Background: an optimization exercise with open tools, aiming at small area and a short achievable clock period. Do not read the settings as production practice.
At most, simulation tests tie the RTL to the original design; equivalence was not proved.
The series may have gaps, and a smaller design here may also do less where the tests do not look.
Function not checked in runs 4 to 7: the RTL went through the layout flow alone.
Power figures rest on the tool's default switching activity, not on a simulated workload.

**design.v**
```verilog
`timescale 1ns / 1ps
module WbBit(ls, bk, ns, nv, y);
	input [3:0] ls;       
	input [3:0] bk;       
	input ns;             
	input nv;
	output y;
	wire t0, t1;
	AOI222 u0 (.a1(ls[0]), .a2(bk[0]), .b1(ls[1]), .b2(bk[1]), .c1(ls[2]), .c2(bk[2]), .y(t0));
	AOI22  u1 (.a1(ls[3]), .a2(bk[3]), .b1(ns), .b2(nv), .y(t1));
	assign y = ~(t0 & t1);
endmodule
`timescale 1ns / 1ps
module AOI222(a1, a2, b1, b2, c1, c2, y);
	input a1, a2, b1, b2, c1, c2;
	output y;
	assign y = ~((a1 & a2) | (b1 & b2) | (c1 & c2));
endmodule
module AOI22(a1, a2, b1, b2, y);
	input a1, a2, b1, b2;
	output y;
	assign y = ~((a1 & a2) | (b1 & b2));
endmodule
module RegRead(sel, bsel, d, bd, out);
	input [31:1] sel;
	input bsel;
	input [32*32-1:32] d;      
	input [31:0] bd;
	output [31:0] out;
	genvar i, g;
	generate
		for (i = 0; i < 32; i = i + 1) begin : g_bit
			wire [10:0] t;
			for (g = 0; g < 10; g = g + 1) begin : g_aoi
				AOI222 u (.a1(sel[3*g+1]), .a2(d[32*(3*g+1)+i]),
				          .b1(sel[3*g+2]), .b2(d[32*(3*g+2)+i]),
				          .c1(sel[3*g+3]), .c2(d[32*(3*g+3)+i]), .y(t[g]));
			end
			AOI22 u31 (.a1(sel[31]), .a2(d[32*31+i]), .b1(bsel), .b2(bd[i]), .y(t[10]));
			assign out[i] = ~&t;
		end
	endgenerate
endmodule
`timescale 1ns / 1ps
module BankRead(sel, d, out);
	input [15:0] sel;
	input [127:0] d;           
	output [7:0] out;
	genvar i, g;
	generate
		for (i = 0; i < 8; i = i + 1) begin : g_bit
			wire [5:0] t;
			for (g = 0; g < 5; g = g + 1) begin : g_aoi
				AOI222 u (.a1(sel[3*g]), .a2(d[8*(3*g)+i]),
				          .b1(sel[3*g+1]), .b2(d[8*(3*g+1)+i]),
				          .c1(sel[3*g+2]), .c2(d[8*(3*g+2)+i]), .y(t[g]));
			end
			assign t[5] = ~(sel[15] & d[8*15+i]);
			assign out[i] = ~&t;
		end
	endgenerate
endmodule
`timescale 1ns / 1ps
module MAIN2(rst, CLK, imem_addr, imem_data, wb_valid, wb_rd, wb_data, SALIDA);
	input rst;
	input CLK;
	output [11:0] imem_addr;
	input [31:0] imem_data;
	output reg wb_valid;
	output reg [4:0] wb_rd;
	output reg [31:0] wb_data;
	output reg [31:0] SALIDA;
	wire [31:0] ins = imem_data;
	wire [6:0] op  = ins[6:0];
	wire [4:0] rd  = ins[11:7];
	wire [2:0] f3  = ins[14:12];
	wire [4:0] rs1 = ins[19:15];
	wire [4:0] rs2 = ins[24:20];
	wire [6:0] f7  = ins[31:25];
	wire is_r    = (op == 7'b0110011);
	wire is_i    = (op == 7'b0010011);
	wire is_ld   = (op == 7'b0000011);
	wire is_st   = (op == 7'b0100011);
	wire is_br   = (op == 7'b1100011);
	wire is_jalr = (op == 7'b1100111);
	wire is_jal  = (op == 7'b1101111);
	wire is_lui  = (op == 7'b0110111);
	wire f7_0  = (f7 == 7'b0000000);
	wire f7_20 = (f7 == 7'b0100000);
	wire r_ok   = is_r & (f7_0 | f7_20);
	wire i_add  = is_i & (f3 == 3'b000);
	wire i_xor  = is_i & (f3 == 3'b100);
	wire i_and  = is_i & (f3 == 3'b111);
	wire i_sll  = is_i & (f3 == 3'b001);
	wire i_sr   = is_i & (f3 == 3'b101) & (f7_0 | f7_20);
	wire ld_bu  = is_ld & (f3 == 3'b100);
	wire ld_w   = is_ld & (f3 == 3'b010);
	wire st_w   = is_st & (f3 == 3'b010);
	wire st_b   = is_st & (f3 == 3'b000);
	wire wen = r_ok | i_add | i_xor | i_and | i_sll | i_sr | ld_bu | ld_w |
	           is_jal | is_jalr | is_lui;
	reg [32*32-1:32] rf;       
	genvar r;
	generate
		for (r = 1; r < 32; r = r + 1) begin : g_rf
			always @(posedge CLK)
				if (wb_valid && wb_rd == r) rf[32*r +: 32] <= wb_data;
		end
	endgenerate
	wire [31:1] pend, sel1, sel2;
	wire [3:0] lo1, lo2;
	wire [7:0] hi1, hi2;
	genvar q;
	generate
		for (q = 0; q < 4; q = q + 1) begin : g_lo
			assign lo1[q] = (rs1[1:0] == q);
			assign lo2[q] = (rs2[1:0] == q);
		end
		for (q = 0; q < 8; q = q + 1) begin : g_hi
			assign hi1[q] = (rs1[4:2] == q);
			assign hi2[q] = (rs2[4:2] == q);
		end
		for (r = 1; r < 32; r = r + 1) begin : g_sel
			assign pend[r] = wb_valid & (wb_rd == r);
			assign sel1[r] = lo1[r % 4] & hi1[r / 4] & ~pend[r];
			assign sel2[r] = lo2[r % 4] & hi2[r / 4] & ~pend[r];
		end
	endgenerate
	wire byp1 = wb_valid & (wb_rd == rs1) & (rs1 != 5'd0);
	wire byp2 = wb_valid & (wb_rd == rs2) & (rs2 != 5'd0);
	wire [31:0] a, b;
	RegRead rp1 (.sel(sel1), .bsel(byp1), .d(rf), .bd(wb_data), .out(a));
	RegRead rp2 (.sel(sel2), .bsel(byp2), .d(rf), .bd(wb_data), .out(b));
	wire [31:0] imm_i = {{20{ins[31]}}, ins[31:20]};
	wire [31:0] imm_s = {{20{ins[31]}}, ins[31:25], ins[11:7]};
	wire sub = is_r & f7_20;
	wire [31:0] opb = is_r ? (sub ? ~b : b) : imm_i;
	wire [31:0] sum = a + opb + {31'd0, sub};      
	wire [31:0] xo  = a ^ imm_i;
	wire [31:0] an  = a & imm_i;
	wire [4:0] sh = ins[24:20];
	wire [31:0] arev, srev;
	generate
		for (q = 0; q < 32; q = q + 1) begin : g_rev
			assign arev[q] = a[31-q];
			assign srev[q] = shr[31-q];
		end
	endgenerate
	wire left = ~f3[2];
	wire [31:0] shin = left ? arev : a;
	wire [31:0] shr = $signed({~left & f7[5] & a[31], shin}) >>> sh;
	wire [31:0] shv = left ? srev : shr;
	reg [511:0] mem;           
	wire [5:0] m = is_st ? {ins[25], ins[11:7]} : ins[25:20];
	wire [2:0] s2 = a[1:0] + m[1:0];
	wire [1:0] o = s2[1:0];
	wire [5:2] x = a[5:2] ^ m[5:2];
	wire [5:2] g = a[5:2] & m[5:2];
	wire [5:2] p = a[5:2] | m[5:2];
	wire [15:0] e;
	genvar j, k;
	generate
		for (k = 0; k < 16; k = k + 1) begin : g_row
			localparam [3:0] K = k;
			assign e[k] = ((x[2] ^ K[0]) == s2[2]) &
			              ((x[3] ^ K[1]) == (K[0] ? g[2] : p[2])) &
			              ((x[4] ^ K[2]) == (K[1] ? g[3] : p[3])) &
			              ((x[5] ^ K[3]) == (K[2] ? g[4] : p[4]));
		end
	endgenerate
	wire [63:0] msel;          
	wire [31:0] bo;            
	wire [31:0] wr;
	wire [63:0] b2 = {b, b};
	assign wr = b2[(6'd32 - {o, 3'b000}) +: 32];    
	wire gpio_hit;
	generate
		for (j = 0; j < 4; j = j + 1) begin : g_bank
			wire nxt = (o > j);
			assign msel[16*j +: 16] = nxt ? {e[14:0], e[15]} : e;
			wire bwe = ~rst & ~gpio_hit & (st_w | (st_b & (o == j)));
			for (k = 0; k < 16; k = k + 1) begin : g_wr
				always @(posedge CLK)
					if (bwe && msel[16*j+k]) mem[8*(4*k+j) +: 8] <= wr[8*j +: 8];
			end
			wire [127:0] bank;
			for (k = 0; k < 16; k = k + 1) begin : g_bk
				assign bank[8*k +: 8] = mem[8*(4*k+j) +: 8];
			end
			BankRead br (.sel(msel[16*j +: 16]), .d(bank), .out(bo[8*j +: 8]));
		end
	endgenerate
	wire [15:0] lsel;          
	genvar i, t;
	generate
		for (i = 0; i < 4; i = i + 1) begin : g_lane
			for (t = 0; t < 4; t = t + 1) begin : g_ls
				assign lsel[4*i+t] = is_ld & (o == ((t - i) & 3)) & ((i == 0) | ~ld_bu);
			end
		end
	endgenerate
	localparam [31:0] GPIO_ADDR = 32'h0000ABCD;
	wire [31:0] need_c = a ^ imm_s ^ GPIO_ADDR;
	wire [31:0] gen_c  = {(GPIO_ADDR[30:0] & a[30:0] & imm_s[30:0]) |
	                      (~GPIO_ADDR[30:0] & (a[30:0] | imm_s[30:0])), 1'b0};
	assign gpio_hit = (need_c == gen_c);
	always @(posedge CLK) begin
		if (rst) SALIDA <= 32'd0;
		else if ((st_w | st_b) & gpio_hit) SALIDA <= b;
	end
	reg [11:0] pc;
	assign imem_addr = pc;
	wire [11:0] pc4 = pc + 12'd4;
	wire taken = is_jal | (is_br & (a != b));
	wire [9:0] joff = is_jal ? {ins[20], ins[30:22]} : {ins[7], ins[30:25], ins[11:9]};
	wire [11:0] target = pc + {joff, 2'b00};
	wire [11:0] npc = is_jalr ? {sum[11:2], 2'b00} : taken ? target : pc4;
	always @(posedge CLK) begin
		if (rst) pc <= 12'd0;
		else pc <= npc;
	end
	reg [31:0] other;          
	always @* begin
		other = sum;
		if (is_lui) other = {ins[31:12], 12'd0};
		else if (is_jal | is_jalr) other = {20'd0, pc4};
		else if (i_xor) other = xo;
		else if (i_and) other = an;
		else if (i_sll | i_sr) other = shv;
	end
	wire [31:0] wdata;
	generate
		for (i = 0; i < 32; i = i + 1) begin : g_wb
			WbBit u (.ls(lsel[4*(i / 8) +: 4]),
			         .bk({bo[24 + i % 8], bo[16 + i % 8], bo[8 + i % 8], bo[i % 8]}),
			         .ns(~is_ld), .nv(other[i]), .y(wdata[i]));
		end
	endgenerate
	always @(posedge CLK) begin
		if (rst) wb_valid <= 1'b0;
		else wb_valid <= wen & (rd != 5'd0);
		wb_rd <= rd;
		wb_data <= wdata;
	end
endmodule
```
**run.sh**
```bash
#!/bin/bash
# synth_recipe.tcl (not shown) runs the flow's synth.tcl, then flattens the netlist and writes it again
# the make line also repeats each setting of config.mk as NAME=value (left out here)
make -C /OpenROAD-flow-scripts/flow DESIGN_CONFIG=/design/flow/config.mk WORK_HOME=/design/flow/orfs CLKGATE_MAP_FILE= SYNTH_SCRIPT=/design/flow/synth_recipe.tcl finish
```
**constraint.sdc**
```tcl
create_clock -name core_clock -period 14.0 [get_ports {CLK}]
set_input_delay 2.8000 -clock core_clock [delete_from_list [all_inputs] [get_ports {CLK}]]
set_output_delay 2.8000 -clock core_clock [all_outputs]
set_load 0.01 [all_outputs]
```
**config.mk**
```make
export PLATFORM = sky130hd
export DESIGN_NAME = MAIN2
export DESIGN_NICKNAME = MAIN2
export VERILOG_FILES = /design/flow/design.v
export SDC_FILE = /design/flow/constraint.sdc
export NUM_CORES = 4
export LEC_CHECK = 0
export CAP_MARGIN = 20
export CORE_MARGIN = 2
export CORE_UTILIZATION = 50
export CTS_CLUSTER_DIAMETER = 80
export CTS_CLUSTER_SIZE = 25
export SETUP_SLACK_MARGIN = 5
export SLEW_MARGIN = 20
export SYNTH_HIERARCHICAL = 1
export SYNTH_MINIMUM_KEEP_SIZE = 0
```
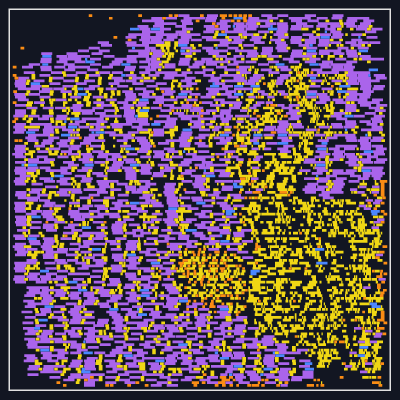
**Above:** run 1 (cells colored by class).
Drawn at 1 px/µm.
[yellow] remaining logic cells | cells: 2954
[blue] clock drivers and dummy loads | cells: 135
[purple] registers | cells: 1584
[orange] remaining buffers and delay cells | cells: 325

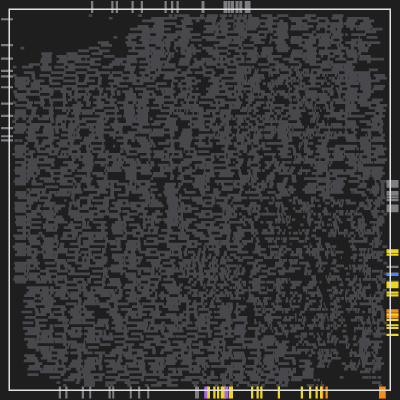
**Above:** run 1 (pin placement).
Drawn at 1 px/µm. Pins as bars across the die edge, other pins in gray.
[orange] imem_addr | pins: 12 | direction: output | edge: 8 south, 4 east
[blue] rst | pins: 1 | direction: input | edge: east
[purple] wb_rd | pins: 5 | direction: output | edge: south
[yellow] imem_data | pins: 32 | direction: input | edge: 18 south, 14 east
all pins by edge: 43 south, 37 east, 25 north, 11 west

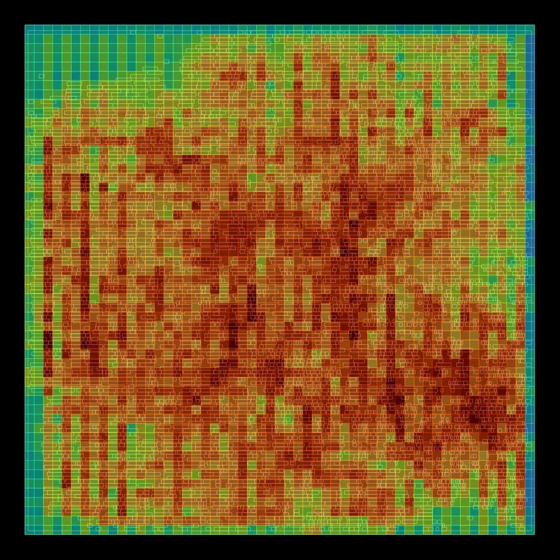
**Above:** run 1 (routing congestion).
GR Layer Usage met1: 0.515
GR Util All Layers: 0.384
GRT Max-Usage Layer: met2
routing usage on met3: 0.106
wire per inst: 41.8 µm

==> flow_summary_export.csv, run 1 <==
group,metric,value,unit
min_path,min_path_type,"reg -> reg",
route,highest_layer,"met5",
place,placed_cell_area,0.0760,mm²
final_layout,final_cells,6879,
critical_path,critPathArrivalTime,9640,ps
clocking,cts-root-buf,"clkbuf_16",
clocking,cts.sinks,1584,
final_layout,syn_to_final_growth,12.3,%
route,route.detailed.drc,0,
route,dr.pass1.iters,14,
route,viasPerCell,7.89,
pwr,switching_share,0.339,
critical_path,r2r_slack,6040,ps
timing,finalCritPeriodShare,0.645,
pwr,combPwrFrac,0.266,
final_layout,largestClassByArea,"registers",
floorplanning,core,0.140,mm²
final_layout,multi_input_area_share,0.308,
final_layout,seq-cell-share,0.591,
clocking,cts_tree,"built",
floorplanning,pin_count,116,
final_layout,n_all_buffers,325,
floorplanning,chipWidth,380,µm
critical_path,timing.rr.start,"wb_rd[2]",
pwr,clkPwrFrac,0.238,
run_status,status,"finished clean",
final_layout,largest-register,"rf",
synth,synth-seq-cells,1584,
synth,synth_fa_ha_area_frac,0.0203,
final_layout,buf_share,0.0349,
global_route,grt_pass1_vias,49841,
timing,finalSetupViolCount,0,
final_layout,layout_common_cells,"edfxtp_1, a222oi_1, nand2_1",
timing,hold_viol_final,0,
final_layout,multiInputGateArea,0.0244,mm²
final_layout,antenna_cells,5,
final_layout,reg_top3,"rf: 992 flops, mem: 512 flops",
pwr,p_int,7.85,mW
clocking,cts_buffers,84,
route,drt_iter0_drc,14007,
final_layout,drive_gt1_frac,0.162,
floorplanning,die_h,380,µm
timing,tightest_slew,1230,ps
critical_path,critPathMaxFanout,32,
route,vias,54265,
route,met2_length,124000,µm
synth,synth-seq-area-share,0.663,
pwr,pg_clk,2.83,mW
clocking,htreeDepth,3,
critical_path,cp_slowest_stage_delay,660,ps
final_layout,utilization,0.567,
global_route,grt_max_degree,48,
final_layout,largest_reg_flops,992,
critical_path,rr_endpoint,"wb_data[20]",
timing,fin_worst_skew,45.5,ps
place,placedCellCount,6714,
global_route,grt_overflow,0,
synth,synthSimpleGateAreaFrac,0.0760,
critical_path,crit_type,"in -> reg",
pwr,cellLeakagePower,25.1,nW
final_layout,final_common_cell,"edfxtp_1",
clocking,clock_latency,760,ps
timing,worst_slack,4970,ps
synth,ys_types,79,
synth,synth_compound_area_frac,0.177,
global_route,antenna_found_initial,10,
critical_path,crit_path_end_kind,"register",
final_layout,inv_count,68,
final_layout,nNetsFinal,5095,
route,final_antenna_net_count,0,
pwr,comb_power,3.16,mW
clocking,cts.repair.resized,8,
floorplanning,start_util,0.505,
synth,synth_flop_cell,"edfxtp_1",
critical_path,r2r_cells,21,
critical_path,startpoint,"imem_data[15]",
critical_path,cpMaxStageDelayCell,"clkdlybuf4s50_1",
clocking,path_clk_slew,90,ps
place,hpwl,183000,µm
clocking,postCtsHoldBufs,0,
clocking,postCtsSetupBuffers,2,
final_layout,final_area,0.0792,mm²
floorplanning,num_rows,137,
timing,max_slew_margin,0.173,
critical_path,cp_cell_sequence,"clkdlybuf4s50_1 -> nand2b_1 -> nor3_2 -> buf_4 -> a222oi_1 -> nand4_1 -> or3_4 -> buf_4 -> ha_1 -> xnor2_1 -> nor2_1 -> nand2_1 -> inv_1 -> nand2_1 -> o21ai_2 -> a222oi_1 -> nand4_1 -> a222oi_1 -> nand2_1",
route,wl_met1,101000,µm
final_layout,clock_buffers,101,
synth,syn_avg_cell_area,15.1,µm²
timing,fin_tns_setup,0,ps
synth,synth_top_family_by_area,"compound AO/OA/AOI/OAI gates",
pwr,vdd_drop_max,0.109,mV
synth,synthMuxAreaShare,0.0317,
floorplanning,taps,1876,
clocking,clockBufferDepth,3,
synth,ys_warn_count,7,
pwr,seq_power_share,0.496,
timing,hold_ws,501,ps
final_layout,fillers,11005,
floorplanning,die_area,0.144,mm²
timing,rsz0062_at_grt,"true",
pwr,top_power_group,"registers",
final_layout,seq_cells,1584,
route,wl,288000,µm
min_path,worstHoldEndpoint,"SALIDA[8]",
==> run 1: per-module statistics from Yosys (local to each module, per instance) <==
| module | flip-flops and latches | times used | cell area (µm²) |
|---|---|---|---|
| MAIN2 | 1584 | 1 | 58800 |
| AOI22 | 0 | 96 | 12.5 |
| WbBit | 0 | 32 | 3.75 |
| BankRead | 0 | 4 | 135 |
| RegRead | 0 | 2 | 761 |
| AOI222 | 0 | 832 | 10.0 |
==> run 1: critical path: cells and delay by family <==
family / cells / cell delay, ps
and+or+nand+nor: 9 / 2770
buffers and inverters: 4 / 1530
xor gates and xnor gates: 1 / 230
AOI/OAI and AO/OA: 4 / 1950
adders and majority gates: 1 / 300
==> run 1: cells in the mapped netlist (54+ instances only) <==
cell,n,share of area
xor2_1,110,0.014
a22oi_2,96,0.017
or3_1,67,0.0059
a21oi_1,110,0.0078
nor3_1,85,0.0060
inv_1,65,0.0035
nor2b_1,54,0.0048
nand2_1,232,0.012
a222oi_1,839,0.12
o21ai_0,107,0.0076
edfxtp_1,1504,0.64
nand4_1,184,0.016
dfxtp_1,80,0.023
nor2_1,229,0.012
ha_1,108,0.019
mux2i_1,92,0.013
clkbuf_1,88,0.0047
nand3_1,99,0.0070
==> inputs of run 2 (changes only) <==
==> flow/run.sh (new file) <==
#!/bin/bash
set -euo pipefail
bash standard.sh MATCH_CELL_FOOTPRINT=0 SETUP_SLACK_MARGIN=6.5 finish > standard.log 2>&1
==> standard.sh (new file) <==
#!/bin/bash
# synth_recipe.tcl (not shown) runs the flow's synth.tcl, then flattens the netlist and writes it again
# the make line also repeats each setting of config.mk as NAME=value (left out here)
make -C /OpenROAD-flow-scripts/flow DESIGN_CONFIG=/design/flow/config.mk WORK_HOME=/design/flow/orfs CLKGATE_MAP_FILE= SYNTH_SCRIPT=/design/flow/synth_recipe.tcl "${@:-finish}"
--- a/config.mk
+++ b/config.mk
@@ -7,7 +7,7 @@
 export LEC_CHECK = 0
 export CAP_MARGIN = 20
 export CORE_MARGIN = 2
-export CORE_UTILIZATION = 50
+export CORE_UTILIZATION = 55
 export CTS_CLUSTER_DIAMETER = 80
 export CTS_CLUSTER_SIZE = 25
 export SETUP_SLACK_MARGIN = 5
removed: run.sh
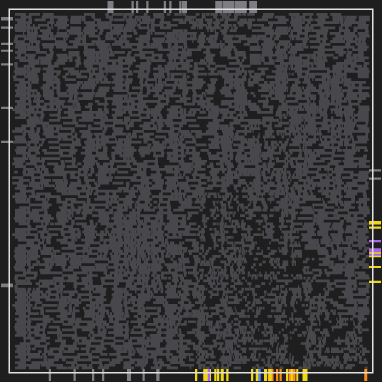
**Above:** run 2 (pin placement).
Drawn at 1 px/µm. Pins as bars across the die edge, other pins in gray.
[yellow] imem_data | pins: 32 | direction: input | edge: 25 south, 7 east
[purple] wb_rd | pins: 5 | direction: output | edge: 4 east, 1 south
[orange] imem_addr | pins: 12 | direction: output | edge: south
[blue] rst | pins: 1 | direction: input | edge: south

==> run 2 against run 1 <==
  * Still clean
  * Power is 2.5% higher
  * Count of clock-buffer cells in the layout is 6 higher
  * Wire length is 1.8% higher
  * Utilization is 8.6 points higher
  * First-iteration DRC count is 2.1% lower
  * Hold slack better by 3.1 ps
  * Critical path depth is 5 higher
  * Sequential share of layout area is 2.8 points lower
  * Critical path type unchanged
==> flow_summary_export.csv, run 2 <==
group,metric,value,unit
pwr,seq_power_share,0.484,
timing,hold_ws,504,ps
floorplanning,chipWidth,362,µm
timing,max_clock_freq,126,MHz
route,final_antenna_net_count,0,
floorplanning,core,0.127,mm²
timing,max_slew_margin,0.138,
final_layout,final_area,0.0832,mm²
synth,yosysMostFrequentCell,"edfxtp_1",
route,dr.pass1.iters,13,
final_layout,multiInputGateArea,0.0265,mm²
synth,synth_flop_cell,"edfxtp_1",
route,wl,293000,µm
final_layout,final_cells,6838,
critical_path,timing.rr.start,"wb_rd[0]",
critical_path,cp_num_buf_inv,5,
final_layout,nNetsFinal,5266,
min_path,min_path_type,"reg -> reg",
synth,netlist.area_leader.share,0.641,
timing,worst_slack,6050,ps
route,wl_met1,100000,µm
floorplanning,die_h,362,µm
synth,ys_types,79,
critical_path,critPathMaxFanout,9,
floorplanning,num_rows,131,
critical_path,r2r_cells,20,
floorplanning,die_area,0.131,mm²
global_route,grt_max_degree,45,
final_layout,utilization,0.653,
global_route,antenna_found_initial,15,
critical_path,startpoint,"imem_data[16]",
critical_path,critPathArrivalTime,8490,ps
clocking,cts.repair.resized,263,
critical_path,critPathTopFamily,"simple AND/OR/NAND/NOR gates",
clocking,cts.sinks,1584,
route,highest_layer,"met5",
clocking,cts-root-buf,"clkbuf_16",
final_layout,layout_common_cells,"edfxtp_1, a222oi_1, buf_4",
clocking,postCtsHoldBufs,0,
pwr,clkPwrFrac,0.232,
global_route,grt_overflow,0,
route,drt_iter0_drc,13711,
critical_path,crit_cells,24,
synth,syn_avg_cell_area,15.1,µm²
pwr,comb_power,3.45,mW
timing,fin_tns_setup,0,ps
synth,synth_top_area_cell,"edfxtp_1",
final_layout,reg_top3,"rf: 992 flops, mem: 512 flops",
synth,synthTopCellsByArea,"edfxtp_1, a222oi_1, dfxtp_1",
route,route.detailed.drc,0,
route,post_drt_wl_per_cell,42.8,µm
timing,rsz0062_at_grt,"true",
critical_path,cp_slowest_stage_delay,1060,ps
clocking,cts_buffers,83,
timing,finalCritPeriodShare,0.568,
final_layout,largest-register,"rf",
synth,ys_warn_count,7,
critical_path,rr_endpoint,"wb_data[8]",
pwr,cellLeakagePower,26.8,nW
pwr,pg_clk,2.82,mW
synth,synth-seq-area-share,0.663,
critical_path,crit_type,"in -> reg",
pwr,switching_share,0.336,
clocking,cts_tree,"built",
timing,finalSetupViolCount,0,
pwr,top_power_group,"registers",
critical_path,r2r_slack,6110,ps
route,met2_length,129000,µm
global_route,busiest_layer,"met2",
final_layout,drive_gt1_frac,0.229,
synth,synth-seq-cells,1584,
min_path,worstHoldEndpoint,"SALIDA[25]",
critical_path,cpMaxStageDelayCell,"a222oi_1",
critical_path,crit_path_end_kind,"register",
pwr,switchingPower,4.09,mW
final_layout,syn_to_final_growth,18.0,%
global_route,grt_pass1_vias,51072,
floorplanning,pin_count,116,
place,hpwl,186000,µm
clocking,path_clk_slew,100,ps
clocking,clockBufferDepth,3,
global_route,met3_usage,0.118,
run_status,status,"finished clean",
route,viasPerCell,8.12,
timing,hold_viol_final,0,
final_layout,fillers,9055,
pwr,combPwrFrac,0.284,
clocking,htreeDepth,3,
place,placed_cell_area,0.0774,mm²
final_layout,largest_reg_flops,992,
global_route,met1_usage,0.569,
global_route,grt_use_total,0.435,
route,vias,55521,
timing,tightest_slew,1290,ps
place,placedCellCount,6491,
clocking,clock_latency,740,ps
synth,ys_top_cells_by_count,"edfxtp_1, a222oi_1, nand2_1, nor2_1, nand4_1",
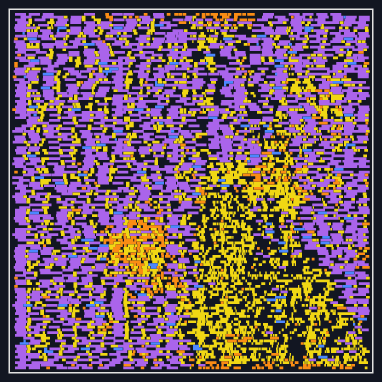
**Above:** run 2 (cells colored by class).
Drawn at 1 px/µm.
[blue] clock drivers and dummy loads | cells: 135
[orange] remaining buffers and delay cells | cells: 497
[purple] registers | cells: 1584
[yellow] remaining logic cells | cells: 2954

-- run 2: cell counts after synthesis --
Identical to the previous run, type by type.
-- run 2: Yosys stat by module, one instance, submodules excluded --
| module | flip-flops and latches | cells inside | copies in the design |
|---|---|---|---|
| WbBit | 0 | 1 | 32 |
| AOI222 | 0 | 1 | 832 |
| MAIN2 | 1584 | 3360 | 1 |
| AOI22 | 0 | 1 | 96 |
| RegRead | 0 | 128 | 2 |
| BankRead | 0 | 25 | 4 |
-- run 2: kinds of logic (layout without fill, tap and decap cells) --
kind of cell | after synthesis | in the layout | synth area share
buffers and inverters | 207 | 700 | 0.0121
AOI/OAI and AO/OA | 1378 | 1378 | 0.177
xor gates and xnor gates | 161 | 161 | 0.0200
and+or+nand+nor | 1071 | 1071 | 0.0760
other | 1 | 8 | 0.0000532
adders and majority gates | 112 | 112 | 0.0203
DFF | 1584 | 1584 | 0.663
muxes | 162 | 162 | 0.0317
-- run 2: final cells by class --
class                      instances  share of cell area
inverter                          68             0.00411
sequential                      1584               0.562
antenna                            6            0.000180
multi-input combinational       2886               0.318
tap                             1662              0.0250
timing repair buffer             497              0.0586
clock inverter                    28             0.00474
clock buffer                     107              0.0268
**Run 2: routing congestion**

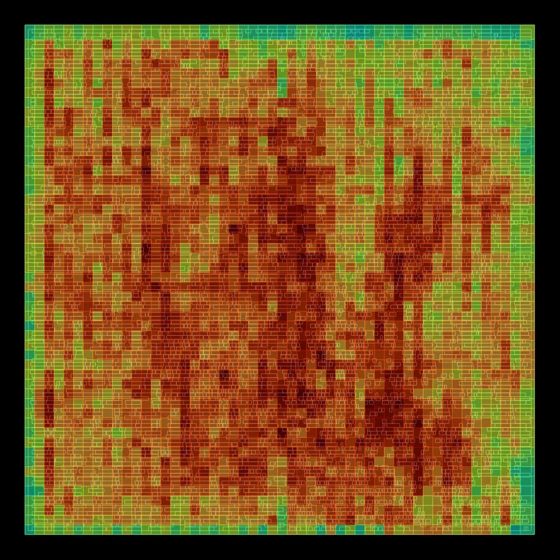

==> inputs of run 3 (changes only) <==
==> flow/run.sh (replaced) <==
#!/bin/bash
set -euo pipefail
bash standard.sh MATCH_CELL_FOOTPRINT=0 SETUP_SLACK_MARGIN=7 finish > standard.log 2>&1
--- a/config.mk
+++ b/config.mk
@@ -7,9 +7,9 @@
 export LEC_CHECK = 0
 export CAP_MARGIN = 20
 export CORE_MARGIN = 2
-export CORE_UTILIZATION = 55
-export CTS_CLUSTER_DIAMETER = 80
-export CTS_CLUSTER_SIZE = 25
+export CORE_UTILIZATION = 30
+export CTS_CLUSTER_DIAMETER = 100
+export CTS_CLUSTER_SIZE = 30
 export SETUP_SLACK_MARGIN = 5
 export SLEW_MARGIN = 20
 export SYNTH_HIERARCHICAL = 1
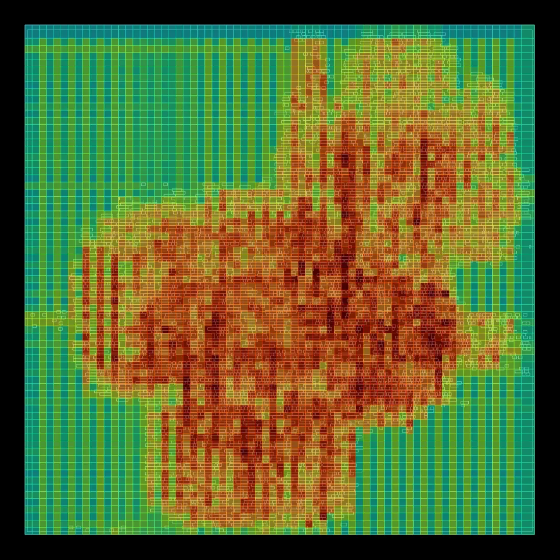
**Above:** run 3 (routing congestion).
wire per inst: 35.8 µm
routing usage on met3: 0.0721
GR Util All Layers: 0.238

==> run 3 against run 2 <==
  * Via count about the same
  * Critical path depth did not move
  * Sequential share of layout area shrank 2.7 points
  * Synthesized cell count unchanged
  * Wire length increased by 3.2%
  * Sequential power grew 0.7%
  * Power increased by 1.5%
  * Non-clock buffer count up 158
==> flow_summary_export.csv, run 3 <==
group,metric,value,unit
route,viasPerCell,6.57,
final_layout,seq_cells,1584,
run_status,status,"finished clean",
timing,max_clock_freq,131,MHz
clocking,cts_buffers,69,
timing,finalSetupViolCount,0,
clocking,clockBufferDepth,3,
global_route,grt_max_degree,55,
timing,hold_viol_final,0,
pwr,switchingPower,4.31,mW
timing,hold_ws,516,ps
route,dr.pass1.iters,13,
synth,yosysMostFrequentCell,"edfxtp_1",
pwr,combPwrFrac,0.313,
final_layout,layout_common_cells,"edfxtp_1, a222oi_1, buf_4",
floorplanning,pin_count,116,
floorplanning,taps,3132,
critical_path,crit_type,"in -> reg",
final_layout,drive_gt1_frac,0.270,
final_layout,largest-register,"rf",
timing,rsz0062_at_grt,"true",
final_layout,final_area,0.0874,mm²
floorplanning,start_util,0.302,
clocking,cts_tree,"built",
final_layout,inv_count,69,
final_layout,clock_buffers,85,
global_route,busiest_layer,"met2",
clocking,path_clk_slew,110,ps
synth,ys_types,79,
synth,synth-seq-area-share,0.663,
final_layout,nNetsFinal,5418,
pwr,seq_power_share,0.480,
final_layout,multi_input_area_share,0.311,
final_layout,largestClassByArea,"registers",
timing,max_slew_margin,0.219,
floorplanning,num_rows,177,
final_layout,final_cells,8445,
synth,synthTopCellsByArea,"edfxtp_1, a222oi_1, dfxtp_1",
synth,ys_top_cells_by_count,"edfxtp_1, a222oi_1, nand2_1, nor2_1, nand4_1",
critical_path,cpMaxStageDelayCell,"or3_4",
route,wl_met1,109000,µm
final_layout,utilization,0.375,
critical_path,cp_num_buf_inv,4,
clocking,htreeDepth,3,
synth,syn_avg_cell_area,15.1,µm²
final_layout,multiInputGateArea,0.0272,mm²
route,vias,55497,
final_layout,nMultiInputCombCells,2893,
timing,fin_worst_skew,95.0,ps
final_layout,n_all_buffers,655,
final_layout,buf_share,0.0795,
pwr,cellLeakagePower,27.7,nW
synth,synth_top_area_cell,"edfxtp_1",
pwr,clkPwrFrac,0.206,
synth,synth-seq-cells,1584,
floorplanning,die_area,0.239,mm²
final_layout,final_common_cell,"edfxtp_1",
floorplanning,die_h,489,µm
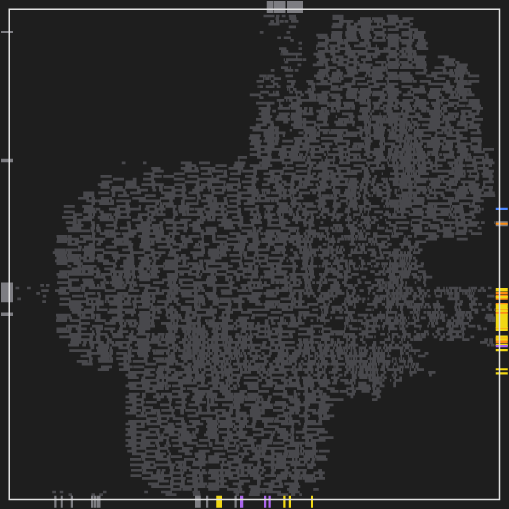
**Above:** run 3 (pin placement).
Drawn at 1 px/µm. Pins as bars across the die edge, other pins in gray.
[purple] wb_rd | pins: 5 | direction: output | edge: 4 south, 1 east
[blue] rst | pins: 1 | direction: input | edge: east
[orange] imem_addr | pins: 12 | direction: output | edge: east
[yellow] imem_data | pins: 32 | direction: input | edge: 24 east, 8 south
all pins by edge: 40 east, 31 north, 26 south, 19 west

==> run 3: path summary, 6_finish.rpt <==
check	slack [ps]	to	depth (start not counted)	from
worst min-delay path	520	SALIDA[18]	2	SALIDA[18]
worst max-delay path	6390	wb_data[5]	24	imem_data[16]
worst min register to register	520	SALIDA[18]	2	SALIDA[18]
worst max register to register	6460	wb_data[5]	21	wb_rd[1]
==> run 3: logic make-up (layout without fill, tap and decap cells) <==
kind of cell | count (synthesis) | after routing | synth area share
adders and majority gates | 112 | 112 | 0.0203
xor gates and xnor gates | 161 | 161 | 0.0200
buffers and inverters | 207 | 828 | 0.0121
DFF | 1584 | 1584 | 0.663
other | 1 | 10 | 0.0000532
and+or+nand+nor | 1071 | 1073 | 0.0760
AOI/OAI and AO/OA | 1378 | 1383 | 0.177
muxes | 162 | 162 | 0.0317
==> run 3: power groups by stage <==
| stage | logic [mW] | registers (mW) | clock network [mW] |
|---|---|---|---|
| floorplan | 1.55 | 6.17 | 0 |
| global route | 3.94 | 5.92 | 2.70 |
| global placement | 3.11 | 6.02 | 0 |
| finish | 3.87 | 5.93 | 2.55 |
| detailed placement | 3.15 | 6.02 | 0 |
| CTS | 3.56 | 5.91 | 2.56 |
**Run 3: cells colored by class**

Drawn at 1 px/µm.
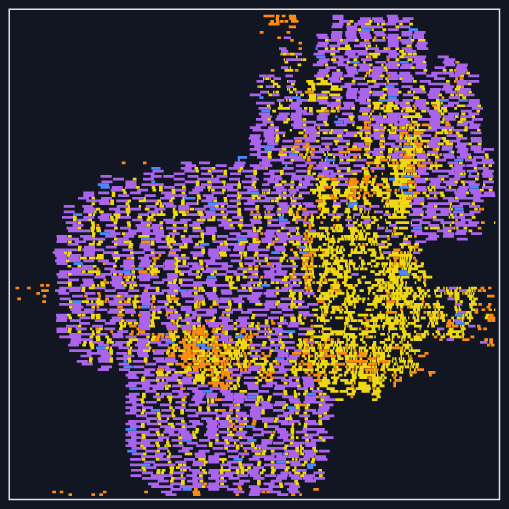

==> inputs of run 4 (changes only) <==
--- a/design.v
+++ b/design.v
@@ -1,15 +1,3 @@
-`timescale 1ns / 1ps
-module WbBit(ls, bk, ns, nv, y);
-	input [3:0] ls;       
-	input [3:0] bk;       
-	input ns;             
-	input nv;
-	output y;
-	wire t0, t1;
-	AOI222 u0 (.a1(ls[0]), .a2(bk[0]), .b1(ls[1]), .b2(bk[1]), .c1(ls[2]), .c2(bk[2]), .y(t0));
-	AOI22  u1 (.a1(ls[3]), .a2(bk[3]), .b1(ns), .b2(nv), .y(t1));
-	assign y = ~(t0 & t1);
-endmodule
 `timescale 1ns / 1ps
 module AOI222(a1, a2, b1, b2, c1, c2, y);
 	input a1, a2, b1, b2, c1, c2;
@@ -190,15 +178,9 @@
 			BankRead br (.sel(msel[16*j +: 16]), .d(bank), .out(bo[8*j +: 8]));
 		end
 	endgenerate
-	wire [15:0] lsel;          
-	genvar i, t;
-	generate
-		for (i = 0; i < 4; i = i + 1) begin : g_lane
-			for (t = 0; t < 4; t = t + 1) begin : g_ls
-				assign lsel[4*i+t] = is_ld & (o == ((t - i) & 3)) & ((i == 0) | ~ld_bu);
-			end
-		end
-	endgenerate
+	wire [63:0] bk2 = {bo, bo};
+	wire [31:0] mword = bk2[{o, 3'b000} +: 32];
+	wire [31:0] ldv = ld_bu ? {24'd0, mword[7:0]} : mword;
 	localparam [31:0] GPIO_ADDR = 32'h0000ABCD;
 	wire [31:0] need_c = a ^ imm_s ^ GPIO_ADDR;
 	wire [31:0] gen_c  = {(GPIO_ADDR[30:0] & a[30:0] & imm_s[30:0]) |
@@ -219,23 +201,16 @@
 		if (rst) pc <= 12'd0;
 		else pc <= npc;
 	end
-	reg [31:0] other;          
+	reg [31:0] wdata;
 	always @* begin
-		other = sum;
-		if (is_lui) other = {ins[31:12], 12'd0};
-		else if (is_jal | is_jalr) other = {20'd0, pc4};
-		else if (i_xor) other = xo;
-		else if (i_and) other = an;
-		else if (i_sll | i_sr) other = shv;
-	end
-	wire [31:0] wdata;
-	generate
-		for (i = 0; i < 32; i = i + 1) begin : g_wb
-			WbBit u (.ls(lsel[4*(i / 8) +: 4]),
-			         .bk({bo[24 + i % 8], bo[16 + i % 8], bo[8 + i % 8], bo[i % 8]}),
-			         .ns(~is_ld), .nv(other[i]), .y(wdata[i]));
-		end
-	endgenerate
+		wdata = sum;
+		if (is_lui) wdata = {ins[31:12], 12'd0};
+		else if (is_jal | is_jalr) wdata = {20'd0, pc4};
+		else if (is_ld) wdata = ldv;
+		else if (i_xor) wdata = xo;
+		else if (i_and) wdata = an;
+		else if (i_sll | i_sr) wdata = shv;
+	end
 	always @(posedge CLK) begin
 		if (rst) wb_valid <= 1'b0;
 		else wb_valid <= wen & (rd != 5'd0);
==> run.sh (new file) <==
#!/bin/bash
# synth_recipe.tcl (not shown) runs the flow's synth.tcl, then flattens the netlist and writes it again
# the make line also repeats each setting of config.mk as NAME=value (left out here)
make -C /OpenROAD-flow-scripts/flow DESIGN_CONFIG=/design/flow/config.mk WORK_HOME=/design/flow/orfs CLKGATE_MAP_FILE= SYNTH_SCRIPT=/design/flow/synth_recipe.tcl finish
removed: flow/run.sh
removed: standard.sh
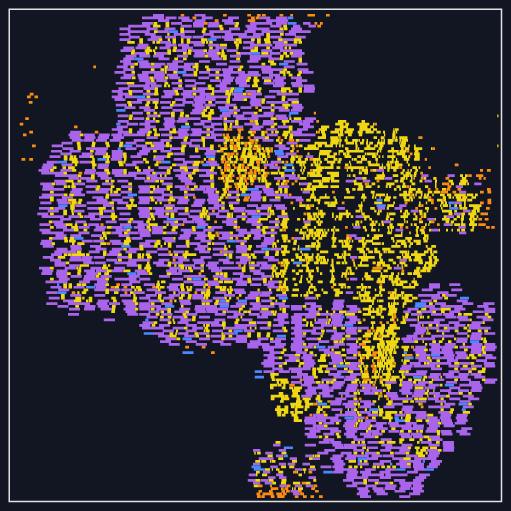
**Above:** run 4 (cells colored by class).
Drawn at 1 px/µm.
[orange] remaining buffers and delay cells | cells: 341
[yellow] remaining logic cells | cells: 2998
[blue] clock drivers and dummy loads | cells: 100
[purple] registers | cells: 1584

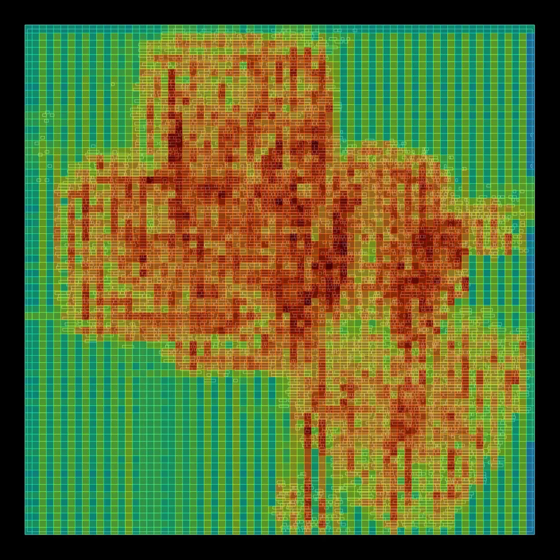
**Above:** run 4 (routing congestion).
wire per inst: 35.5 µm
met2 usage: 0.340

==> run 4 against run 3 <==
  * Clock power hardly changed
  * Wire length fell by 3.8%
  * Via count is 3.3% lower
  * First-iteration DRC count is 0.91% higher
  * Critical endpoint is now wb_data[10]
  * Non-clock buffer count decreased by 314
  * Count of clock-buffer cells in the layout down 7
  * Final cell count shrank 3.1%
  * Clock skew down 3.5 ps
  * Global-route usage fell by 0.91 points
  * Synthesized cell count is 1.5% higher
==> flow_summary_export.csv, run 4 <==
group,metric,value,unit
final_layout,final_cells,8183,
final_layout,fillers,22545,
critical_path,crit_path_end_kind,"register",
clocking,cts-root-buf,"clkbuf_16",
run_status,status,"finished clean",
synth,synth-seq-area-share,0.658,
timing,worst_slack,4930,ps
pwr,pg_clk,2.56,mW
global_route,busiest_layer,"met2",
final_layout,drive_gt1_frac,0.168,
clocking,htreeDepth,3,
place,hpwl,187000,µm
clocking,cts_tree,"built",
min_path,min_path_cells,2,
route,vias,53686,
synth,ys_warn_count,7,
timing,tightest_slew,1230,ps
pwr,vdd_drop_max,0.101,mV
final_layout,final_common_cell,"edfxtp_1",
final_layout,utilization,0.345,
global_route,met1_usage,0.304,
timing,finalSetupViolCount,0,
clocking,postCtsHoldBufs,0,
min_path,min_path_type,"reg -> reg",
route,wl_met1,108000,µm
floorplanning,die_area,0.241,mm²
final_layout,layout_common_cells,"edfxtp_1, a222oi_1, buf_4",
timing,max_slew_margin,0.180,
synth,synthTopCellsByArea,"edfxtp_1, a222oi_1, dfxtp_1",
synth,synth_top_area_cell,"edfxtp_1",
critical_path,cpMaxStageDelayCell,"or3_4",
critical_path,rr_endpoint,"wb_data[10]",
synth,syn_avg_cell_area,15.0,µm²
pwr,comb_power,3.48,mW
synth,yosysMostFrequentCell,"edfxtp_1",
floorplanning,num_rows,178,
timing,fin_tns_setup,0,ps
route,highest_layer,"met5",
critical_path,startpoint,"imem_data[16]",
timing,fin_worst_skew,91.5,ps
clocking,clock_latency,780,ps
pwr,clkPwrFrac,0.215,
critical_path,critPathMaxFanout,32,
pwr,cellLeakagePower,25.1,nW
critical_path,endpoint,"wb_data[10]",
floorplanning,core,0.235,mm²
final_layout,largest_reg_flops,992,
min_path,worstHoldEndpoint,"SALIDA[1]",
synth,ys_types,83,
critical_path,cp_slowest_stage_delay,640,ps
global_route,met3_usage,0.0637,
timing,hold_ws,507,ps
clocking,clockBufferDepth,3,
route,wl,291000,µm
critical_path,cp_num_buf_inv,4,
floorplanning,die_h,491,µm
clocking,path_clk_slew,110,ps
pwr,p_int,7.78,mW
place,placed_cell_area,0.0786,mm²
global_route,antenna_found_initial,23,
pwr,switching_share,0.347,
critical_path,cp_cell_sequence,"clkdlybuf4s18_2 -> or2_4 -> nor3_2 -> buf_4 -> a222oi_1 -> nand4_1 -> or3_4 -> inv_1 -> ha_1 -> xor2_1 -> nor2_2 -> nand2_2 -> inv_2 -> nand2_1 -> o21ai_2 -> a222oi_1 -> nand4_1 -> mux4_2 -> a221o_1 -> a221o_1 -> a211oi_2 -> nor4_1",
timing,max_clock_freq,110,MHz
pwr,combPwrFrac,0.292,
critical_path,timing.rr.start,"wb_valid",
critical_path,r2r_slack,5330,ps
synth,netlist.area_leader.share,0.635,
clocking,cts.sinks,1584,
floorplanning,start_util,0.302,
floorplanning,pin_count,116,
synth,synth_flop_cell,"edfxtp_1",
pwr,seq_power,5.88,mW
min_path,min-delay-start,"SALIDA[1]",
final_layout,nNetsFinal,5139,
final_layout,syn_to_final_growth,14.4,%
global_route,grt_overflow,0,
synth,ys_top_cells_by_count,"edfxtp_1, a222oi_1, nand2_1, nor2_1, nand4_1",
route,met2_length,125000,µm
final_layout,largest-register,"rf",
timing,finalCritPeriodShare,0.648,
pwr,top_power_group,"registers",
floorplanning,chipWidth,491,µm
-- run 4: area by class of cell --
| cell class | instances | area [µm²] | share of cell area |
|---|---|---|---|
| clock inverters | 22 | 373 | 0.00459 |
| flip-flops and latches | 1584 | 46800 | 0.575 |
| clock buffers | 78 | 1780 | 0.0219 |
| multi-input cells | 2927 | 25200 | 0.310 |
| inverters | 71 | 295 | 0.00363 |
| diodes | 10 | 25.0 | 0.000308 |
| well taps | 3150 | 3940 | 0.0485 |
| repair buffers | 341 | 2920 | 0.0359 |
-- run 4: Yosys stat by module (local to each module, per instance) --
module | area [µm²] | flops+latches
AOI222 | 10.0 | 0
MAIN2 | 60200 | 1584
RegRead | 761 | 0
AOI22 | 12.5 | 0
BankRead | 135 | 0
-- run 4: cell families after synthesis --
kind of cell	synth area share
fa+ha+maj	0.0200
xor+xnor	0.0189
compound gates	0.171
simple gates	0.0755
flops	0.658
other cells	0.0000528
buf+inv	0.0141
mux	0.0427
-- run 4: timing repair --
| item | 4_1_cts | 5_1_grt |
|---|---|---|
| setup endpoints to repair | 352 | 28 |
| setup buffers | 4 | 29 |
| pin swaps | 5 | 14 |
| resized for setup | 32 | 46 |
**Run 4: pin placement**

Drawn at 1 px/µm. Pins as bars across the die edge, other pins in gray.
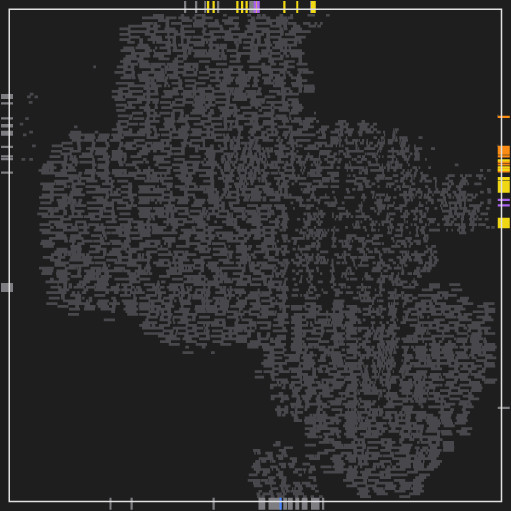

==> inputs of run 5 (changes only) <==
--- a/design.v
+++ b/design.v
@@ -96,22 +96,11 @@
 		end
 	endgenerate
 	wire [31:1] pend, sel1, sel2;
-	wire [3:0] lo1, lo2;
-	wire [7:0] hi1, hi2;
-	genvar q;
-	generate
-		for (q = 0; q < 4; q = q + 1) begin : g_lo
-			assign lo1[q] = (rs1[1:0] == q);
-			assign lo2[q] = (rs2[1:0] == q);
-		end
-		for (q = 0; q < 8; q = q + 1) begin : g_hi
-			assign hi1[q] = (rs1[4:2] == q);
-			assign hi2[q] = (rs2[4:2] == q);
-		end
+	generate
 		for (r = 1; r < 32; r = r + 1) begin : g_sel
 			assign pend[r] = wb_valid & (wb_rd == r);
-			assign sel1[r] = lo1[r % 4] & hi1[r / 4] & ~pend[r];
-			assign sel2[r] = lo2[r % 4] & hi2[r / 4] & ~pend[r];
+			assign sel1[r] = (rs1 == r) & ~pend[r];
+			assign sel2[r] = (rs2 == r) & ~pend[r];
 		end
 	endgenerate
 	wire byp1 = wb_valid & (wb_rd == rs1) & (rs1 != 5'd0);
@@ -128,6 +117,7 @@
 	wire [31:0] an  = a & imm_i;
 	wire [4:0] sh = ins[24:20];
 	wire [31:0] arev, srev;
+	genvar q;
 	generate
 		for (q = 0; q < 32; q = q + 1) begin : g_rev
 			assign arev[q] = a[31-q];
--- a/config.mk
+++ b/config.mk
@@ -10,7 +10,7 @@
 export CORE_UTILIZATION = 30
 export CTS_CLUSTER_DIAMETER = 100
 export CTS_CLUSTER_SIZE = 30
-export SETUP_SLACK_MARGIN = 5
+export SETUP_SLACK_MARGIN = 4
 export SLEW_MARGIN = 20
 export SYNTH_HIERARCHICAL = 1
 export SYNTH_MINIMUM_KEEP_SIZE = 0
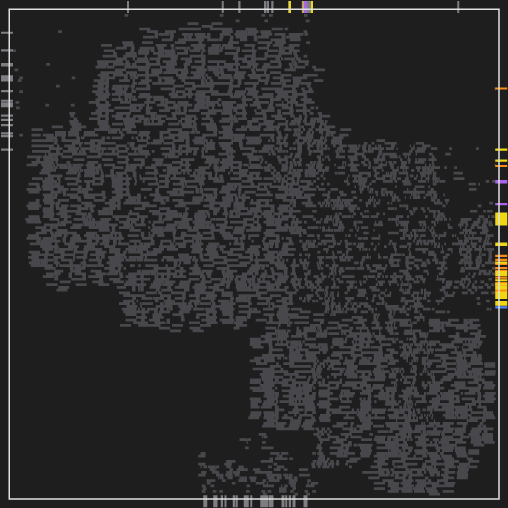
**Above:** run 5 (pin placement).
Drawn at 1 px/µm. Pins as bars across the die edge, other pins in gray.
[blue] rst | pins: 1 | direction: input | edge: east
[yellow] imem_data | pins: 32 | direction: input | edge: 29 east, 3 north
[purple] wb_rd | pins: 5 | direction: output | edge: 3 east, 2 north
[orange] imem_addr | pins: 12 | direction: output | edge: east

==> run 5 against run 4 <==
  * Wire length rose by 2.0%
  * Hold slack got worse by 4.6 ps
  * Largest cell class unchanged
  * Sequential share of layout area rose by 0.76 points
  * Final area fell by 1.3%
  * Power rose by 1.6%
==> flow_summary_export.csv, run 5 <==
group,metric,value,unit
final_layout,multiInputGateArea,0.0235,mm²
final_layout,largestClassByArea,"registers",
final_layout,syn_to_final_growth,14.1,%
critical_path,cp_num_buf_inv,4,
run_status,status,"finished clean",
route,drt_iter0_drc,13166,
clocking,postCtsSetupBuffers,0,
synth,yosysMostFrequentCell,"edfxtp_1",
pwr,vdd_drop_max,0.0976,mV
timing,finalCritPeriodShare,0.707,
synth,ys_types,82,
route,viasPerCell,6.56,
synth,ys_top_cells_by_count,"edfxtp_1, a222oi_1, nand2_1, nor2_1, nand4_1",
timing,finalSetupViolCount,0,
final_layout,clock_buffers,87,
route,wl_met1,112000,µm
global_route,grt_overflow,0,
route,route.detailed.drc,0,
final_layout,seq-cell-share,0.583,
clocking,clockBufferDepth,3,
timing,max_clock_freq,101,MHz
synth,netlist.area_leader.share,0.642,
floorplanning,core,0.233,mm²
final_layout,utilization,0.345,
synth,synthMuxAreaShare,0.0376,
synth,synth_compound_area_frac,0.170,
min_path,min-delay-start,"SALIDA[21]",
final_layout,multi_input_area_share,0.293,
final_layout,clkCellAreaFrac,0.0360,
critical_path,cpMaxStageDelayCell,"clkdlybuf4s50_1",
synth,synth-xor-area-share,0.0198,
synth,async_flop_share,0,
critical_path,rr_endpoint,"wb_data[30]",
final_layout,largest-register,"rf",
floorplanning,die_h,488,µm
clocking,path_clk_slew,110,ps
floorplanning,die_area,0.238,mm²
floorplanning,start_util,0.302,
final_layout,fillers,22255,
final_layout,ff_latch_area,0.0468,mm²
route,final_antenna_net_count,0,
clocking,cts_tree,"built",
critical_path,r2r_cells,28,
floorplanning,pin_count,116,
final_layout,seq_cells,1584,
global_route,grt_max_degree,74,
critical_path,r2r_slack,5300,ps
final_layout,n_all_buffers,344,
final_layout,nNetsFinal,5116,
min_path,min_path_type,"reg -> reg",
final_layout,inv_count,70,
critical_path,timing.rr.start,"wb_valid",
final_layout,buf_share,0.0358,
timing,tightest_slew,1200,ps
final_layout,reg_top3,"rf: 992 flops, mem: 512 flops",
final_layout,nMultiInputCombCells,2890,
route,highest_layer,"met5",
synth,synth-seq-cells,1584,
synth,syn_avg_cell_area,15.0,µm²
critical_path,crit_path_end_kind,"register",
timing,max_slew_margin,0.192,
synth,synth-seq-area-share,0.665,
critical_path,critPathTopFamily,"compound AO/OA/AOI/OAI gates",
pwr,cellLeakagePower,25.2,nW
floorplanning,taps,3132,
timing,fin_tns_setup,0,ps
timing,hold_viol_final,0,
run,cap_violations,0,
clocking,cts_buffers,81,
min_path,worstHoldEndpoint,"SALIDA[21]",
global_route,antenna_found_initial,21,
critical_path,cp_cell_sequence,"clkdlybuf4s50_1 -> nand3b_1 -> nor3_2 -> buf_4 -> a222oi_1 -> nand3_1 -> or3_4 -> inv_1 -> fa_2 -> ha_1 -> buf_4 -> o21ai_1 -> a222oi_1 -> and3_1 -> nand4_1 -> mux2_2 -> o21ai_0 -> a21oi_1 -> a21oi_1 -> nor3_1",
final_layout,drive_gt1_frac,0.128,
synth,synthSimpleGateAreaFrac,0.0757,
final_layout,final_common_cell,"edfxtp_1",
route,met2_length,125000,µm
global_route,grt_pass1_vias,49781,
min_path,min_path_cells,2,
clocking,htreeDepth,3,
final_layout,largest_reg_flops,992,
synth,ys_warn_count,7,
clocking,cts.repair.resized,0,
critical_path,critPathArrivalTime,10580,ps
clocking,clock_latency,790,ps
synth,synth_top_area_cell,"edfxtp_1",
route,dr.pass1.iters,12,
clocking,cts.sinks,1584,
critical_path,cp_slowest_stage_delay,970,ps
timing,fin_worst_skew,70.3,ps
synth,synth_top_family_by_area,"compound AO/OA/AOI/OAI gates",
synth,synthTopCellsByArea,"edfxtp_1, a222oi_1, dfxtp_1",
timing,rsz0062_at_grt,"false",
place,hpwl,186000,µm
route,vias,53529,
synth,synth_fa_ha_area_frac,0.0202,
clocking,cts-root-buf,"clkbuf_16",
synth,synth_flop_cell,"edfxtp_1",
route,wl,296000,µm
floorplanning,chipWidth,488,µm
clocking,postCtsHoldBufs,0,
critical_path,critPathMaxFanout,35,
floorplanning,num_rows,177,
final_layout,layout_common_cells,"edfxtp_1, a222oi_1, nand2_1",
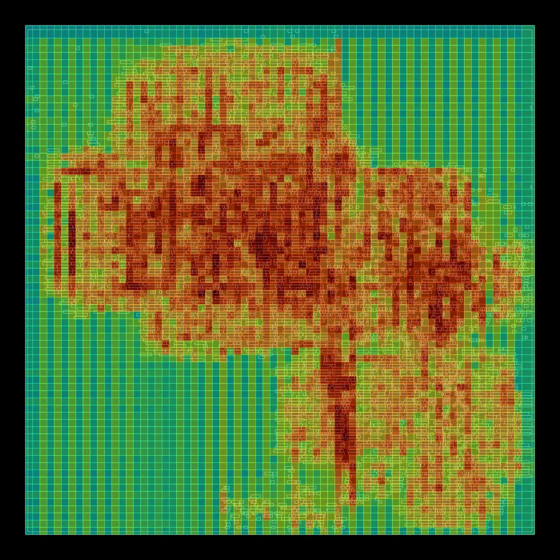
**Above:** run 5 (routing congestion).
wire per inst: 36.3 µm
GR Util All Layers: 0.238
GR Layer Usage met1: 0.317
met2 usage: 0.344

run 5: how the worst max path moves through the flow:
stage	to	slack [ps]	startpoint	cells after the start
after global routing	wb_data[20]	4000	imem_data[15]	28
after global placement	wb_data[18]	3080	imem_data[18]	25
final	wb_data[18]	4100	imem_data[17]	20
after detailed placement	wb_data[18]	3220	imem_data[18]	26
after floorplan	wb_data[20]	3620	imem_data[18]	29
after CTS	wb_data[20]	4010	imem_data[18]	28
run 5: metal layers:
metal	track usage	up-vias
met1	0.317	27068
met2	0.344	4406
li1	-	21271
met3	0.0659	770
met4	0.140	14
met5	0.00429	-
run 5: stage by stage:
step	total power [mW]	cell area, µm²	hold slack, ps	cells	worst slack [ps]
after global routing	12.4	80200	534	8153	4000
after CTS	12.0	80100	505	8148	4010
after detailed placement	9.12	77200	484	8019	3220
after global placement	9.09	77200	478	8017	3080
final	12.1	80200	503	8158	4100
after floorplan	7.51	70600	536	4685	3620
run 5: report_power, final:
part / leakage (nW) / switching (mW) / internal (mW)
Combinational: 9.62 / 2.38 / 0.880
Clock: 1.37 / 1.73 / 1.23
Sequential: 14.2 / 0.0671 / 5.81
Total: 25.2 / 4.18 / 7.92
**Run 5: cells colored by class**

Drawn at 1 px/µm.
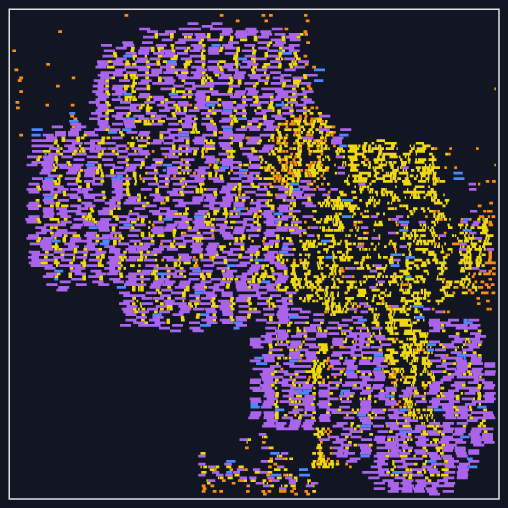

==> inputs of run 6 (changes only) <==
--- a/design.v
+++ b/design.v
@@ -116,18 +116,8 @@
 	wire [31:0] xo  = a ^ imm_i;
 	wire [31:0] an  = a & imm_i;
 	wire [4:0] sh = ins[24:20];
-	wire [31:0] arev, srev;
-	genvar q;
-	generate
-		for (q = 0; q < 32; q = q + 1) begin : g_rev
-			assign arev[q] = a[31-q];
-			assign srev[q] = shr[31-q];
-		end
-	endgenerate
-	wire left = ~f3[2];
-	wire [31:0] shin = left ? arev : a;
-	wire [31:0] shr = $signed({~left & f7[5] & a[31], shin}) >>> sh;
-	wire [31:0] shv = left ? srev : shr;
+	wire [31:0] sll = a << sh;
+	wire [31:0] srl = $signed({f7[5] & a[31], a}) >>> sh;
 	reg [511:0] mem;           
 	wire [5:0] m = is_st ? {ins[25], ins[11:7]} : ins[25:20];
 	wire [2:0] s2 = a[1:0] + m[1:0];
@@ -199,7 +189,8 @@
 		else if (is_ld) wdata = ldv;
 		else if (i_xor) wdata = xo;
 		else if (i_and) wdata = an;
-		else if (i_sll | i_sr) wdata = shv;
+		else if (i_sll) wdata = sll;
+		else if (i_sr) wdata = srl;
 	end
 	always @(posedge CLK) begin
 		if (rst) wb_valid <= 1'b0;
--- a/config.mk
+++ b/config.mk
@@ -8,9 +8,6 @@
 export CAP_MARGIN = 20
 export CORE_MARGIN = 2
 export CORE_UTILIZATION = 30
-export CTS_CLUSTER_DIAMETER = 100
-export CTS_CLUSTER_SIZE = 30
-export SETUP_SLACK_MARGIN = 4
 export SLEW_MARGIN = 20
 export SYNTH_HIERARCHICAL = 1
 export SYNTH_MINIMUM_KEEP_SIZE = 0
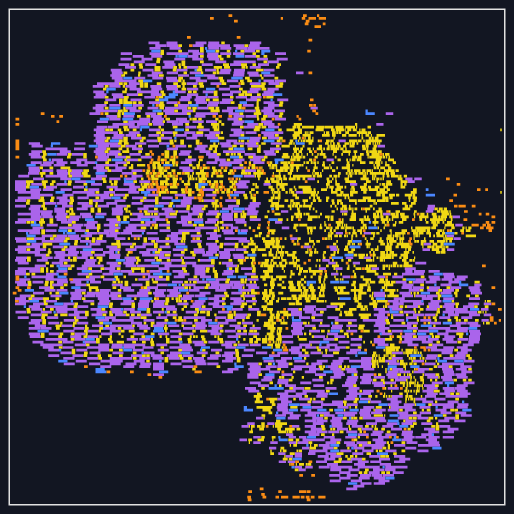
**Above:** run 6 (cells colored by class).
Drawn at 1 px/µm.
[yellow] remaining logic cells | cells: 3202
[orange] remaining buffers and delay cells | cells: 364
[purple] registers | cells: 1584
[blue] clock drivers and dummy loads | cells: 309

==> run 6 against run 5 <==
  * Sequential share of layout area is 2.8 points lower
  * Critical path type unchanged
  * Die area rose by 2.3%
  * Global-route usage is 0.60 points lower
  * Clock power is about 50% higher
  * Largest cell class unchanged
==> flow_summary_export.csv, run 6 <==
group,metric,value,unit
final_layout,reg_top3,"rf: 992 flops, mem: 512 flops",
clocking,clock_latency,870,ps
timing,hold_ws,494,ps
min_path,min_path_type,"reg -> reg",
pwr,cellLeakagePower,27.1,nW
min_path,min-delay-start,"SALIDA[4]",
synth,ys_types,82,
timing,fin_worst_skew,84.7,ps
timing,finalCritPeriodShare,0.761,
critical_path,startpoint,"imem_data[17]",
synth,synthTopCellsByArea,"edfxtp_1, a222oi_1, dfxtp_1",
final_layout,largest_reg_flops,992,
place,placedCellCount,8315,
floorplanning,num_rows,179,
floorplanning,die_area,0.244,mm²
final_layout,final_cells,8635,
synth,synth-seq-cells,1584,
route,drt_iter0_drc,13203,
timing,worst_slack,3340,ps
route,dr.pass1.iters,11,
critical_path,r2r_slack,4510,ps
clocking,cts_buffers,169,
critical_path,cpMaxStageDelayCell,"clkdlybuf4s50_1",
run_status,status,"finished clean",
timing,hold_viol_final,0,
critical_path,timing.rr.start,"wb_rd[4]",
synth,synth_top_area_cell,"edfxtp_1",
critical_path,critPathTopFamily,"simple AND/OR/NAND/NOR gates",
place,dp_slack,2650,ps
synth,syn_avg_cell_area,14.5,µm²
final_layout,utilization,0.353,
clocking,postCtsHoldBufs,0,
clocking,cts-root-buf,"clkbuf_16",
pwr,seq_power,5.93,mW
pwr,switching_share,0.329,
floorplanning,pin_count,116,
route,vias,55388,
pwr,pg_clk,4.46,mW
route,wl,296000,µm
clocking,clockBufferDepth,3,
final_layout,final_common_cell,"edfxtp_1",
clocking,htreeDepth,4,
critical_path,cp_num_buf_inv,5,
pwr,p_total,13.7,mW
global_route,antenna_found_initial,27,
run,cap_violations,0,
min_path,worstHoldEndpoint,"SALIDA[4]",
final_layout,largest-register,"rf",
pwr,seq_power_share,0.432,
synth,async_flop_share,0,
synth,yosysMostFrequentCell,"edfxtp_1",
clocking,cts_tree,"built",
min_path,min_path_cells,2,
critical_path,critPathMaxFanout,32,
floorplanning,chipWidth,494,µm
synth,netlist.area_leader.share,0.627,
final_layout,syn_to_final_growth,17.0,%
global_route,grt_max_degree,68,
floorplanning,start_util,0.302,
pwr,clkPwrFrac,0.325,
pwr,p_int,9.22,mW
global_route,grt_pass1_vias,51825,
pwr,combPwrFrac,0.244,
place,hpwl,193000,µm
global_route,grt_use_total,0.232,
pwr,vdd_drop_max,0.116,mV
timing,finalSetupViolCount,0,
clocking,cts.sinks,1584,
route,route.detailed.drc,0,
synth,ys_top_cells_by_count,"edfxtp_1, a222oi_1, nor2_1, nand2_1, nand4_1",
critical_path,crit_path_end_kind,"register",
timing,fin_tns_setup,0,ps
place,placed_cell_area,0.0787,mm²
critical_path,endpoint,"wb_data[6]",
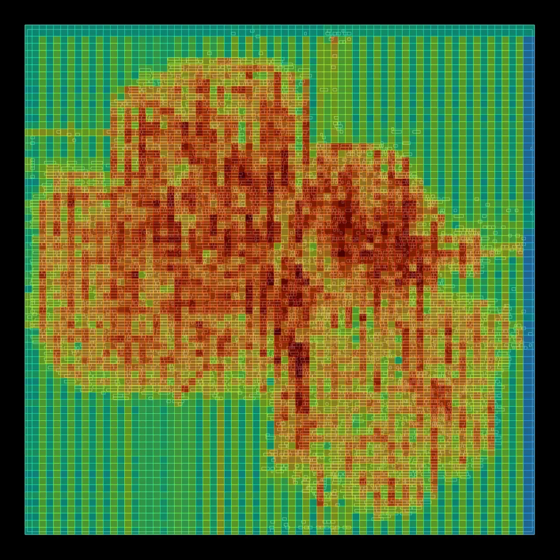
**Above:** run 6 (routing congestion).
GR Layer Usage met1: 0.308
routing usage on met3: 0.0594

[run 6: cell types whose count changed in the layout (fill, tap and decap cells not counted), sizes merged, moves of 19 or more]
cell | previous run | this run
buf | 237 | 256
clkbuf | 87 | 216
clkinv | 24 | 72
mux2 | 32 | 52
mux2i | 107 | 138
nand2 | 238 | 279
nor2 | 213 | 279
o21ai | 155 | 175
[run 6: per-layer routing]
metal  wire, µm  global-route usage  up-vias
li1           -                   -    22484
met1     110000               0.308    27727
met4      19000               0.131       16
met5        112                   0        -
met3      38300              0.0594      749
met2     128000               0.343     4412
[run 6: cells by family after synthesis]
| family | share of synthesized area |
|---|---|
| AND/OR/NAND/NOR | 0.0823 |
| flip-flops | 0.650 |
| multiplexers | 0.0399 |
| adder cells (fa/ha/maj) | 0.0199 |
| other | 0.0000521 |
| AO/OA/AOI/OAI | 0.172 |
| XOR/XNOR | 0.0197 |
| buffers and inverters | 0.0164 |
[run 6: area by class of cell]
class,count,area (µm²)
Antenna cell,9,22.5
Clock buffer,215,4430
Clock inverter,94,1030
Fill cell,22830,154000
Inverter,68,255
Multi-Input combinational cell,3134,24800
Sequential cell,1584,46800
Tap cell,3167,3960
Timing Repair Buffer,364,2980
**Run 6: pin placement**

Drawn at 1 px/µm. Pins as bars across the die edge, other pins in gray.
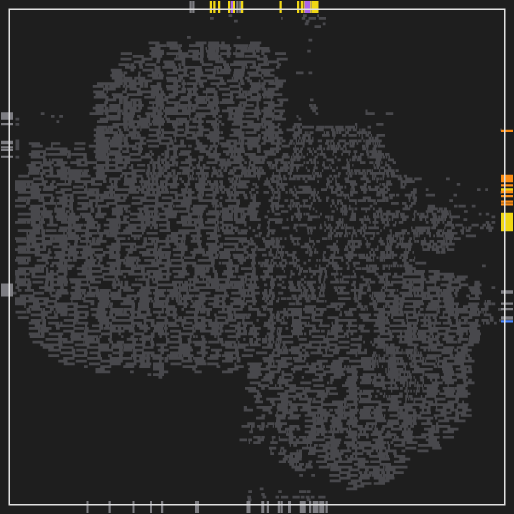

## Run 7: files that changed since run 6, shown whole
removed: run.sh
==> design.v <==
`timescale 1ns / 1ps
module WbBit(ls, bk, ns, nv, y);
	input [3:0] ls;       
	input [3:0] bk;       
	input ns;             
	input nv;
	output y;
	wire t0, t1;
	AOI222 u0 (.a1(ls[0]), .a2(bk[0]), .b1(ls[1]), .b2(bk[1]), .c1(ls[2]), .c2(bk[2]), .y(t0));
	AOI22  u1 (.a1(ls[3]), .a2(bk[3]), .b1(ns), .b2(nv), .y(t1));
	assign y = ~(t0 & t1);
endmodule
`timescale 1ns / 1ps
module AOI222(a1, a2, b1, b2, c1, c2, y);
	input a1, a2, b1, b2, c1, c2;
	output y;
	assign y = ~((a1 & a2) | (b1 & b2) | (c1 & c2));
endmodule
module AOI22(a1, a2, b1, b2, y);
	input a1, a2, b1, b2;
	output y;
	assign y = ~((a1 & a2) | (b1 & b2));
endmodule
module RegRead(sel, bsel, d, bd, out);
	input [31:1] sel;
	input bsel;
	input [32*32-1:32] d;      
	input [31:0] bd;
	output [31:0] out;
	genvar i, g;
	generate
		for (i = 0; i < 32; i = i + 1) begin : g_bit
			wire [10:0] t;
			for (g = 0; g < 10; g = g + 1) begin : g_aoi
				AOI222 u (.a1(sel[3*g+1]), .a2(d[32*(3*g+1)+i]),
				          .b1(sel[3*g+2]), .b2(d[32*(3*g+2)+i]),
				          .c1(sel[3*g+3]), .c2(d[32*(3*g+3)+i]), .y(t[g]));
			end
			AOI22 u31 (.a1(sel[31]), .a2(d[32*31+i]), .b1(bsel), .b2(bd[i]), .y(t[10]));
			assign out[i] = ~&t;
		end
	endgenerate
endmodule
module BypEq(x, y, v, e);
	input [4:0] x, y;
	input v;
	output e;
	assign e = v & (x == y) & (x != 5'd0);
endmodule
`timescale 1ns / 1ps
module BankRead(sel, d, out);
	input [15:0] sel;
	input [127:0] d;           
	output [7:0] out;
	genvar i, g;
	generate
		for (i = 0; i < 8; i = i + 1) begin : g_bit
			wire [5:0] t;
			for (g = 0; g < 5; g = g + 1) begin : g_aoi
				AOI222 u (.a1(sel[3*g]), .a2(d[8*(3*g)+i]),
				          .b1(sel[3*g+1]), .b2(d[8*(3*g+1)+i]),
				          .c1(sel[3*g+2]), .c2(d[8*(3*g+2)+i]), .y(t[g]));
			end
			assign t[5] = ~(sel[15] & d[8*15+i]);
			assign out[i] = ~&t;
		end
	endgenerate
endmodule
`timescale 1ns / 1ps
module MAIN2(rst, CLK, imem_addr, imem_data, wb_valid, wb_rd, wb_data, SALIDA);
	input rst;
	input CLK;
	output [11:0] imem_addr;
	input [31:0] imem_data;
	output reg wb_valid;
	output reg [4:0] wb_rd;
	output [31:0] wb_data;
	output reg [31:0] SALIDA;
	wire [31:0] ins = imem_data;
	wire [6:0] op  = ins[6:0];
	wire [4:0] rd  = ins[11:7];
	wire [2:0] f3  = ins[14:12];
	wire [4:0] rs1 = ins[19:15];
	wire [4:0] rs2 = ins[24:20];
	wire [6:0] f7  = ins[31:25];
	wire is_r    = (op == 7'b0110011);
	wire is_i    = (op == 7'b0010011);
	wire is_ld   = (op == 7'b0000011);
	wire is_st   = (op == 7'b0100011);
	wire is_br   = (op == 7'b1100011);
	wire is_jalr = (op == 7'b1100111);
	wire is_jal  = (op == 7'b1101111);
	wire is_lui  = (op == 7'b0110111);
	wire f7_0  = (f7 == 7'b0000000);
	wire f7_20 = (f7 == 7'b0100000);
	wire r_ok   = is_r & (f7_0 | f7_20);
	wire i_add  = is_i & (f3 == 3'b000);
	wire i_xor  = is_i & (f3 == 3'b100);
	wire i_and  = is_i & (f3 == 3'b111);
	wire i_sll  = is_i & (f3 == 3'b001);
	wire i_sr   = is_i & (f3 == 3'b101) & (f7_0 | f7_20);
	wire ld_bu  = is_ld & (f3 == 3'b100);
	wire ld_w   = is_ld & (f3 == 3'b010);
	wire st_w   = is_st & (f3 == 3'b010);
	wire st_b   = is_st & (f3 == 3'b000);
	wire wen = r_ok | i_add | i_xor | i_and | i_sll | i_sr | ld_bu | ld_w |
	           is_jal | is_jalr | is_lui;
	reg [32*32-1:32] rf;       
	genvar r;
	generate
		for (r = 1; r < 32; r = r + 1) begin : g_rf
			always @(posedge CLK)
				if (wb_valid && wb_rd == r) rf[32*r +: 32] <= wb_data;
		end
	endgenerate
	wire [31:1] pend, sel1, sel2;
	wire [3:0] lo1, lo2;
	wire [7:0] hi1, hi2;
	genvar q;
	generate
		for (q = 0; q < 4; q = q + 1) begin : g_lo
			assign lo1[q] = (rs1[1:0] == q);
			assign lo2[q] = (rs2[1:0] == q);
		end
		for (q = 0; q < 8; q = q + 1) begin : g_hi
			assign hi1[q] = (rs1[4:2] == q);
			assign hi2[q] = (rs2[4:2] == q);
		end
		for (r = 1; r < 32; r = r + 1) begin : g_sel
			assign pend[r] = wb_valid & (wb_rd == r);
			assign sel1[r] = lo1[r % 4] & hi1[r / 4] & ~pend[r];
			assign sel2[r] = lo2[r % 4] & hi2[r / 4] & ~pend[r];
		end
	endgenerate
	wire byp1, byp2;
	BypEq be1 (.x(rs1), .y(wb_rd), .v(wb_valid), .e(byp1));
	BypEq be2 (.x(rs2), .y(wb_rd), .v(wb_valid), .e(byp2));
	wire [31:0] a, b;
	RegRead rp1 (.sel(sel1), .bsel(byp1), .d(rf), .bd(wb_data), .out(a));
	RegRead rp2 (.sel(sel2), .bsel(byp2), .d(rf), .bd(wb_data), .out(b));
	wire [31:0] imm_i = {{20{ins[31]}}, ins[31:20]};
	wire [31:0] imm_s = {{20{ins[31]}}, ins[31:25], ins[11:7]};
	wire sub = is_r & f7_20;
	wire [31:0] opb = is_r ? (sub ? ~b : b) : imm_i;
	wire [31:0] sum = a + opb + {31'd0, sub};      
	wire [31:0] xo  = a ^ imm_i;
	wire [31:0] an  = a & imm_i;
	wire [4:0] sh = ins[24:20];
	wire [31:0] arev, srev;
	generate
		for (q = 0; q < 32; q = q + 1) begin : g_rev
			assign arev[q] = a[31-q];
			assign srev[q] = shr[31-q];
		end
	endgenerate
	wire left = ~f3[2];
	wire [31:0] shin = left ? arev : a;
	wire [31:0] shr = $signed({~left & f7[5] & a[31], shin}) >>> sh;
	wire [31:0] shv = left ? srev : shr;
	reg [511:0] mem;           
	wire [5:0] m = is_st ? {ins[25], ins[11:7]} : ins[25:20];
	wire [2:0] s2 = a[1:0] + m[1:0];
	wire [1:0] o = s2[1:0];
	wire [63:0] msel;          
	reg [63:0] msel_q;         
	wire [31:0] bo;            
	wire [31:0] wr;
	wire [63:0] b2 = {b, b};
	assign wr = b2[(6'd32 - {o, 3'b000}) +: 32];    
	wire gpio_hit;
	genvar j, k;
	generate
		for (j = 0; j < 4; j = j + 1) begin : g_bank
			wire [5:0] mj = m + 6'd3 - j;
			wire [5:2] x = a[5:2] ^ mj[5:2];
			wire [5:2] g = a[5:2] & mj[5:2];
			wire [5:2] p = a[5:2] | mj[5:2];
			wire c = (a[1] & mj[1]) | ((a[1] | mj[1]) & a[0] & mj[0]);
			for (k = 0; k < 16; k = k + 1) begin : g_row
				localparam [3:0] K = k;
				assign msel[16*j+k] = ((x[2] ^ K[0]) == c) &
				                      ((x[3] ^ K[1]) == (K[0] ? g[2] : p[2])) &
				                      ((x[4] ^ K[2]) == (K[1] ? g[3] : p[3])) &
				                      ((x[5] ^ K[3]) == (K[2] ? g[4] : p[4]));
			end
			wire bwe = ~rst & (st_w | (st_b & (o == j)));
			for (k = 0; k < 16; k = k + 1) begin : g_wr
				wire we = bwe & msel[16*j+k] & ((k != (16 - j) / 4) | ~gpio_hit);
				always @(posedge CLK)
					if (we) mem[8*(4*k+j) +: 8] <= wr[8*j +: 8];
			end
			wire [127:0] bank;
			for (k = 0; k < 16; k = k + 1) begin : g_bk
				assign bank[8*k +: 8] = mem[8*(4*k+j) +: 8];
			end
			BankRead br (.sel(msel_q[16*j +: 16]), .d(bank), .out(bo[8*j +: 8]));
		end
	endgenerate
	wire [15:0] lsel;          
	genvar i, t;
	generate
		for (i = 0; i < 4; i = i + 1) begin : g_lane
			for (t = 0; t < 4; t = t + 1) begin : g_ls
				assign lsel[4*i+t] = is_ld & (o == ((t - i) & 3)) & ((i == 0) | ~ld_bu);
			end
		end
	endgenerate
	localparam [31:0] GPIO_ADDR = 32'h0000ABCD;
	wire [31:0] need_c = a ^ imm_s ^ GPIO_ADDR;
	wire [31:0] gen_c  = {(GPIO_ADDR[30:0] & a[30:0] & imm_s[30:0]) |
	                      (~GPIO_ADDR[30:0] & (a[30:0] | imm_s[30:0])), 1'b0};
	assign gpio_hit = (need_c == gen_c);
	always @(posedge CLK) begin
		if (rst) SALIDA <= 32'd0;
		else if ((st_w | st_b) & gpio_hit) SALIDA <= b;
	end
	reg [11:0] pc;
	assign imem_addr = pc;
	wire [11:0] pc4 = pc + 12'd4;
	wire taken = is_jal | (is_br & (a != b));
	wire [9:0] joff = is_jal ? {ins[20], ins[30:22]} : {ins[7], ins[30:25], ins[11:9]};
	wire [11:0] target = pc + {joff, 2'b00};
	wire [11:0] npc = is_jalr ? {sum[11:2], 2'b00} : taken ? target : pc4;
	always @(posedge CLK) begin
		if (rst) pc <= 12'd0;
		else pc <= npc;
	end
	reg [31:0] other;          
	always @* begin
		other = sum;
		if (is_lui) other = {ins[31:12], 12'd0};
		else if (is_jal | is_jalr) other = {20'd0, pc4};
		else if (i_xor) other = xo;
		else if (i_and) other = an;
		else if (i_sll | i_sr) other = shv;
	end
	reg [31:0] other_q;
	reg [15:0] lsel_q;
	reg ns_q;
	always @(posedge CLK) begin
		msel_q <= msel;
		lsel_q <= lsel;
		ns_q <= ~is_ld;
		other_q <= other;
	end
	generate
		for (i = 0; i < 32; i = i + 1) begin : g_wb
			WbBit u (.ls(lsel_q[4*(i / 8) +: 4]),
			         .bk({bo[24 + i % 8], bo[16 + i % 8], bo[8 + i % 8], bo[i % 8]}),
			         .ns(ns_q), .nv(other_q[i]), .y(wb_data[i]));
		end
	endgenerate
	always @(posedge CLK) begin
		if (rst) wb_valid <= 1'b0;
		else wb_valid <= wen & (rd != 5'd0);
		wb_rd <= rd;
	end
endmodule
==> flow/run.sh <==
#!/bin/bash
set -euo pipefail
bash standard.sh MATCH_CELL_FOOTPRINT=0 SETUP_SLACK_MARGIN=7.5 finish > standard.log 2>&1
==> standard.sh <==
#!/bin/bash
# synth_recipe.tcl (not shown) runs the flow's synth.tcl, then flattens the netlist and writes it again
# the make line also repeats each setting of config.mk as NAME=value (left out here)
make -C /OpenROAD-flow-scripts/flow DESIGN_CONFIG=/design/flow/config.mk WORK_HOME=/design/flow/orfs CLKGATE_MAP_FILE= SYNTH_SCRIPT=/design/flow/synth_recipe.tcl "${@:-finish}"
==> config.mk <==
export PLATFORM = sky130hd
export DESIGN_NAME = MAIN2
export DESIGN_NICKNAME = MAIN2
export VERILOG_FILES = /design/flow/design.v
export SDC_FILE = /design/flow/constraint.sdc
export NUM_CORES = 4
export LEC_CHECK = 0
export CAP_MARGIN = 20
export CORE_MARGIN = 2
export CORE_UTILIZATION = 55
export CTS_CLUSTER_DIAMETER = 80
export CTS_CLUSTER_SIZE = 25
export SETUP_SLACK_MARGIN = 5
export SLEW_MARGIN = 20
export SYNTH_HIERARCHICAL = 1
export SYNTH_MINIMUM_KEEP_SIZE = 0
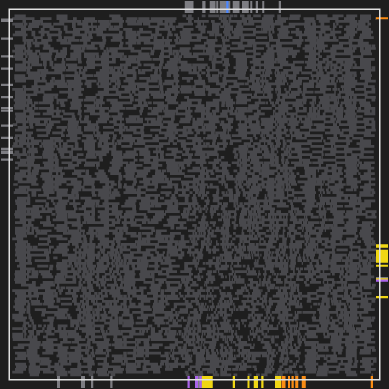
**Above:** run 7 (pin placement).
Drawn at 1 px/µm. Pins as bars across the die edge, other pins in gray.
[blue] rst | pins: 1 | direction: input | edge: north
[purple] wb_rd | pins: 5 | direction: output | edge: 4 south, 1 east
[yellow] imem_data | pins: 32 | direction: input | edge: 18 south, 14 east
[orange] imem_addr | pins: 12 | direction: output | edge: 11 south, 1 east

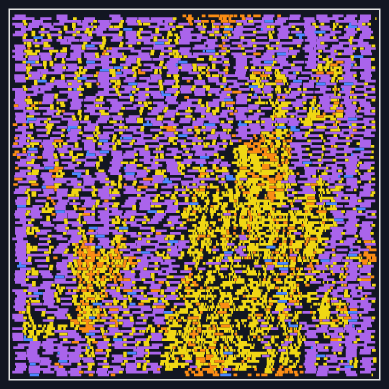
**Above:** run 7 (cells colored by class).
Drawn at 1 px/µm.
[yellow] remaining logic cells | cells: 3083
[blue] clock drivers and dummy loads | cells: 144
[orange] remaining buffers and delay cells | cells: 611
[purple] registers | cells: 1657

==> run 7 against run 6 <==
  * Still clean
  * First-iteration DRC count increased by 8.5%
  * Clock power decreased by 37%
  * Via count is 2.8% higher
  * Global-route usage increased by 18 points
  * Critical path depth decreased by 1
  * Area after synthesis grew 1.8%
  * Utilization rose by 32 points
  * Clock skew shrank 28 ps
  * Critical path type unchanged
  * Largest cell class unchanged
  * Largest power group unchanged
==> flow_summary_export.csv, run 7 <==
group,metric,value,unit
run_status,status,"finished clean",
timing,finalSetupViolCount,0,
global_route,met3_usage,0.109,
pwr,pg_clk,2.83,mW
timing,finalCritPeriodShare,0.511,
global_route,grt_overflow,0,
synth,synthSimpleGateAreaFrac,0.0760,
timing,fin_worst_skew,56.5,ps
run,cap_violations,0,
pwr,combPwrFrac,0.316,
place,hpwl,180000,µm
global_route,grt_use_total,0.414,
pwr,comb_power,4.19,mW
synth,ys_warn_count,7,
route,wl_met1,99000,µm
place,placedCellCount,6778,
synth,synth-xor-area-share,0.0274,
timing,worst_slack,6850,ps
clocking,clockBufferDepth,3,
clocking,cts.sinks,1657,
global_route,antenna_found_initial,21,
synth,yosysMostFrequentCell,"edfxtp_1",
pwr,top_power_group,"registers",
timing,fin_tns_setup,0,ps
floorplanning,die_area,0.136,mm²
pwr,seq_power,6.24,mW
global_route,busiest_layer,"met2",
critical_path,critPathMaxFanout,8,
timing,max_slew_margin,0.224,
synth,synth_top_area_cell,"edfxtp_1",
clocking,cts.repair.resized,392,
floorplanning,start_util,0.556,
timing,hold_viol_final,0,
final_layout,syn_to_final_growth,20.5,%
critical_path,crit_type,"in -> reg",
critical_path,critPathArrivalTime,7740,ps
route,final_antenna_net_count,0,
synth,synth_fa_ha_area_frac,0.0235,
synth,synth_flop_cell,"edfxtp_1",
synth,netlist.area_leader.share,0.616,
pwr,cellLeakagePower,29.0,nW
pwr,p_int,8.72,mW
pwr,p_total,13.3,mW
place,dp_slack,4250,ps
final_layout,drive_gt1_frac,0.247,
route,met2_length,132000,µm
clocking,path_clk_slew,90,ps
clocking,postCtsSetupBuffers,206,
final_layout,largest-register,"rf",
synth,async_flop_share,0,
pwr,clkPwrFrac,0.213,
route,dr.pass1.iters,14,
clocking,postCtsHoldBufs,0,
synth,ys_top_cells_by_count,"edfxtp_1, a222oi_1, nor2_1, nand2_1, nand4_1",
pwr,switchingPower,4.53,mW
route,viasPerCell,7.85,
synth,synth_compound_area_frac,0.166,
route,met3_wirelength,42300,µm
pwr,seq_power_share,0.471,
final_layout,largest_reg_flops,992,
synth,syn_avg_cell_area,15.0,µm²
clocking,clock_latency,760,ps
route,wl,296000,µm
timing,tightest_slew,1160,ps
floorplanning,chipWidth,369,µm
floorplanning,core,0.132,mm²
place,placed_cell_area,0.0799,mm²
clocking,cts-root-buf,"clkbuf_16",
floorplanning,die_h,369,µm
final_layout,multiInputGateArea,0.0281,mm²
synth,synthTopCellsByArea,"edfxtp_1, a222oi_1, dfxtp_1",
pwr,switching_share,0.342,
global_route,met1_usage,0.532,
final_layout,reg_top3,"rf: 992 flops, mem: 512 flops, msel_q: 64 flops",
global_route,grt_max_degree,57,
timing,hold_ws,503,ps
min_path,min_path_type,"reg -> reg",
final_layout,final_area,0.0883,mm²
clocking,cts_tree,"built",
global_route,use_met2,0.641,
synth,ys_types,85,
final_layout,final_common_cell,"edfxtp_1",
[run 7: cell types whose count changed after synthesis, moves of 34 or more]
cell and change:
a222oi_1 +34, dfxtp_1 +73, nor3_1 +36, nand2_1 -46, o21ai_0 -77, nor2b_1 -51
[run 7: final cells by class]
class                   instances  share of cell area
inverters                      66             0.00319
flip-flops and latches       1657               0.547
repair buffers                611              0.0763
clock buffers                 113              0.0254
multi-input cells            3017               0.319
diodes                         10            0.000284
well taps                    1755              0.0249
clock inverters                31             0.00452
[run 7: critical path, stage by stage]
cell	delay, ps
buf_8	100
buf_12	130
clkinvlp_4	90
buf_12	150
nor2_4	50
nand2_4	110
nor3_4	50
buf_12	170
buf_6	160
a222oi_1	390
nand4_1	420
or3_4	570
xor2_1	180
a21oi_1	90
ha_2	460
and4_4	270
nand4_1	140
a211oi_4	280
nor3_2	100
o21bai_1	240
a311oi_2	150
xnor2_1	200
a221oi_2	270
o21ai_1	100
[run 7: worst paths after layout]
path / from / end / slack [ps] / depth (start not counted)
max: imem_data[23] / other_q[31] / 6850 / 24
min: SALIDA[31] / SALIDA[31] / 500 / 2
max reg2reg: wb_rd[0] / other_q[30] / 7200 / 22
min reg2reg: SALIDA[31] / SALIDA[31] / 500 / 2
**Run 7: routing congestion**

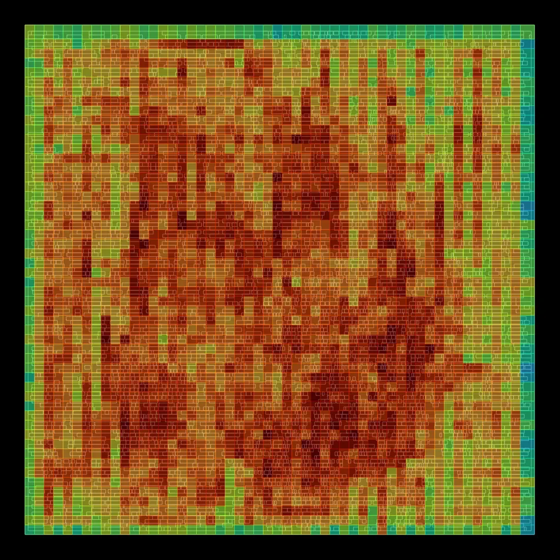

==> inputs of run 8 (changes only) <==
--- a/design.v
+++ b/design.v
@@ -1,13 +1,15 @@
 `timescale 1ns / 1ps
-module WbBit(ls, bk, ns, nv, y);
+module WbBit(ls, bk, ss, sv, ns, nv, y);
 	input [3:0] ls;       
 	input [3:0] bk;       
+	input ss;             
+	input sv;
 	input ns;             
 	input nv;
 	output y;
 	wire t0, t1;
 	AOI222 u0 (.a1(ls[0]), .a2(bk[0]), .b1(ls[1]), .b2(bk[1]), .c1(ls[2]), .c2(bk[2]), .y(t0));
-	AOI22  u1 (.a1(ls[3]), .a2(bk[3]), .b1(ns), .b2(nv), .y(t1));
+	AOI222 u1 (.a1(ls[3]), .a2(bk[3]), .b1(ss), .b2(sv), .c1(ns), .c2(nv), .y(t1));
 	assign y = ~(t0 & t1);
 endmodule
 `timescale 1ns / 1ps
@@ -227,27 +229,29 @@
 	end
 	reg [31:0] other;          
 	always @* begin
-		other = sum;
+		other = 32'd0;
 		if (is_lui) other = {ins[31:12], 12'd0};
 		else if (is_jal | is_jalr) other = {20'd0, pc4};
 		else if (i_xor) other = xo;
 		else if (i_and) other = an;
 		else if (i_sll | i_sr) other = shv;
 	end
-	reg [31:0] other_q;
+	reg [31:0] sum_q, other_q;
 	reg [15:0] lsel_q;
-	reg ns_q;
+	reg ss_q, ns_q;
 	always @(posedge CLK) begin
 		msel_q <= msel;
 		lsel_q <= lsel;
-		ns_q <= ~is_ld;
+		ss_q <= r_ok | i_add;
+		ns_q <= is_lui | is_jal | is_jalr | i_xor | i_and | i_sll | i_sr;
+		sum_q <= sum;
 		other_q <= other;
 	end
 	generate
 		for (i = 0; i < 32; i = i + 1) begin : g_wb
 			WbBit u (.ls(lsel_q[4*(i / 8) +: 4]),
 			         .bk({bo[24 + i % 8], bo[16 + i % 8], bo[8 + i % 8], bo[i % 8]}),
-			         .ns(ns_q), .nv(other_q[i]), .y(wb_data[i]));
+			         .ss(ss_q), .sv(sum_q[i]), .ns(ns_q), .nv(other_q[i]), .y(wb_data[i]));
 		end
 	endgenerate
 	always @(posedge CLK) begin
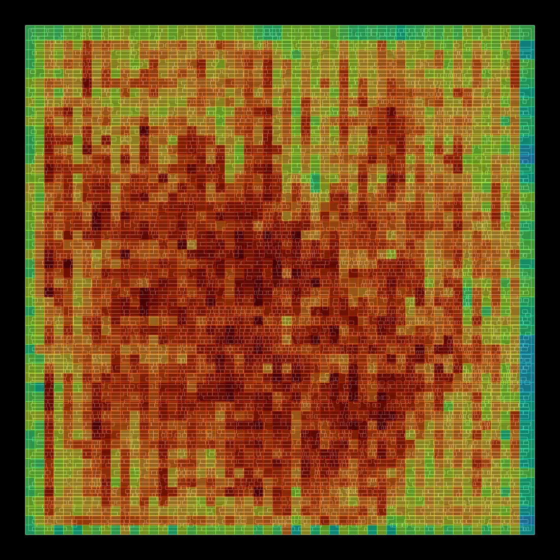
**Above:** run 8 (routing congestion).
met2 usage: 0.626
wire per inst: 42.3 µm
post-layout util: 0.681
GR Util All Layers: 0.425
GR Layer Usage met1: 0.540

==> run 8 against run 7 <==
  * Worst setup slack worse by 67 ps
  * Power down 3.5%
  * Global-route usage up 1.1 points
  * Sequential power down 5.3%
  * Combinational power down 6.4%
  * Wire length up 4.4%
  * Sequential share of layout area down 0.69 points
  * Synthesized cell count down 1.6%
  * Die area up 0.28%
==> flow_summary_export.csv, run 8 <==
group,metric,value,unit
critical_path,r2r_cells,22,
floorplanning,start_util,0.553,
run,cap_violations,0,
synth,synth-seq-cells,1690,
synth,synth-seq-area-share,0.665,
final_layout,multi_input_area_share,0.313,
run_status,status,"finished clean",
critical_path,crit_cells,22,
global_route,grt_max_degree,47,
final_layout,layout_common_cells,"edfxtp_1, a222oi_1, buf_4",
clocking,postCtsSetupBuffers,273,
timing,fin_worst_skew,50.4,ps
clocking,clockBufferDepth,3,
floorplanning,pin_count,116,
critical_path,cp_num_buf_inv,6,
timing,fin_tns_setup,0,ps
floorplanning,taps,1768,
final_layout,fillers,9117,
synth,ys_warn_count,7,
global_route,busiest_layer,"met2",
synth,netlist.area_leader.share,0.615,
synth,synthSimpleGateAreaFrac,0.0726,
final_layout,nNetsFinal,5657,
synth,ys_types,82,
synth,synth_top_area_cell,"edfxtp_1",
clocking,cts.sinks,1690,
critical_path,endpoint,"sum_q[21]",
timing,max_slew_margin,0.190,
final_layout,largest-register,"rf",
final_layout,n_all_buffers,730,
final_layout,syn_to_final_growth,23.3,%
critical_path,timing.rr.start,"wb_rd[0]",
pwr,clkPwrFrac,0.231,
critical_path,crit_top_cell,"buf_12",
critical_path,critPathMaxFanout,32,
route,drt_iter0_drc,14251,
synth,synth_top_family_by_area,"compound AO/OA/AOI/OAI gates",
final_layout,clkCellAreaFrac,0.0303,
final_layout,ff_latch_area,0.0489,mm²
final_layout,inv_count,76,
final_layout,buf_share,0.0883,
final_layout,drive_gt1_frac,0.282,
critical_path,cp_cell_sequence,"buf_12 -> buf_12 -> nand3_4 -> nor3_2 -> buf_12 -> a222oi_1 -> nand4_1 -> or3_4 -> xor2_1 -> a21oi_1 -> ha_2 -> a211oi_4 -> o21ai_2 -> a221oi_2 -> buf_4 -> a21boi_4 -> o31ai_4 -> a21boi_2 -> buf_4 -> buf_6 -> o211ai_1 -> nand3_1",
place,hpwl,181000,µm
critical_path,cpMaxStageDelayCell,"a222oi_1",
clocking,cts_tree,"built",
timing,max_clock_freq,139,MHz
final_layout,nMultiInputCombCells,2903,
clocking,cts.repair.resized,395,
floorplanning,num_rows,134,
floorplanning,die_h,370,µm
route,final_antenna_net_count,0,
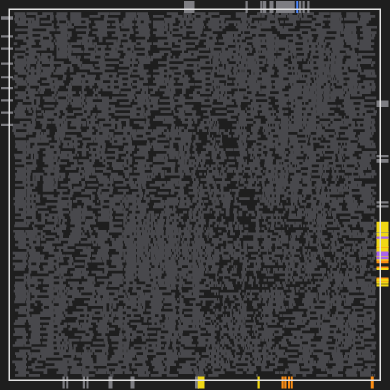
**Above:** run 8 (pin placement).
Drawn at 1 px/µm. Pins as bars across the die edge, other pins in gray.
[purple] wb_rd | pins: 5 | direction: output | edge: east
[orange] imem_addr | pins: 12 | direction: output | edge: 6 south, 6 east
[yellow] imem_data | pins: 32 | direction: input | edge: 25 east, 7 south
[blue] rst | pins: 1 | direction: input | edge: north
all pins by edge: 46 east, 36 north, 24 south, 10 west

[run 8: per-layer routing]
metal / wire [µm] / part of all wire / vias to the layer above
met2: 132000 / 0.43 / 5284
li1: - / - / 22678
met3: 46000 / 0.15 / 1157
met4: 28700 / 0.093 / 22
met1: 102000 / 0.33 / 28558
met5: 356 / 0.0012 / -
[run 8: power groups by stage]
stage | sequential [mW] | clock (mW) | combinational [mW]
finish | 5.91 | 2.96 | 3.92
global route | 5.92 | 3.12 | 3.96
CTS | 5.91 | 2.95 | 3.46
detailed placement | 6.03 | 0 | 2.85
global placement | 6.04 | 0 | 2.82
floorplan | 5.97 | 0 | 1.79
[run 8: worst register-to-register path, cell delays in order (launching register included)]
cell and delay (ps):
dfxtp_1 780, nand2b_1 670, nor2_4 240, buf_4 510, nor3_2 170, buf_12 220, a222oi_1 780, nand4_1 580
or3_4 650, xor2_1 190, a21oi_1 100, ha_2 260, a211oi_4 340, o21ai_2 130, a221oi_2 220, buf_4 180
a21boi_4 80, o31ai_4 320, a21boi_2 100, buf_4 140, buf_6 110, o211ai_1 150, nand3_1 90
**Run 8: cells colored by class**

Drawn at 1 px/µm.
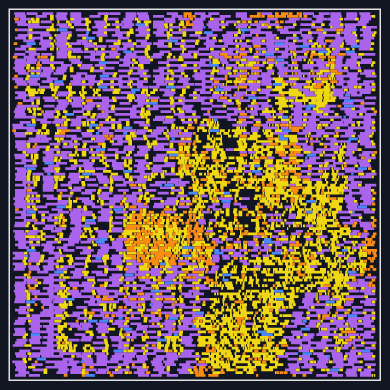

==> inputs of run 9 (changes only) <==
--- a/design.v
+++ b/design.v
@@ -170,6 +170,13 @@
 	wire [63:0] b2 = {b, b};
 	assign wr = b2[(6'd32 - {o, 3'b000}) +: 32];    
 	wire gpio_hit;
+	wire [3:0] sbe;            
+	reg [3:0] sbe_q;
+	reg [31:0] wr_q;
+	always @(posedge CLK) begin
+		sbe_q <= sbe;
+		wr_q <= wr;
+	end
 	genvar j, k;
 	generate
 		for (j = 0; j < 4; j = j + 1) begin : g_bank
@@ -185,11 +192,10 @@
 				                      ((x[4] ^ K[2]) == (K[1] ? g[3] : p[3])) &
 				                      ((x[5] ^ K[3]) == (K[2] ? g[4] : p[4]));
 			end
-			wire bwe = ~rst & (st_w | (st_b & (o == j)));
+			assign sbe[j] = ~rst & ~gpio_hit & (st_w | (st_b & (o == j)));
 			for (k = 0; k < 16; k = k + 1) begin : g_wr
-				wire we = bwe & msel[16*j+k] & ((k != (16 - j) / 4) | ~gpio_hit);
 				always @(posedge CLK)
-					if (we) mem[8*(4*k+j) +: 8] <= wr[8*j +: 8];
+					if (sbe_q[j] && msel_q[16*j+k]) mem[8*(4*k+j) +: 8] <= wr_q[8*j +: 8];
 			end
 			wire [127:0] bank;
 			for (k = 0; k < 16; k = k + 1) begin : g_bk
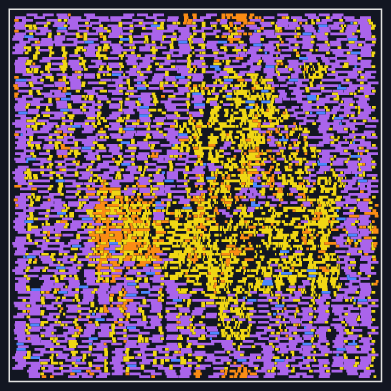
**Above:** run 9 (cells colored by class).
Drawn at 1 px/µm.
sequential share of cell area: 0.565
CORE AREA: 0.133 mm²
row count: 134
fin area: 0.0878 mm²

==> run 9 against run 8 <==
  * Still clean on timing, DRC and antenna
  * Wire length fell by 2.4%
  * Clock power barely moved
  * Register-to-register slack better by 320 ps
  * Final cell count is 1.4% lower
  * Clock skew is essentially flat
  * Via count down 2.1%
  * Area after synthesis grew 0.67%
  * Largest cell class unchanged
  * Highest routed layer unchanged
==> flow_summary_export.csv, run 9 <==
group,metric,value,unit
run_status,status,"finished clean",
synth,async_flop_share,0,
global_route,grt_overflow,0,
final_layout,clkCellAreaFrac,0.0320,
synth,synth-seq-area-share,0.671,
final_layout,largest_reg_flops,992,
final_layout,utilization,0.658,
final_layout,largestClassByArea,"registers",
place,placedCellCount,6713,
pwr,p_int,7.99,mW
final_layout,fillers,9519,
critical_path,r2r_cells,13,
final_layout,largest-register,"rf",
min_path,min_path_cells,2,
pwr,clkPwrFrac,0.258,
synth,synth-seq-cells,1726,
clocking,cts-root-buf,"clkbuf_16",
floorplanning,chipWidth,371,µm
min_path,min-delay-start,"SALIDA[18]",
synth,ys_top_cells_by_count,"edfxtp_1, a222oi_1, nor2_1, dfxtp_1, nand2_1",
global_route,grt_max_degree,53,
synth,ys_types,86,
floorplanning,die_area,0.137,mm²
pwr,cellLeakagePower,28.1,nW
final_layout,multiInputGateArea,0.0263,mm²
critical_path,r2r_slack,7180,ps
final_layout,antenna_cells,10,
timing,hold_viol_final,0,
global_route,grt_use_total,0.427,
route,drt_iter0_drc,13740,
synth,synthSimpleGateAreaFrac,0.0731,
final_layout,final_cells,7216,
pwr,p_total,11.6,mW
timing,max_clock_freq,139,MHz
final_layout,layout_common_cells,"edfxtp_1, a222oi_1, buf_4",
synth,synth-xor-area-share,0.0254,
synth,synth_top_family_by_area,"compound AO/OA/AOI/OAI gates",
synth,syn_avg_cell_area,15.4,µm²
floorplanning,die_h,371,µm
timing,finalCritPeriodShare,0.514,
timing,fin_tns_setup,0,ps
critical_path,timing.rr.start,"wb_rd[1]",
pwr,vdd_drop_max,0.127,mV
route,viasPerCell,7.83,
synth,synth_flop_cell,"edfxtp_1",
min_path,worstHoldEndpoint,"SALIDA[18]",
final_layout,syn_to_final_growth,18.7,%
final_layout,reg_top3,"rf: 992 flops, mem: 512 flops, msel_q: 64 flops",
final_layout,n_all_buffers,616,
final_layout,nMultiInputCombCells,2880,
timing,max_slew_margin,0.240,
synth,synth_compound_area_frac,0.159,
place,dp_slack,4860,ps
final_layout,final_common_cell,"edfxtp_1",
critical_path,critPathMaxFanout,32,
final_layout,clock_buffers,112,
critical_path,critPathArrivalTime,7800,ps
final_layout,buf_share,0.0746,
clocking,path_clk_slew,100,ps
pwr,combPwrFrac,0.236,
place,hpwl,180000,µm
clocking,cts.sinks,1726,
pwr,seq_power_share,0.506,
route,dr.pass1.iters,13,
timing,hold_ws,503,ps
pwr,switchingPower,3.62,mW
synth,yosysMostFrequentCell,"edfxtp_1",
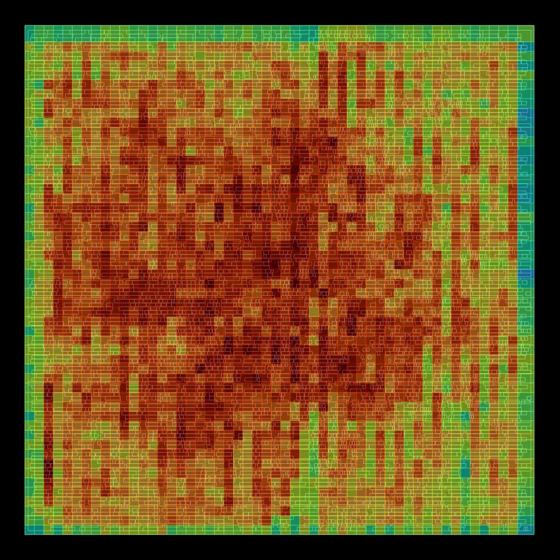
**Above:** run 9 (routing congestion).
routing usage on met3: 0.129
met2 usage: 0.628
GR Layer Usage met1: 0.542
wire per inst: 41.8 µm

==> run 9: cell types whose count changed after synthesis, moves of 16 or more <==
cell,previous run,this run
and2_1,16,79
nor2_1,270,225
dfxtp_1,186,222
nand3_1,119,101
nor3_1,114,97
xor2_1,119,136
o21ai_0,76,92
==> run 9: power groups by stage <==
stage | sequential (mW) | clock, mW | combinational (mW)
after detailed placement | 5.99 | 0 | 2.11
after floorplan | 5.88 | 0 | 1.27
after global placement | 5.98 | 0 | 2.10
after CTS | 5.87 | 3.00 | 2.50
after global routing | 5.89 | 3.18 | 2.78
final | 5.88 | 2.99 | 2.74
==> run 9: worst max-delay path: stages <==
cell	delay, ps
buf_6	180
or2_4	270
nor3_2	80
buf_6	250
a222oi_1	570
nand4_1	830
or3_4	780
mux4_2	500
mux4_2	490
mux4_2	570
a211oi_2	340
a21oi_1	70
==> run 9: layer usage <==
metal,vias to the layer above,share of wire,track usage
met5,-,0.0014,0.00594
met4,44,0.091,0.298
met3,1066,0.14,0.129
met2,4969,0.43,0.628
met1,28016,0.34,0.542
li1,22385,-,-
**Run 9: pin placement**

Drawn at 1 px/µm. Pins as bars across the die edge, other pins in gray.
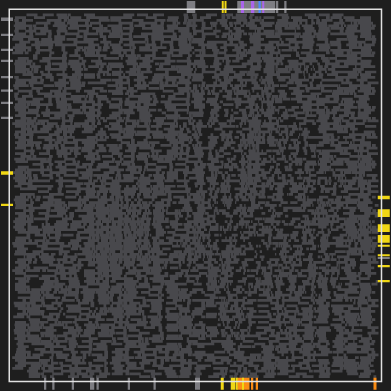

==> inputs of run 10 (changes only) <==
==> flow/run.sh (replaced) <==
#!/bin/bash
set -euo pipefail
bash standard.sh MATCH_CELL_FOOTPRINT=0 SETUP_SLACK_MARGIN=7 finish > standard.log 2>&1
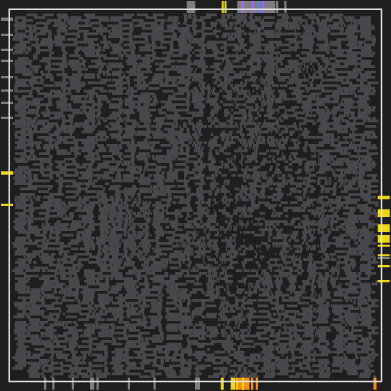
**Above:** run 10 (pin placement).
Drawn at 1 px/µm. Pins as bars across the die edge, other pins in gray.
[orange] imem_addr | pins: 12 | direction: output | edge: south
[yellow] imem_data | pins: 32 | direction: input | edge: 21 east, 6 south, 3 west, 2 north
[purple] wb_rd | pins: 5 | direction: output | edge: north
[blue] rst | pins: 1 | direction: input | edge: north
all pins by edge: 52 north, 30 south, 22 east, 12 west

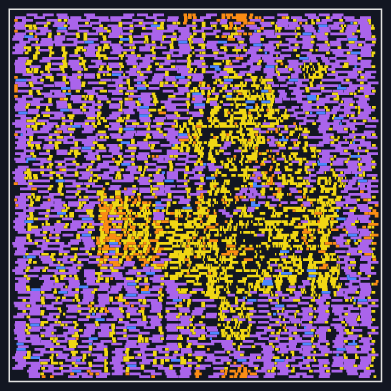
**Above:** run 10 (cells colored by class).
Drawn at 1 px/µm.
sequential share of cell area: 0.589
fin area: 0.0842 mm²

==> run 10 against run 9 <==
  * Non-clock buffer count decreased by 223
  * Utilization decreased by 2.7 points
  * Register-to-register slack got worse by 70 ps
  * Flip-flop and latch count unchanged
  * Area after synthesis unchanged
  * Die area unchanged
  * Final cell count decreased by 3.1%
  * Hold slack improved by 2.7 ps
  * First-iteration DRC count decreased by 4.6%
  * Power decreased by 3.4%
  * Sequential power about the same
  * Fmax decreased by 0.81%
  * Highest routed layer unchanged
==> flow_summary_export.csv, run 10 <==
group,metric,value,unit
final_layout,fillers,9877,
pwr,vdd_drop_max,0.126,mV
floorplanning,core,0.133,mm²
synth,synthMuxAreaShare,0.0366,
timing,hold_viol_final,0,
synth,synth-xor-area-share,0.0254,
synth,synthSimpleGateAreaFrac,0.0731,
synth,synth_top_area_cell,"edfxtp_1",
clocking,clock_latency,770,ps
final_layout,drive_gt1_frac,0.169,
floorplanning,die_h,371,µm
critical_path,timing.rr.start,"wb_valid",
synth,yosysMostFrequentCell,"edfxtp_1",
synth,ys_top_cells_by_count,"edfxtp_1, a222oi_1, nor2_1, dfxtp_1, nand2_1",
global_route,grt_use_total,0.402,
pwr,comb_power,2.35,mW
timing,max_slew_margin,0.334,
final_layout,utilization,0.631,
final_layout,final_common_cell,"edfxtp_1",
global_route,met1_usage,0.529,
global_route,grt_pass1_wl,387000,µm
synth,ys_warn_count,7,
critical_path,cpMaxStageDelayCell,"or3_4",
critical_path,cp_slowest_stage_delay,760,ps
floorplanning,start_util,0.554,
clocking,cts-root-buf,"clkbuf_16",
pwr,clkPwrFrac,0.267,
critical_path,crit_path_end_kind,"register",
global_route,grt_pass1_vias,49914,
global_route,met3_usage,0.0926,
timing,finalCritPeriodShare,0.518,
min_path,min_path_type,"reg -> reg",
timing,fin_tns_setup,0,ps
clocking,postCtsHoldBufs,0,
final_layout,final_cells,6995,
critical_path,r2r_slack,7110,ps
place,placed_cell_area,0.0791,mm²
clocking,cts.sinks,1726,
clocking,path_clk_slew,100,ps
route,wl,288000,µm
global_route,antenna_found_initial,20,
route,route.detailed.drc,0,
route,post_drt_wl_per_cell,41.1,µm
synth,synth_top_family_by_area,"compound AO/OA/AOI/OAI gates",
final_layout,syn_to_final_growth,13.9,%
critical_path,critPathArrivalTime,7860,ps
pwr,combPwrFrac,0.210,
timing,hold_ws,506,ps
final_layout,layout_common_cells,"edfxtp_1, a222oi_1, dfxtp_1",
global_route,busiest_layer,"met2",
pwr,pg_clk,2.99,mW
critical_path,rr_endpoint,"other_q[23]",
critical_path,r2r_cells,16,
floorplanning,die_area,0.137,mm²
synth,syn_avg_cell_area,15.4,µm²
run_status,status,"finished clean",
synth,synth_fa_ha_area_frac,0.0233,
critical_path,crit_top_cell,"mux4_2",
clocking,cts_buffers,88,
min_path,min_path_cells,2,
pwr,top_power_group,"registers",
critical_path,cp_num_buf_inv,6,
synth,synth_compound_area_frac,0.159,
critical_path,cp-start-kind,"input port",
final_layout,largest_reg_flops,992,
route,drt_iter0_drc,13105,
synth,netlist.area_leader.share,0.611,
timing,tightest_slew,998,ps
pwr,p_int,7.74,mW
place,placedCellCount,6713,
route,vias,54520,
floorplanning,num_rows,134,
critical_path,crit_cells,16,
final_layout,nNetsFinal,5326,
timing,finalSetupViolCount,0,
floorplanning,pin_count,116,
critical_path,cp.required,14600,ps
critical_path,critPathMaxFanout,7,
clocking,htreeDepth,3,
pwr,switching_share,0.309,
clocking,clockBufferDepth,3,
synth,synth-seq-area-share,0.671,
min_path,min-delay-start,"SALIDA[18]",
final_layout,largest-register,"rf",
min_path,worstHoldEndpoint,"SALIDA[18]",
timing,rsz0062_at_grt,"true",
critical_path,crit_type,"in -> reg",
critical_path,cp_cell_sequence,"buf_6 -> buf_8 -> nand3b_1 -> buf_4 -> nor3_2 -> clkbuf_16 -> buf_4 -> a222oi_1 -> nand4_1 -> or3_4 -> buf_12 -> mux4_2 -> mux4_2 -> mux4_2 -> a211oi_2 -> a21oi_1",
pwr,p_total,11.2,mW
global_route,use_met2,0.605,
route,dr.pass1.iters,15,
timing,fin_worst_skew,54.1,ps
final_layout,reg_top3,"rf: 992 flops, mem: 512 flops, msel_q: 64 flops",
pwr,switchingPower,3.47,mW
place,dp_slack,4860,ps
place,hpwl,180000,µm
run,cap_violations,0,
synth,synthTopCellsByArea,"edfxtp_1, a222oi_1, dfxtp_1",
pwr,seq_power,5.87,mW
synth,async_flop_share,0,
clocking,cts_tree,"built",
==> run 10: cell counts after synthesis <==
No cell type changed its count.
==> run 10: how the worst max path moves through the flow <==
stage / slack (ps) / from / end
after floorplan: 4460 / imem_data[21] / sum_q[30]
after global placement: 4930 / imem_data[24] / sum_q[30]
after detailed placement: 4860 / imem_data[24] / sum_q[30]
after CTS: 6950 / imem_data[23] / sum_q[30]
after global routing: 6890 / imem_data[24] / sum_q[30]
final: 6750 / imem_data[19] / other_q[23]
==> run 10: layer usage <==
layer  wire, µm  up-vias
li1           -    21920
met1     100000    27288
met2     126000     4410
met3      36900      884
met4      24000       18
met5        149        -
==> run 10: layout make-up <==
cell class,count,area (µm²),area share
antenna,17,42.5,0.000505
clock buffer,112,2330,0.0277
clock inverter,31,475,0.00564
inverter,72,298,0.00353
multi-input combinational,2875,25300,0.300
sequential,1726,49600,0.589
tap,1768,2210,0.0263
timing repair buffer,393,3970,0.0471
timing repair inverter,1,5.00,0.0000594
==> run 10: timing repair <==
action	CTS	global route
cloned	8	12
setup buffers	37	65
setup endpoints to repair	145	101
pin swaps	47	107
gates resized for setup	176	143
**Run 10: routing congestion**

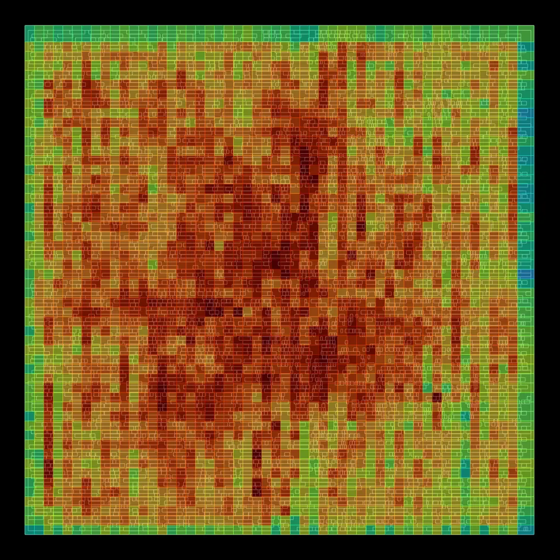

==> inputs of run 11 (changes only) <==
==> flow/run.sh (replaced) <==
#!/bin/bash
set -euo pipefail
bash standard.sh MATCH_CELL_FOOTPRINT=0 SETUP_SLACK_MARGIN=6 finish > standard.log 2>&1
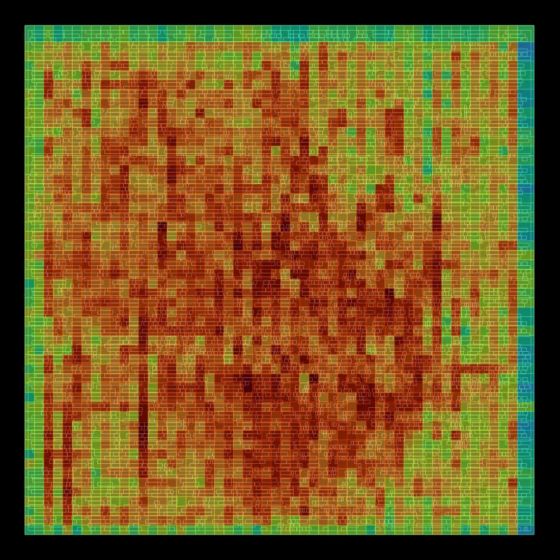
**Above:** run 11 (routing congestion).
GR Layer Usage met1: 0.510
wire per inst: 40.4 µm
post-layout util: 0.614
GR Util All Layers: 0.395
met2 usage: 0.607

==> run 11 against run 10 <==
  * Still clean on timing, DRC and antenna
  * Wire length is 3.3% lower
  * Count of clock-buffer cells in the layout is 5 higher
  * Worst setup slack worse by 610 ps
  * Global-route usage is 0.67 points lower
  * Hold slack worse by 2.6 ps
  * Non-clock buffer count is 114 lower
  * Critical path depth is 1 lower
  * Largest cell class unchanged
  * Largest power group unchanged
==> flow_summary_export.csv, run 11 <==
group,metric,value,unit
run_status,status,"finished clean",
global_route,grt_pass1_wl,381000,µm
floorplanning,pin_count,116,
final_layout,largest_reg_flops,992,
final_layout,final_area,0.0820,mm²
pwr,seq_power_share,0.531,
synth,ys_types,86,
critical_path,r2r_slack,6910,ps
synth,synthTopCellsByArea,"edfxtp_1, a222oi_1, dfxtp_1",
final_layout,final_cells,6879,
clocking,cts_buffers,88,
synth,synth-seq-area-share,0.671,
timing,tightest_slew,996,ps
critical_path,startpoint,"imem_data[19]",
route,dr.pass1.iters,14,
timing,hold_ws,503,ps
floorplanning,die_area,0.137,mm²
critical_path,cp_slowest_stage_delay,780,ps
min_path,worstHoldEndpoint,"SALIDA[30]",
place,dp_slack,4580,ps
place,placedCellCount,6714,
critical_path,cp_cell_sequence,"dlymetal6s2s_1 -> nand3b_1 -> nor3_2 -> buf_4 -> a222oi_1 -> nand4_1 -> or3_4 -> buf_12 -> mux4_2 -> mux4_2 -> inv_1 -> mux4_2 -> nor2_1 -> a21oi_1 -> o221ai_1",
place,placed_cell_area,0.0790,mm²
critical_path,crit_cells,15,
timing,finalCritPeriodShare,0.562,
synth,synth_top_area_cell,"edfxtp_1",
synth,async_flop_share,0,
timing,hold_viol_final,0,
pwr,clkPwrFrac,0.271,
pwr,seq_power,5.86,mW
final_layout,largest-register,"rf",
final_layout,nNetsFinal,5212,
timing,finalSetupViolCount,0,
critical_path,cp_num_buf_inv,4,
timing,max_slew_margin,0.335,
pwr,p_int,7.64,mW
clocking,clock_latency,760,ps
critical_path,crit_type,"in -> reg",
final_layout,drive_gt1_frac,0.132,
global_route,grt_pass1_vias,50003,
timing,fin_tns_setup,0,ps
clocking,cts-root-buf,"clkbuf_16",
clocking,htreeDepth,3,
min_path,min-delay-start,"SALIDA[30]",
clocking,cts.sinks,1726,
global_route,met3_usage,0.0909,
pwr,pg_clk,2.99,mW
pwr,p_total,11.0,mW
route,wl,278000,µm
critical_path,critPathMaxFanout,32,
pwr,cellLeakagePower,25.3,nW
critical_path,timing.rr.start,"wb_rd[0]",
synth,syn_avg_cell_area,15.4,µm²
critical_path,r2r_cells,14,
critical_path,cp-start-kind,"input port",
critical_path,endpoint,"other_q[10]",
global_route,busiest_layer,"met2",
synth,ys_warn_count,7,
synth,synth-seq-cells,1726,
final_layout,syn_to_final_growth,10.8,%
floorplanning,num_rows,134,
timing,worst_slack,6140,ps
floorplanning,core,0.133,mm²
clocking,postCtsHoldBufs,0,
final_layout,final_common_cell,"edfxtp_1",
clocking,clockBufferDepth,3,
route,route.detailed.drc,0,
clocking,path_clk_slew,100,ps
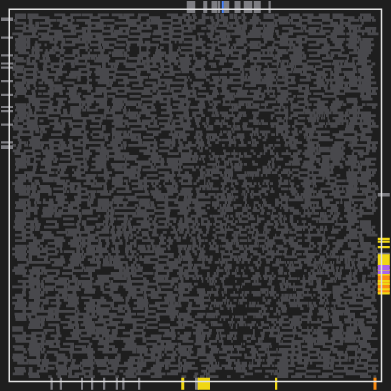
**Above:** run 11 (pin placement).
Drawn at 1 px/µm. Pins as bars across the die edge, other pins in gray.
die extent in x: 371 µm
Buffers on Ports: 113
Die H: 371 µm

-- run 11: cell counts after synthesis --
Identical to the previous run, type by type.
-- run 11: cell type report --
cell class	instances	area, µm²
Timing Repair Buffer	279	2410
Timing Repair inverter	2	10.0
Tap cell	1768	2210
Fill cell	10182	51500
Sequential cell	1726	49600
Inverter	72	290
Antenna cell	11	27.5
Clock buffer	117	2380
Clock inverter	30	405
Multi-Input combinational cell	2874	24600
-- run 11: routing by layer --
layer	up-vias	share of wire
met5	-	0.000093
met4	6	0.076
met3	709	0.13
met2	4188	0.45
met1	26840	0.35
li1	21681	-
-- run 11: timing repair --
item	CTS	global route
cloned	2	0
endpoints found under the setup margin	36	57
gates resized for setup	7	27
pin swaps	1	9
buffers inserted	2	3
-- run 11: kinds of logic (layout without fill, tap and decap cells) --
group / after synthesis / after routing / share of synthesized area
flip-flops: 1726 / 1726 / 0.671
AO/OA/AOI/OAI: 1298 / 1298 / 0.159
AND/OR/NAND/NOR: 1058 / 1058 / 0.0731
XOR/XNOR: 208 / 208 / 0.0254
buffers and inverters: 201 / 500 / 0.0115
multiplexers: 172 / 172 / 0.0366
adder cells (fa/ha/maj): 136 / 136 / 0.0233
other: 1 / 13 / 0.0000507
**Run 11: cells colored by class**

Drawn at 1 px/µm.
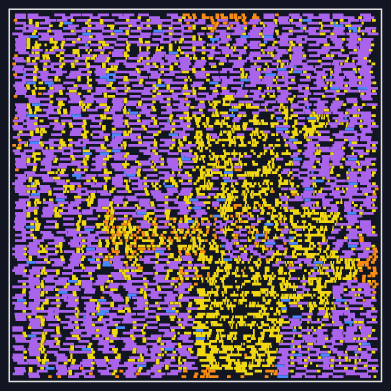

==> inputs of run 12 (changes only) <==
==> flow/run.sh (replaced) <==
#!/bin/bash
set -euo pipefail
bash standard.sh MATCH_CELL_FOOTPRINT=0 SETUP_SLACK_MARGIN=6.5 finish > standard.log 2>&1
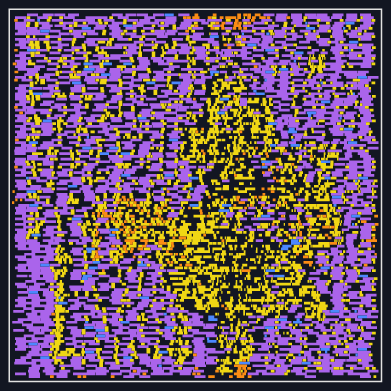
**Above:** run 12 (cells colored by class).
Drawn at 1 px/µm.
post-layout util: 0.617
fin area: 0.0823 mm²
sequential share of cell area: 0.603

==> run 12 against run 11 <==
  * Still clean
  * Count of clock-buffer cells in the layout fell by 4
  * First-iteration DRC count rose by 8.0%
  * Combinational power rose by 2%
  * Hold slack improved by 5.2 ps
  * Sequential power barely moved
  * Clock power barely moved
  * Utilization rose by 0.28 points
  * Area after synthesis did not move
  * Flip-flop and latch count did not move
  * Synthesized cell count did not move
  * Largest cell class unchanged
==> flow_summary_export.csv, run 12 <==
group,metric,value,unit
run_status,status,"finished clean",
timing,hold_viol_final,0,
clocking,clock_latency,770,ps
route,wl,284000,µm
pwr,switching_share,0.307,
synth,netlist.area_leader.share,0.611,
critical_path,rr_endpoint,"SALIDA[25]",
floorplanning,die_h,371,µm
synth,ys_warn_count,7,
pwr,pg_clk,2.97,mW
route,met3_wirelength,37400,µm
critical_path,cp-start-kind,"input port",
route,dr.pass1.iters,15,
global_route,met3_usage,0.0958,
global_route,grt_max_degree,61,
clocking,cts-root-buf,"clkbuf_16",
critical_path,critPathMaxFanout,32,
route,vias,53918,
critical_path,endpoint,"SALIDA[25]",
critical_path,critPathArrivalTime,8170,ps
final_layout,syn_to_final_growth,11.3,%
route,route.detailed.drc,0,
timing,finalCritPeriodShare,0.540,
synth,synth-seq-cells,1726,
route,drt_iter0_drc,13869,
timing,drv_slew,0,
synth,synth_top_area_cell,"edfxtp_1",
floorplanning,start_util,0.554,
synth,ys_types,86,
synth,syn_avg_cell_area,15.4,µm²
min_path,worstHoldEndpoint,"SALIDA[24]",
critical_path,startpoint,"imem_data[19]",
final_layout,largest_reg_flops,992,
critical_path,timing.rr.start,"wb_valid",
floorplanning,num_rows,134,
place,dp_slack,4930,ps
timing,max_slew_margin,0.240,
global_route,busiest_layer,"met2",
timing,max_clock_freq,132,MHz
floorplanning,chipWidth,371,µm
route,met2_length,125000,µm
synth,synth_flop_cell,"edfxtp_1",
route,highest_layer,"met5",
min_path,min_path_type,"reg -> reg",
timing,fin_worst_skew,53.7,ps
min_path,min-delay-start,"SALIDA[24]",
clocking,path_clk_slew,100,ps
place,hpwl,183000,µm
timing,tightest_slew,1140,ps
critical_path,r2r_slack,6960,ps
critical_path,crit_path_end_kind,"register",
global_route,antenna_found_initial,16,
pwr,seq_power,5.87,mW
global_route,grt_use_total,0.405,
synth,ys_top_cells_by_count,"edfxtp_1, a222oi_1, nor2_1, dfxtp_1, nand2_1",
pwr,top_power_group,"registers",
clocking,cts_tree,"built",
global_route,grt_pass1_vias,50099,
final_layout,drive_gt1_frac,0.140,
synth,synthTopCellsByArea,"edfxtp_1, a222oi_1, dfxtp_1",
place,placed_cell_area,0.0791,mm²
pwr,switchingPower,3.39,mW
pwr,vdd_drop_max,0.0998,mV
critical_path,cp.required,14620,ps
global_route,grt_overflow,0,
final_layout,final_cells,6881,
final_layout,reg_top3,"rf: 992 flops, mem: 512 flops, msel_q: 64 flops",
synth,async_flop_share,0,
pwr,p_int,7.67,mW
clocking,cts.sinks,1726,
clocking,htreeDepth,3,
pwr,cellLeakagePower,25.3,nW
synth,synth-seq-area-share,0.671,
clocking,postCtsHoldBufs,0,
pwr,p_total,11.1,mW
final_layout,largest-register,"rf",
timing,worst_slack,6450,ps
floorplanning,core,0.133,mm²
pwr,comb_power,2.23,mW
critical_path,r2r_cells,18,
timing,finalSetupViolCount,0,
clocking,cts_buffers,89,
timing,hold_ws,508,ps
clocking,clockBufferDepth,3,
pwr,combPwrFrac,0.201,
synth,yosysMostFrequentCell,"edfxtp_1",
timing,rsz0062_at_grt,"true",
global_route,grt_pass1_wl,391000,µm
min_path,min_path_cells,2,
route,wl_met1,99100,µm
final_layout,nNetsFinal,5216,
pwr,clkPwrFrac,0.269,
place,io_buffer_count,113,
final_layout,final_common_cell,"edfxtp_1",
critical_path,crit_type,"in -> reg",
timing,fin_tns_setup,0,ps
floorplanning,die_area,0.137,mm²
run,cap_violations,0,
route,final_antenna_net_count,0,
place,placedCellCount,6712,
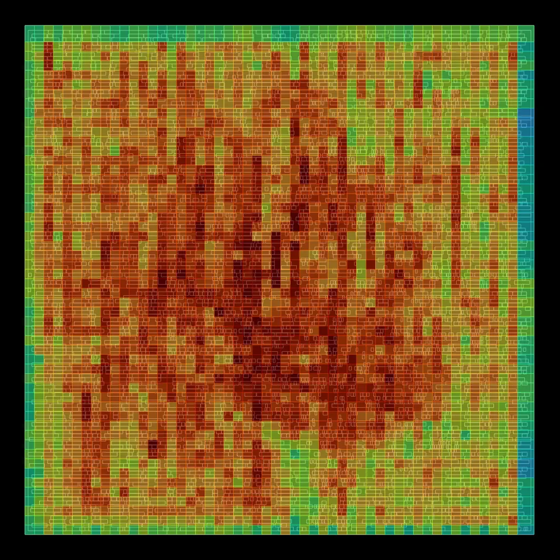
**Above:** run 12 (routing congestion).
wire per inst: 41.3 µm
GR Layer Usage met1: 0.533
met2 usage: 0.607

run 12: critical path, stage by stage:
cell	delay [ps]
clkbuf_2	380
nor2_1	100
nand2_1	230
nor3_2	60
buf_4	340
a222oi_1	630
nand4_1	540
or3_4	670
inv_1	130
ha_1	370
xnor2_2	380
nand4_1	170
nor4_2	380
nand4_1	150
buf_4	320
mux2i_1	340
nor2_1	60
run 12: logic make-up after synthesis:
logic type                 after synthesis  share of synthesized area
and+or+nand+nor                       1058                     0.0731
adders and majority gates              136                     0.0233
DFF                                   1726                      0.671
other                                    1                  0.0000507
AOI/OAI and AO/OA                     1298                      0.159
muxes                                  172                     0.0366
buffers and inverters                  201                     0.0115
xor gates and xnor gates               208                     0.0254
run 12: timing repair:
item / in CTS / in global routing
resized for setup: 40 / 52
pin swaps: 16 / 19
endpoints found under the setup margin: 106 / 83
gates cloned: 1 / 0
buffers inserted: 7 / 4
run 12: cell type report:
class	count	area, µm²
well taps	1768	2210
multi-input cells	2874	24900
inverters	72	289
diodes	12	30.0
clock inverters	32	427
repair buffers	284	2520
fillers	10047	51100
clock buffers	113	2380
flip-flops and latches	1726	49600

re-timing with driven ports:
No port has a modelled driver above. Below, the same layouts with a new extraction and two added sets of constraints.
Step 1: set_driving_cell puts a clkbuf_16 on CLK and a buf_2 on each other input, an assumption about the parent block.
Step 2, shift: input delay + t, output delay - t, t = (earliest + latest rising clock arrival at the registers) / 2. This alone moves slack from input paths to output paths.
Slacks: ideal ports / drivers / drivers and shift; pairs: ideal ports / drivers.
run	t, ns	setup slack, ns	hold slack, ns
run 1	0.811	4.970 / 4.950 / 4.139	0.501 / 0.501 / 0.501
run 2	0.798	6.046 / 6.057 / 5.259	0.504 / 0.504 / 0.504
run 3	0.856	6.391 / 6.384 / 5.528	0.516 / 0.516 / 0.516
run 4	0.815	4.926 / 4.927 / 4.112	0.507 / 0.507 / 0.507
run 5	0.857	4.101 / 4.085 / 3.228	0.503 / 0.503 / 0.503
run 6	0.914	3.339 / 3.407 / 2.493	0.494 / 0.494 / 0.494
run 7	0.816	6.847 / 6.867 / 6.052	0.503 / 0.503 / 0.503
run 8	0.830	6.781 / 6.726 / 5.896	0.584 / 0.584 / 0.584
run 9	0.831	6.807 / 6.639 / 5.808	0.503 / 0.503 / 0.503
run 10	0.829	6.749 / 6.709 / 5.880	0.506 / 0.506 / 0.506
run 11	0.818	6.138 / 6.195 / 5.377	0.503 / 0.503 / 0.503
run 12	0.822	6.447 / 6.396 / 5.575	0.508 / 0.508 / 0.508
After both steps every run listed still meets setup and hold. The setup slack of run 9, which loses most, moves by -0.168 ns with the drivers and by -0.999 ns with both steps.
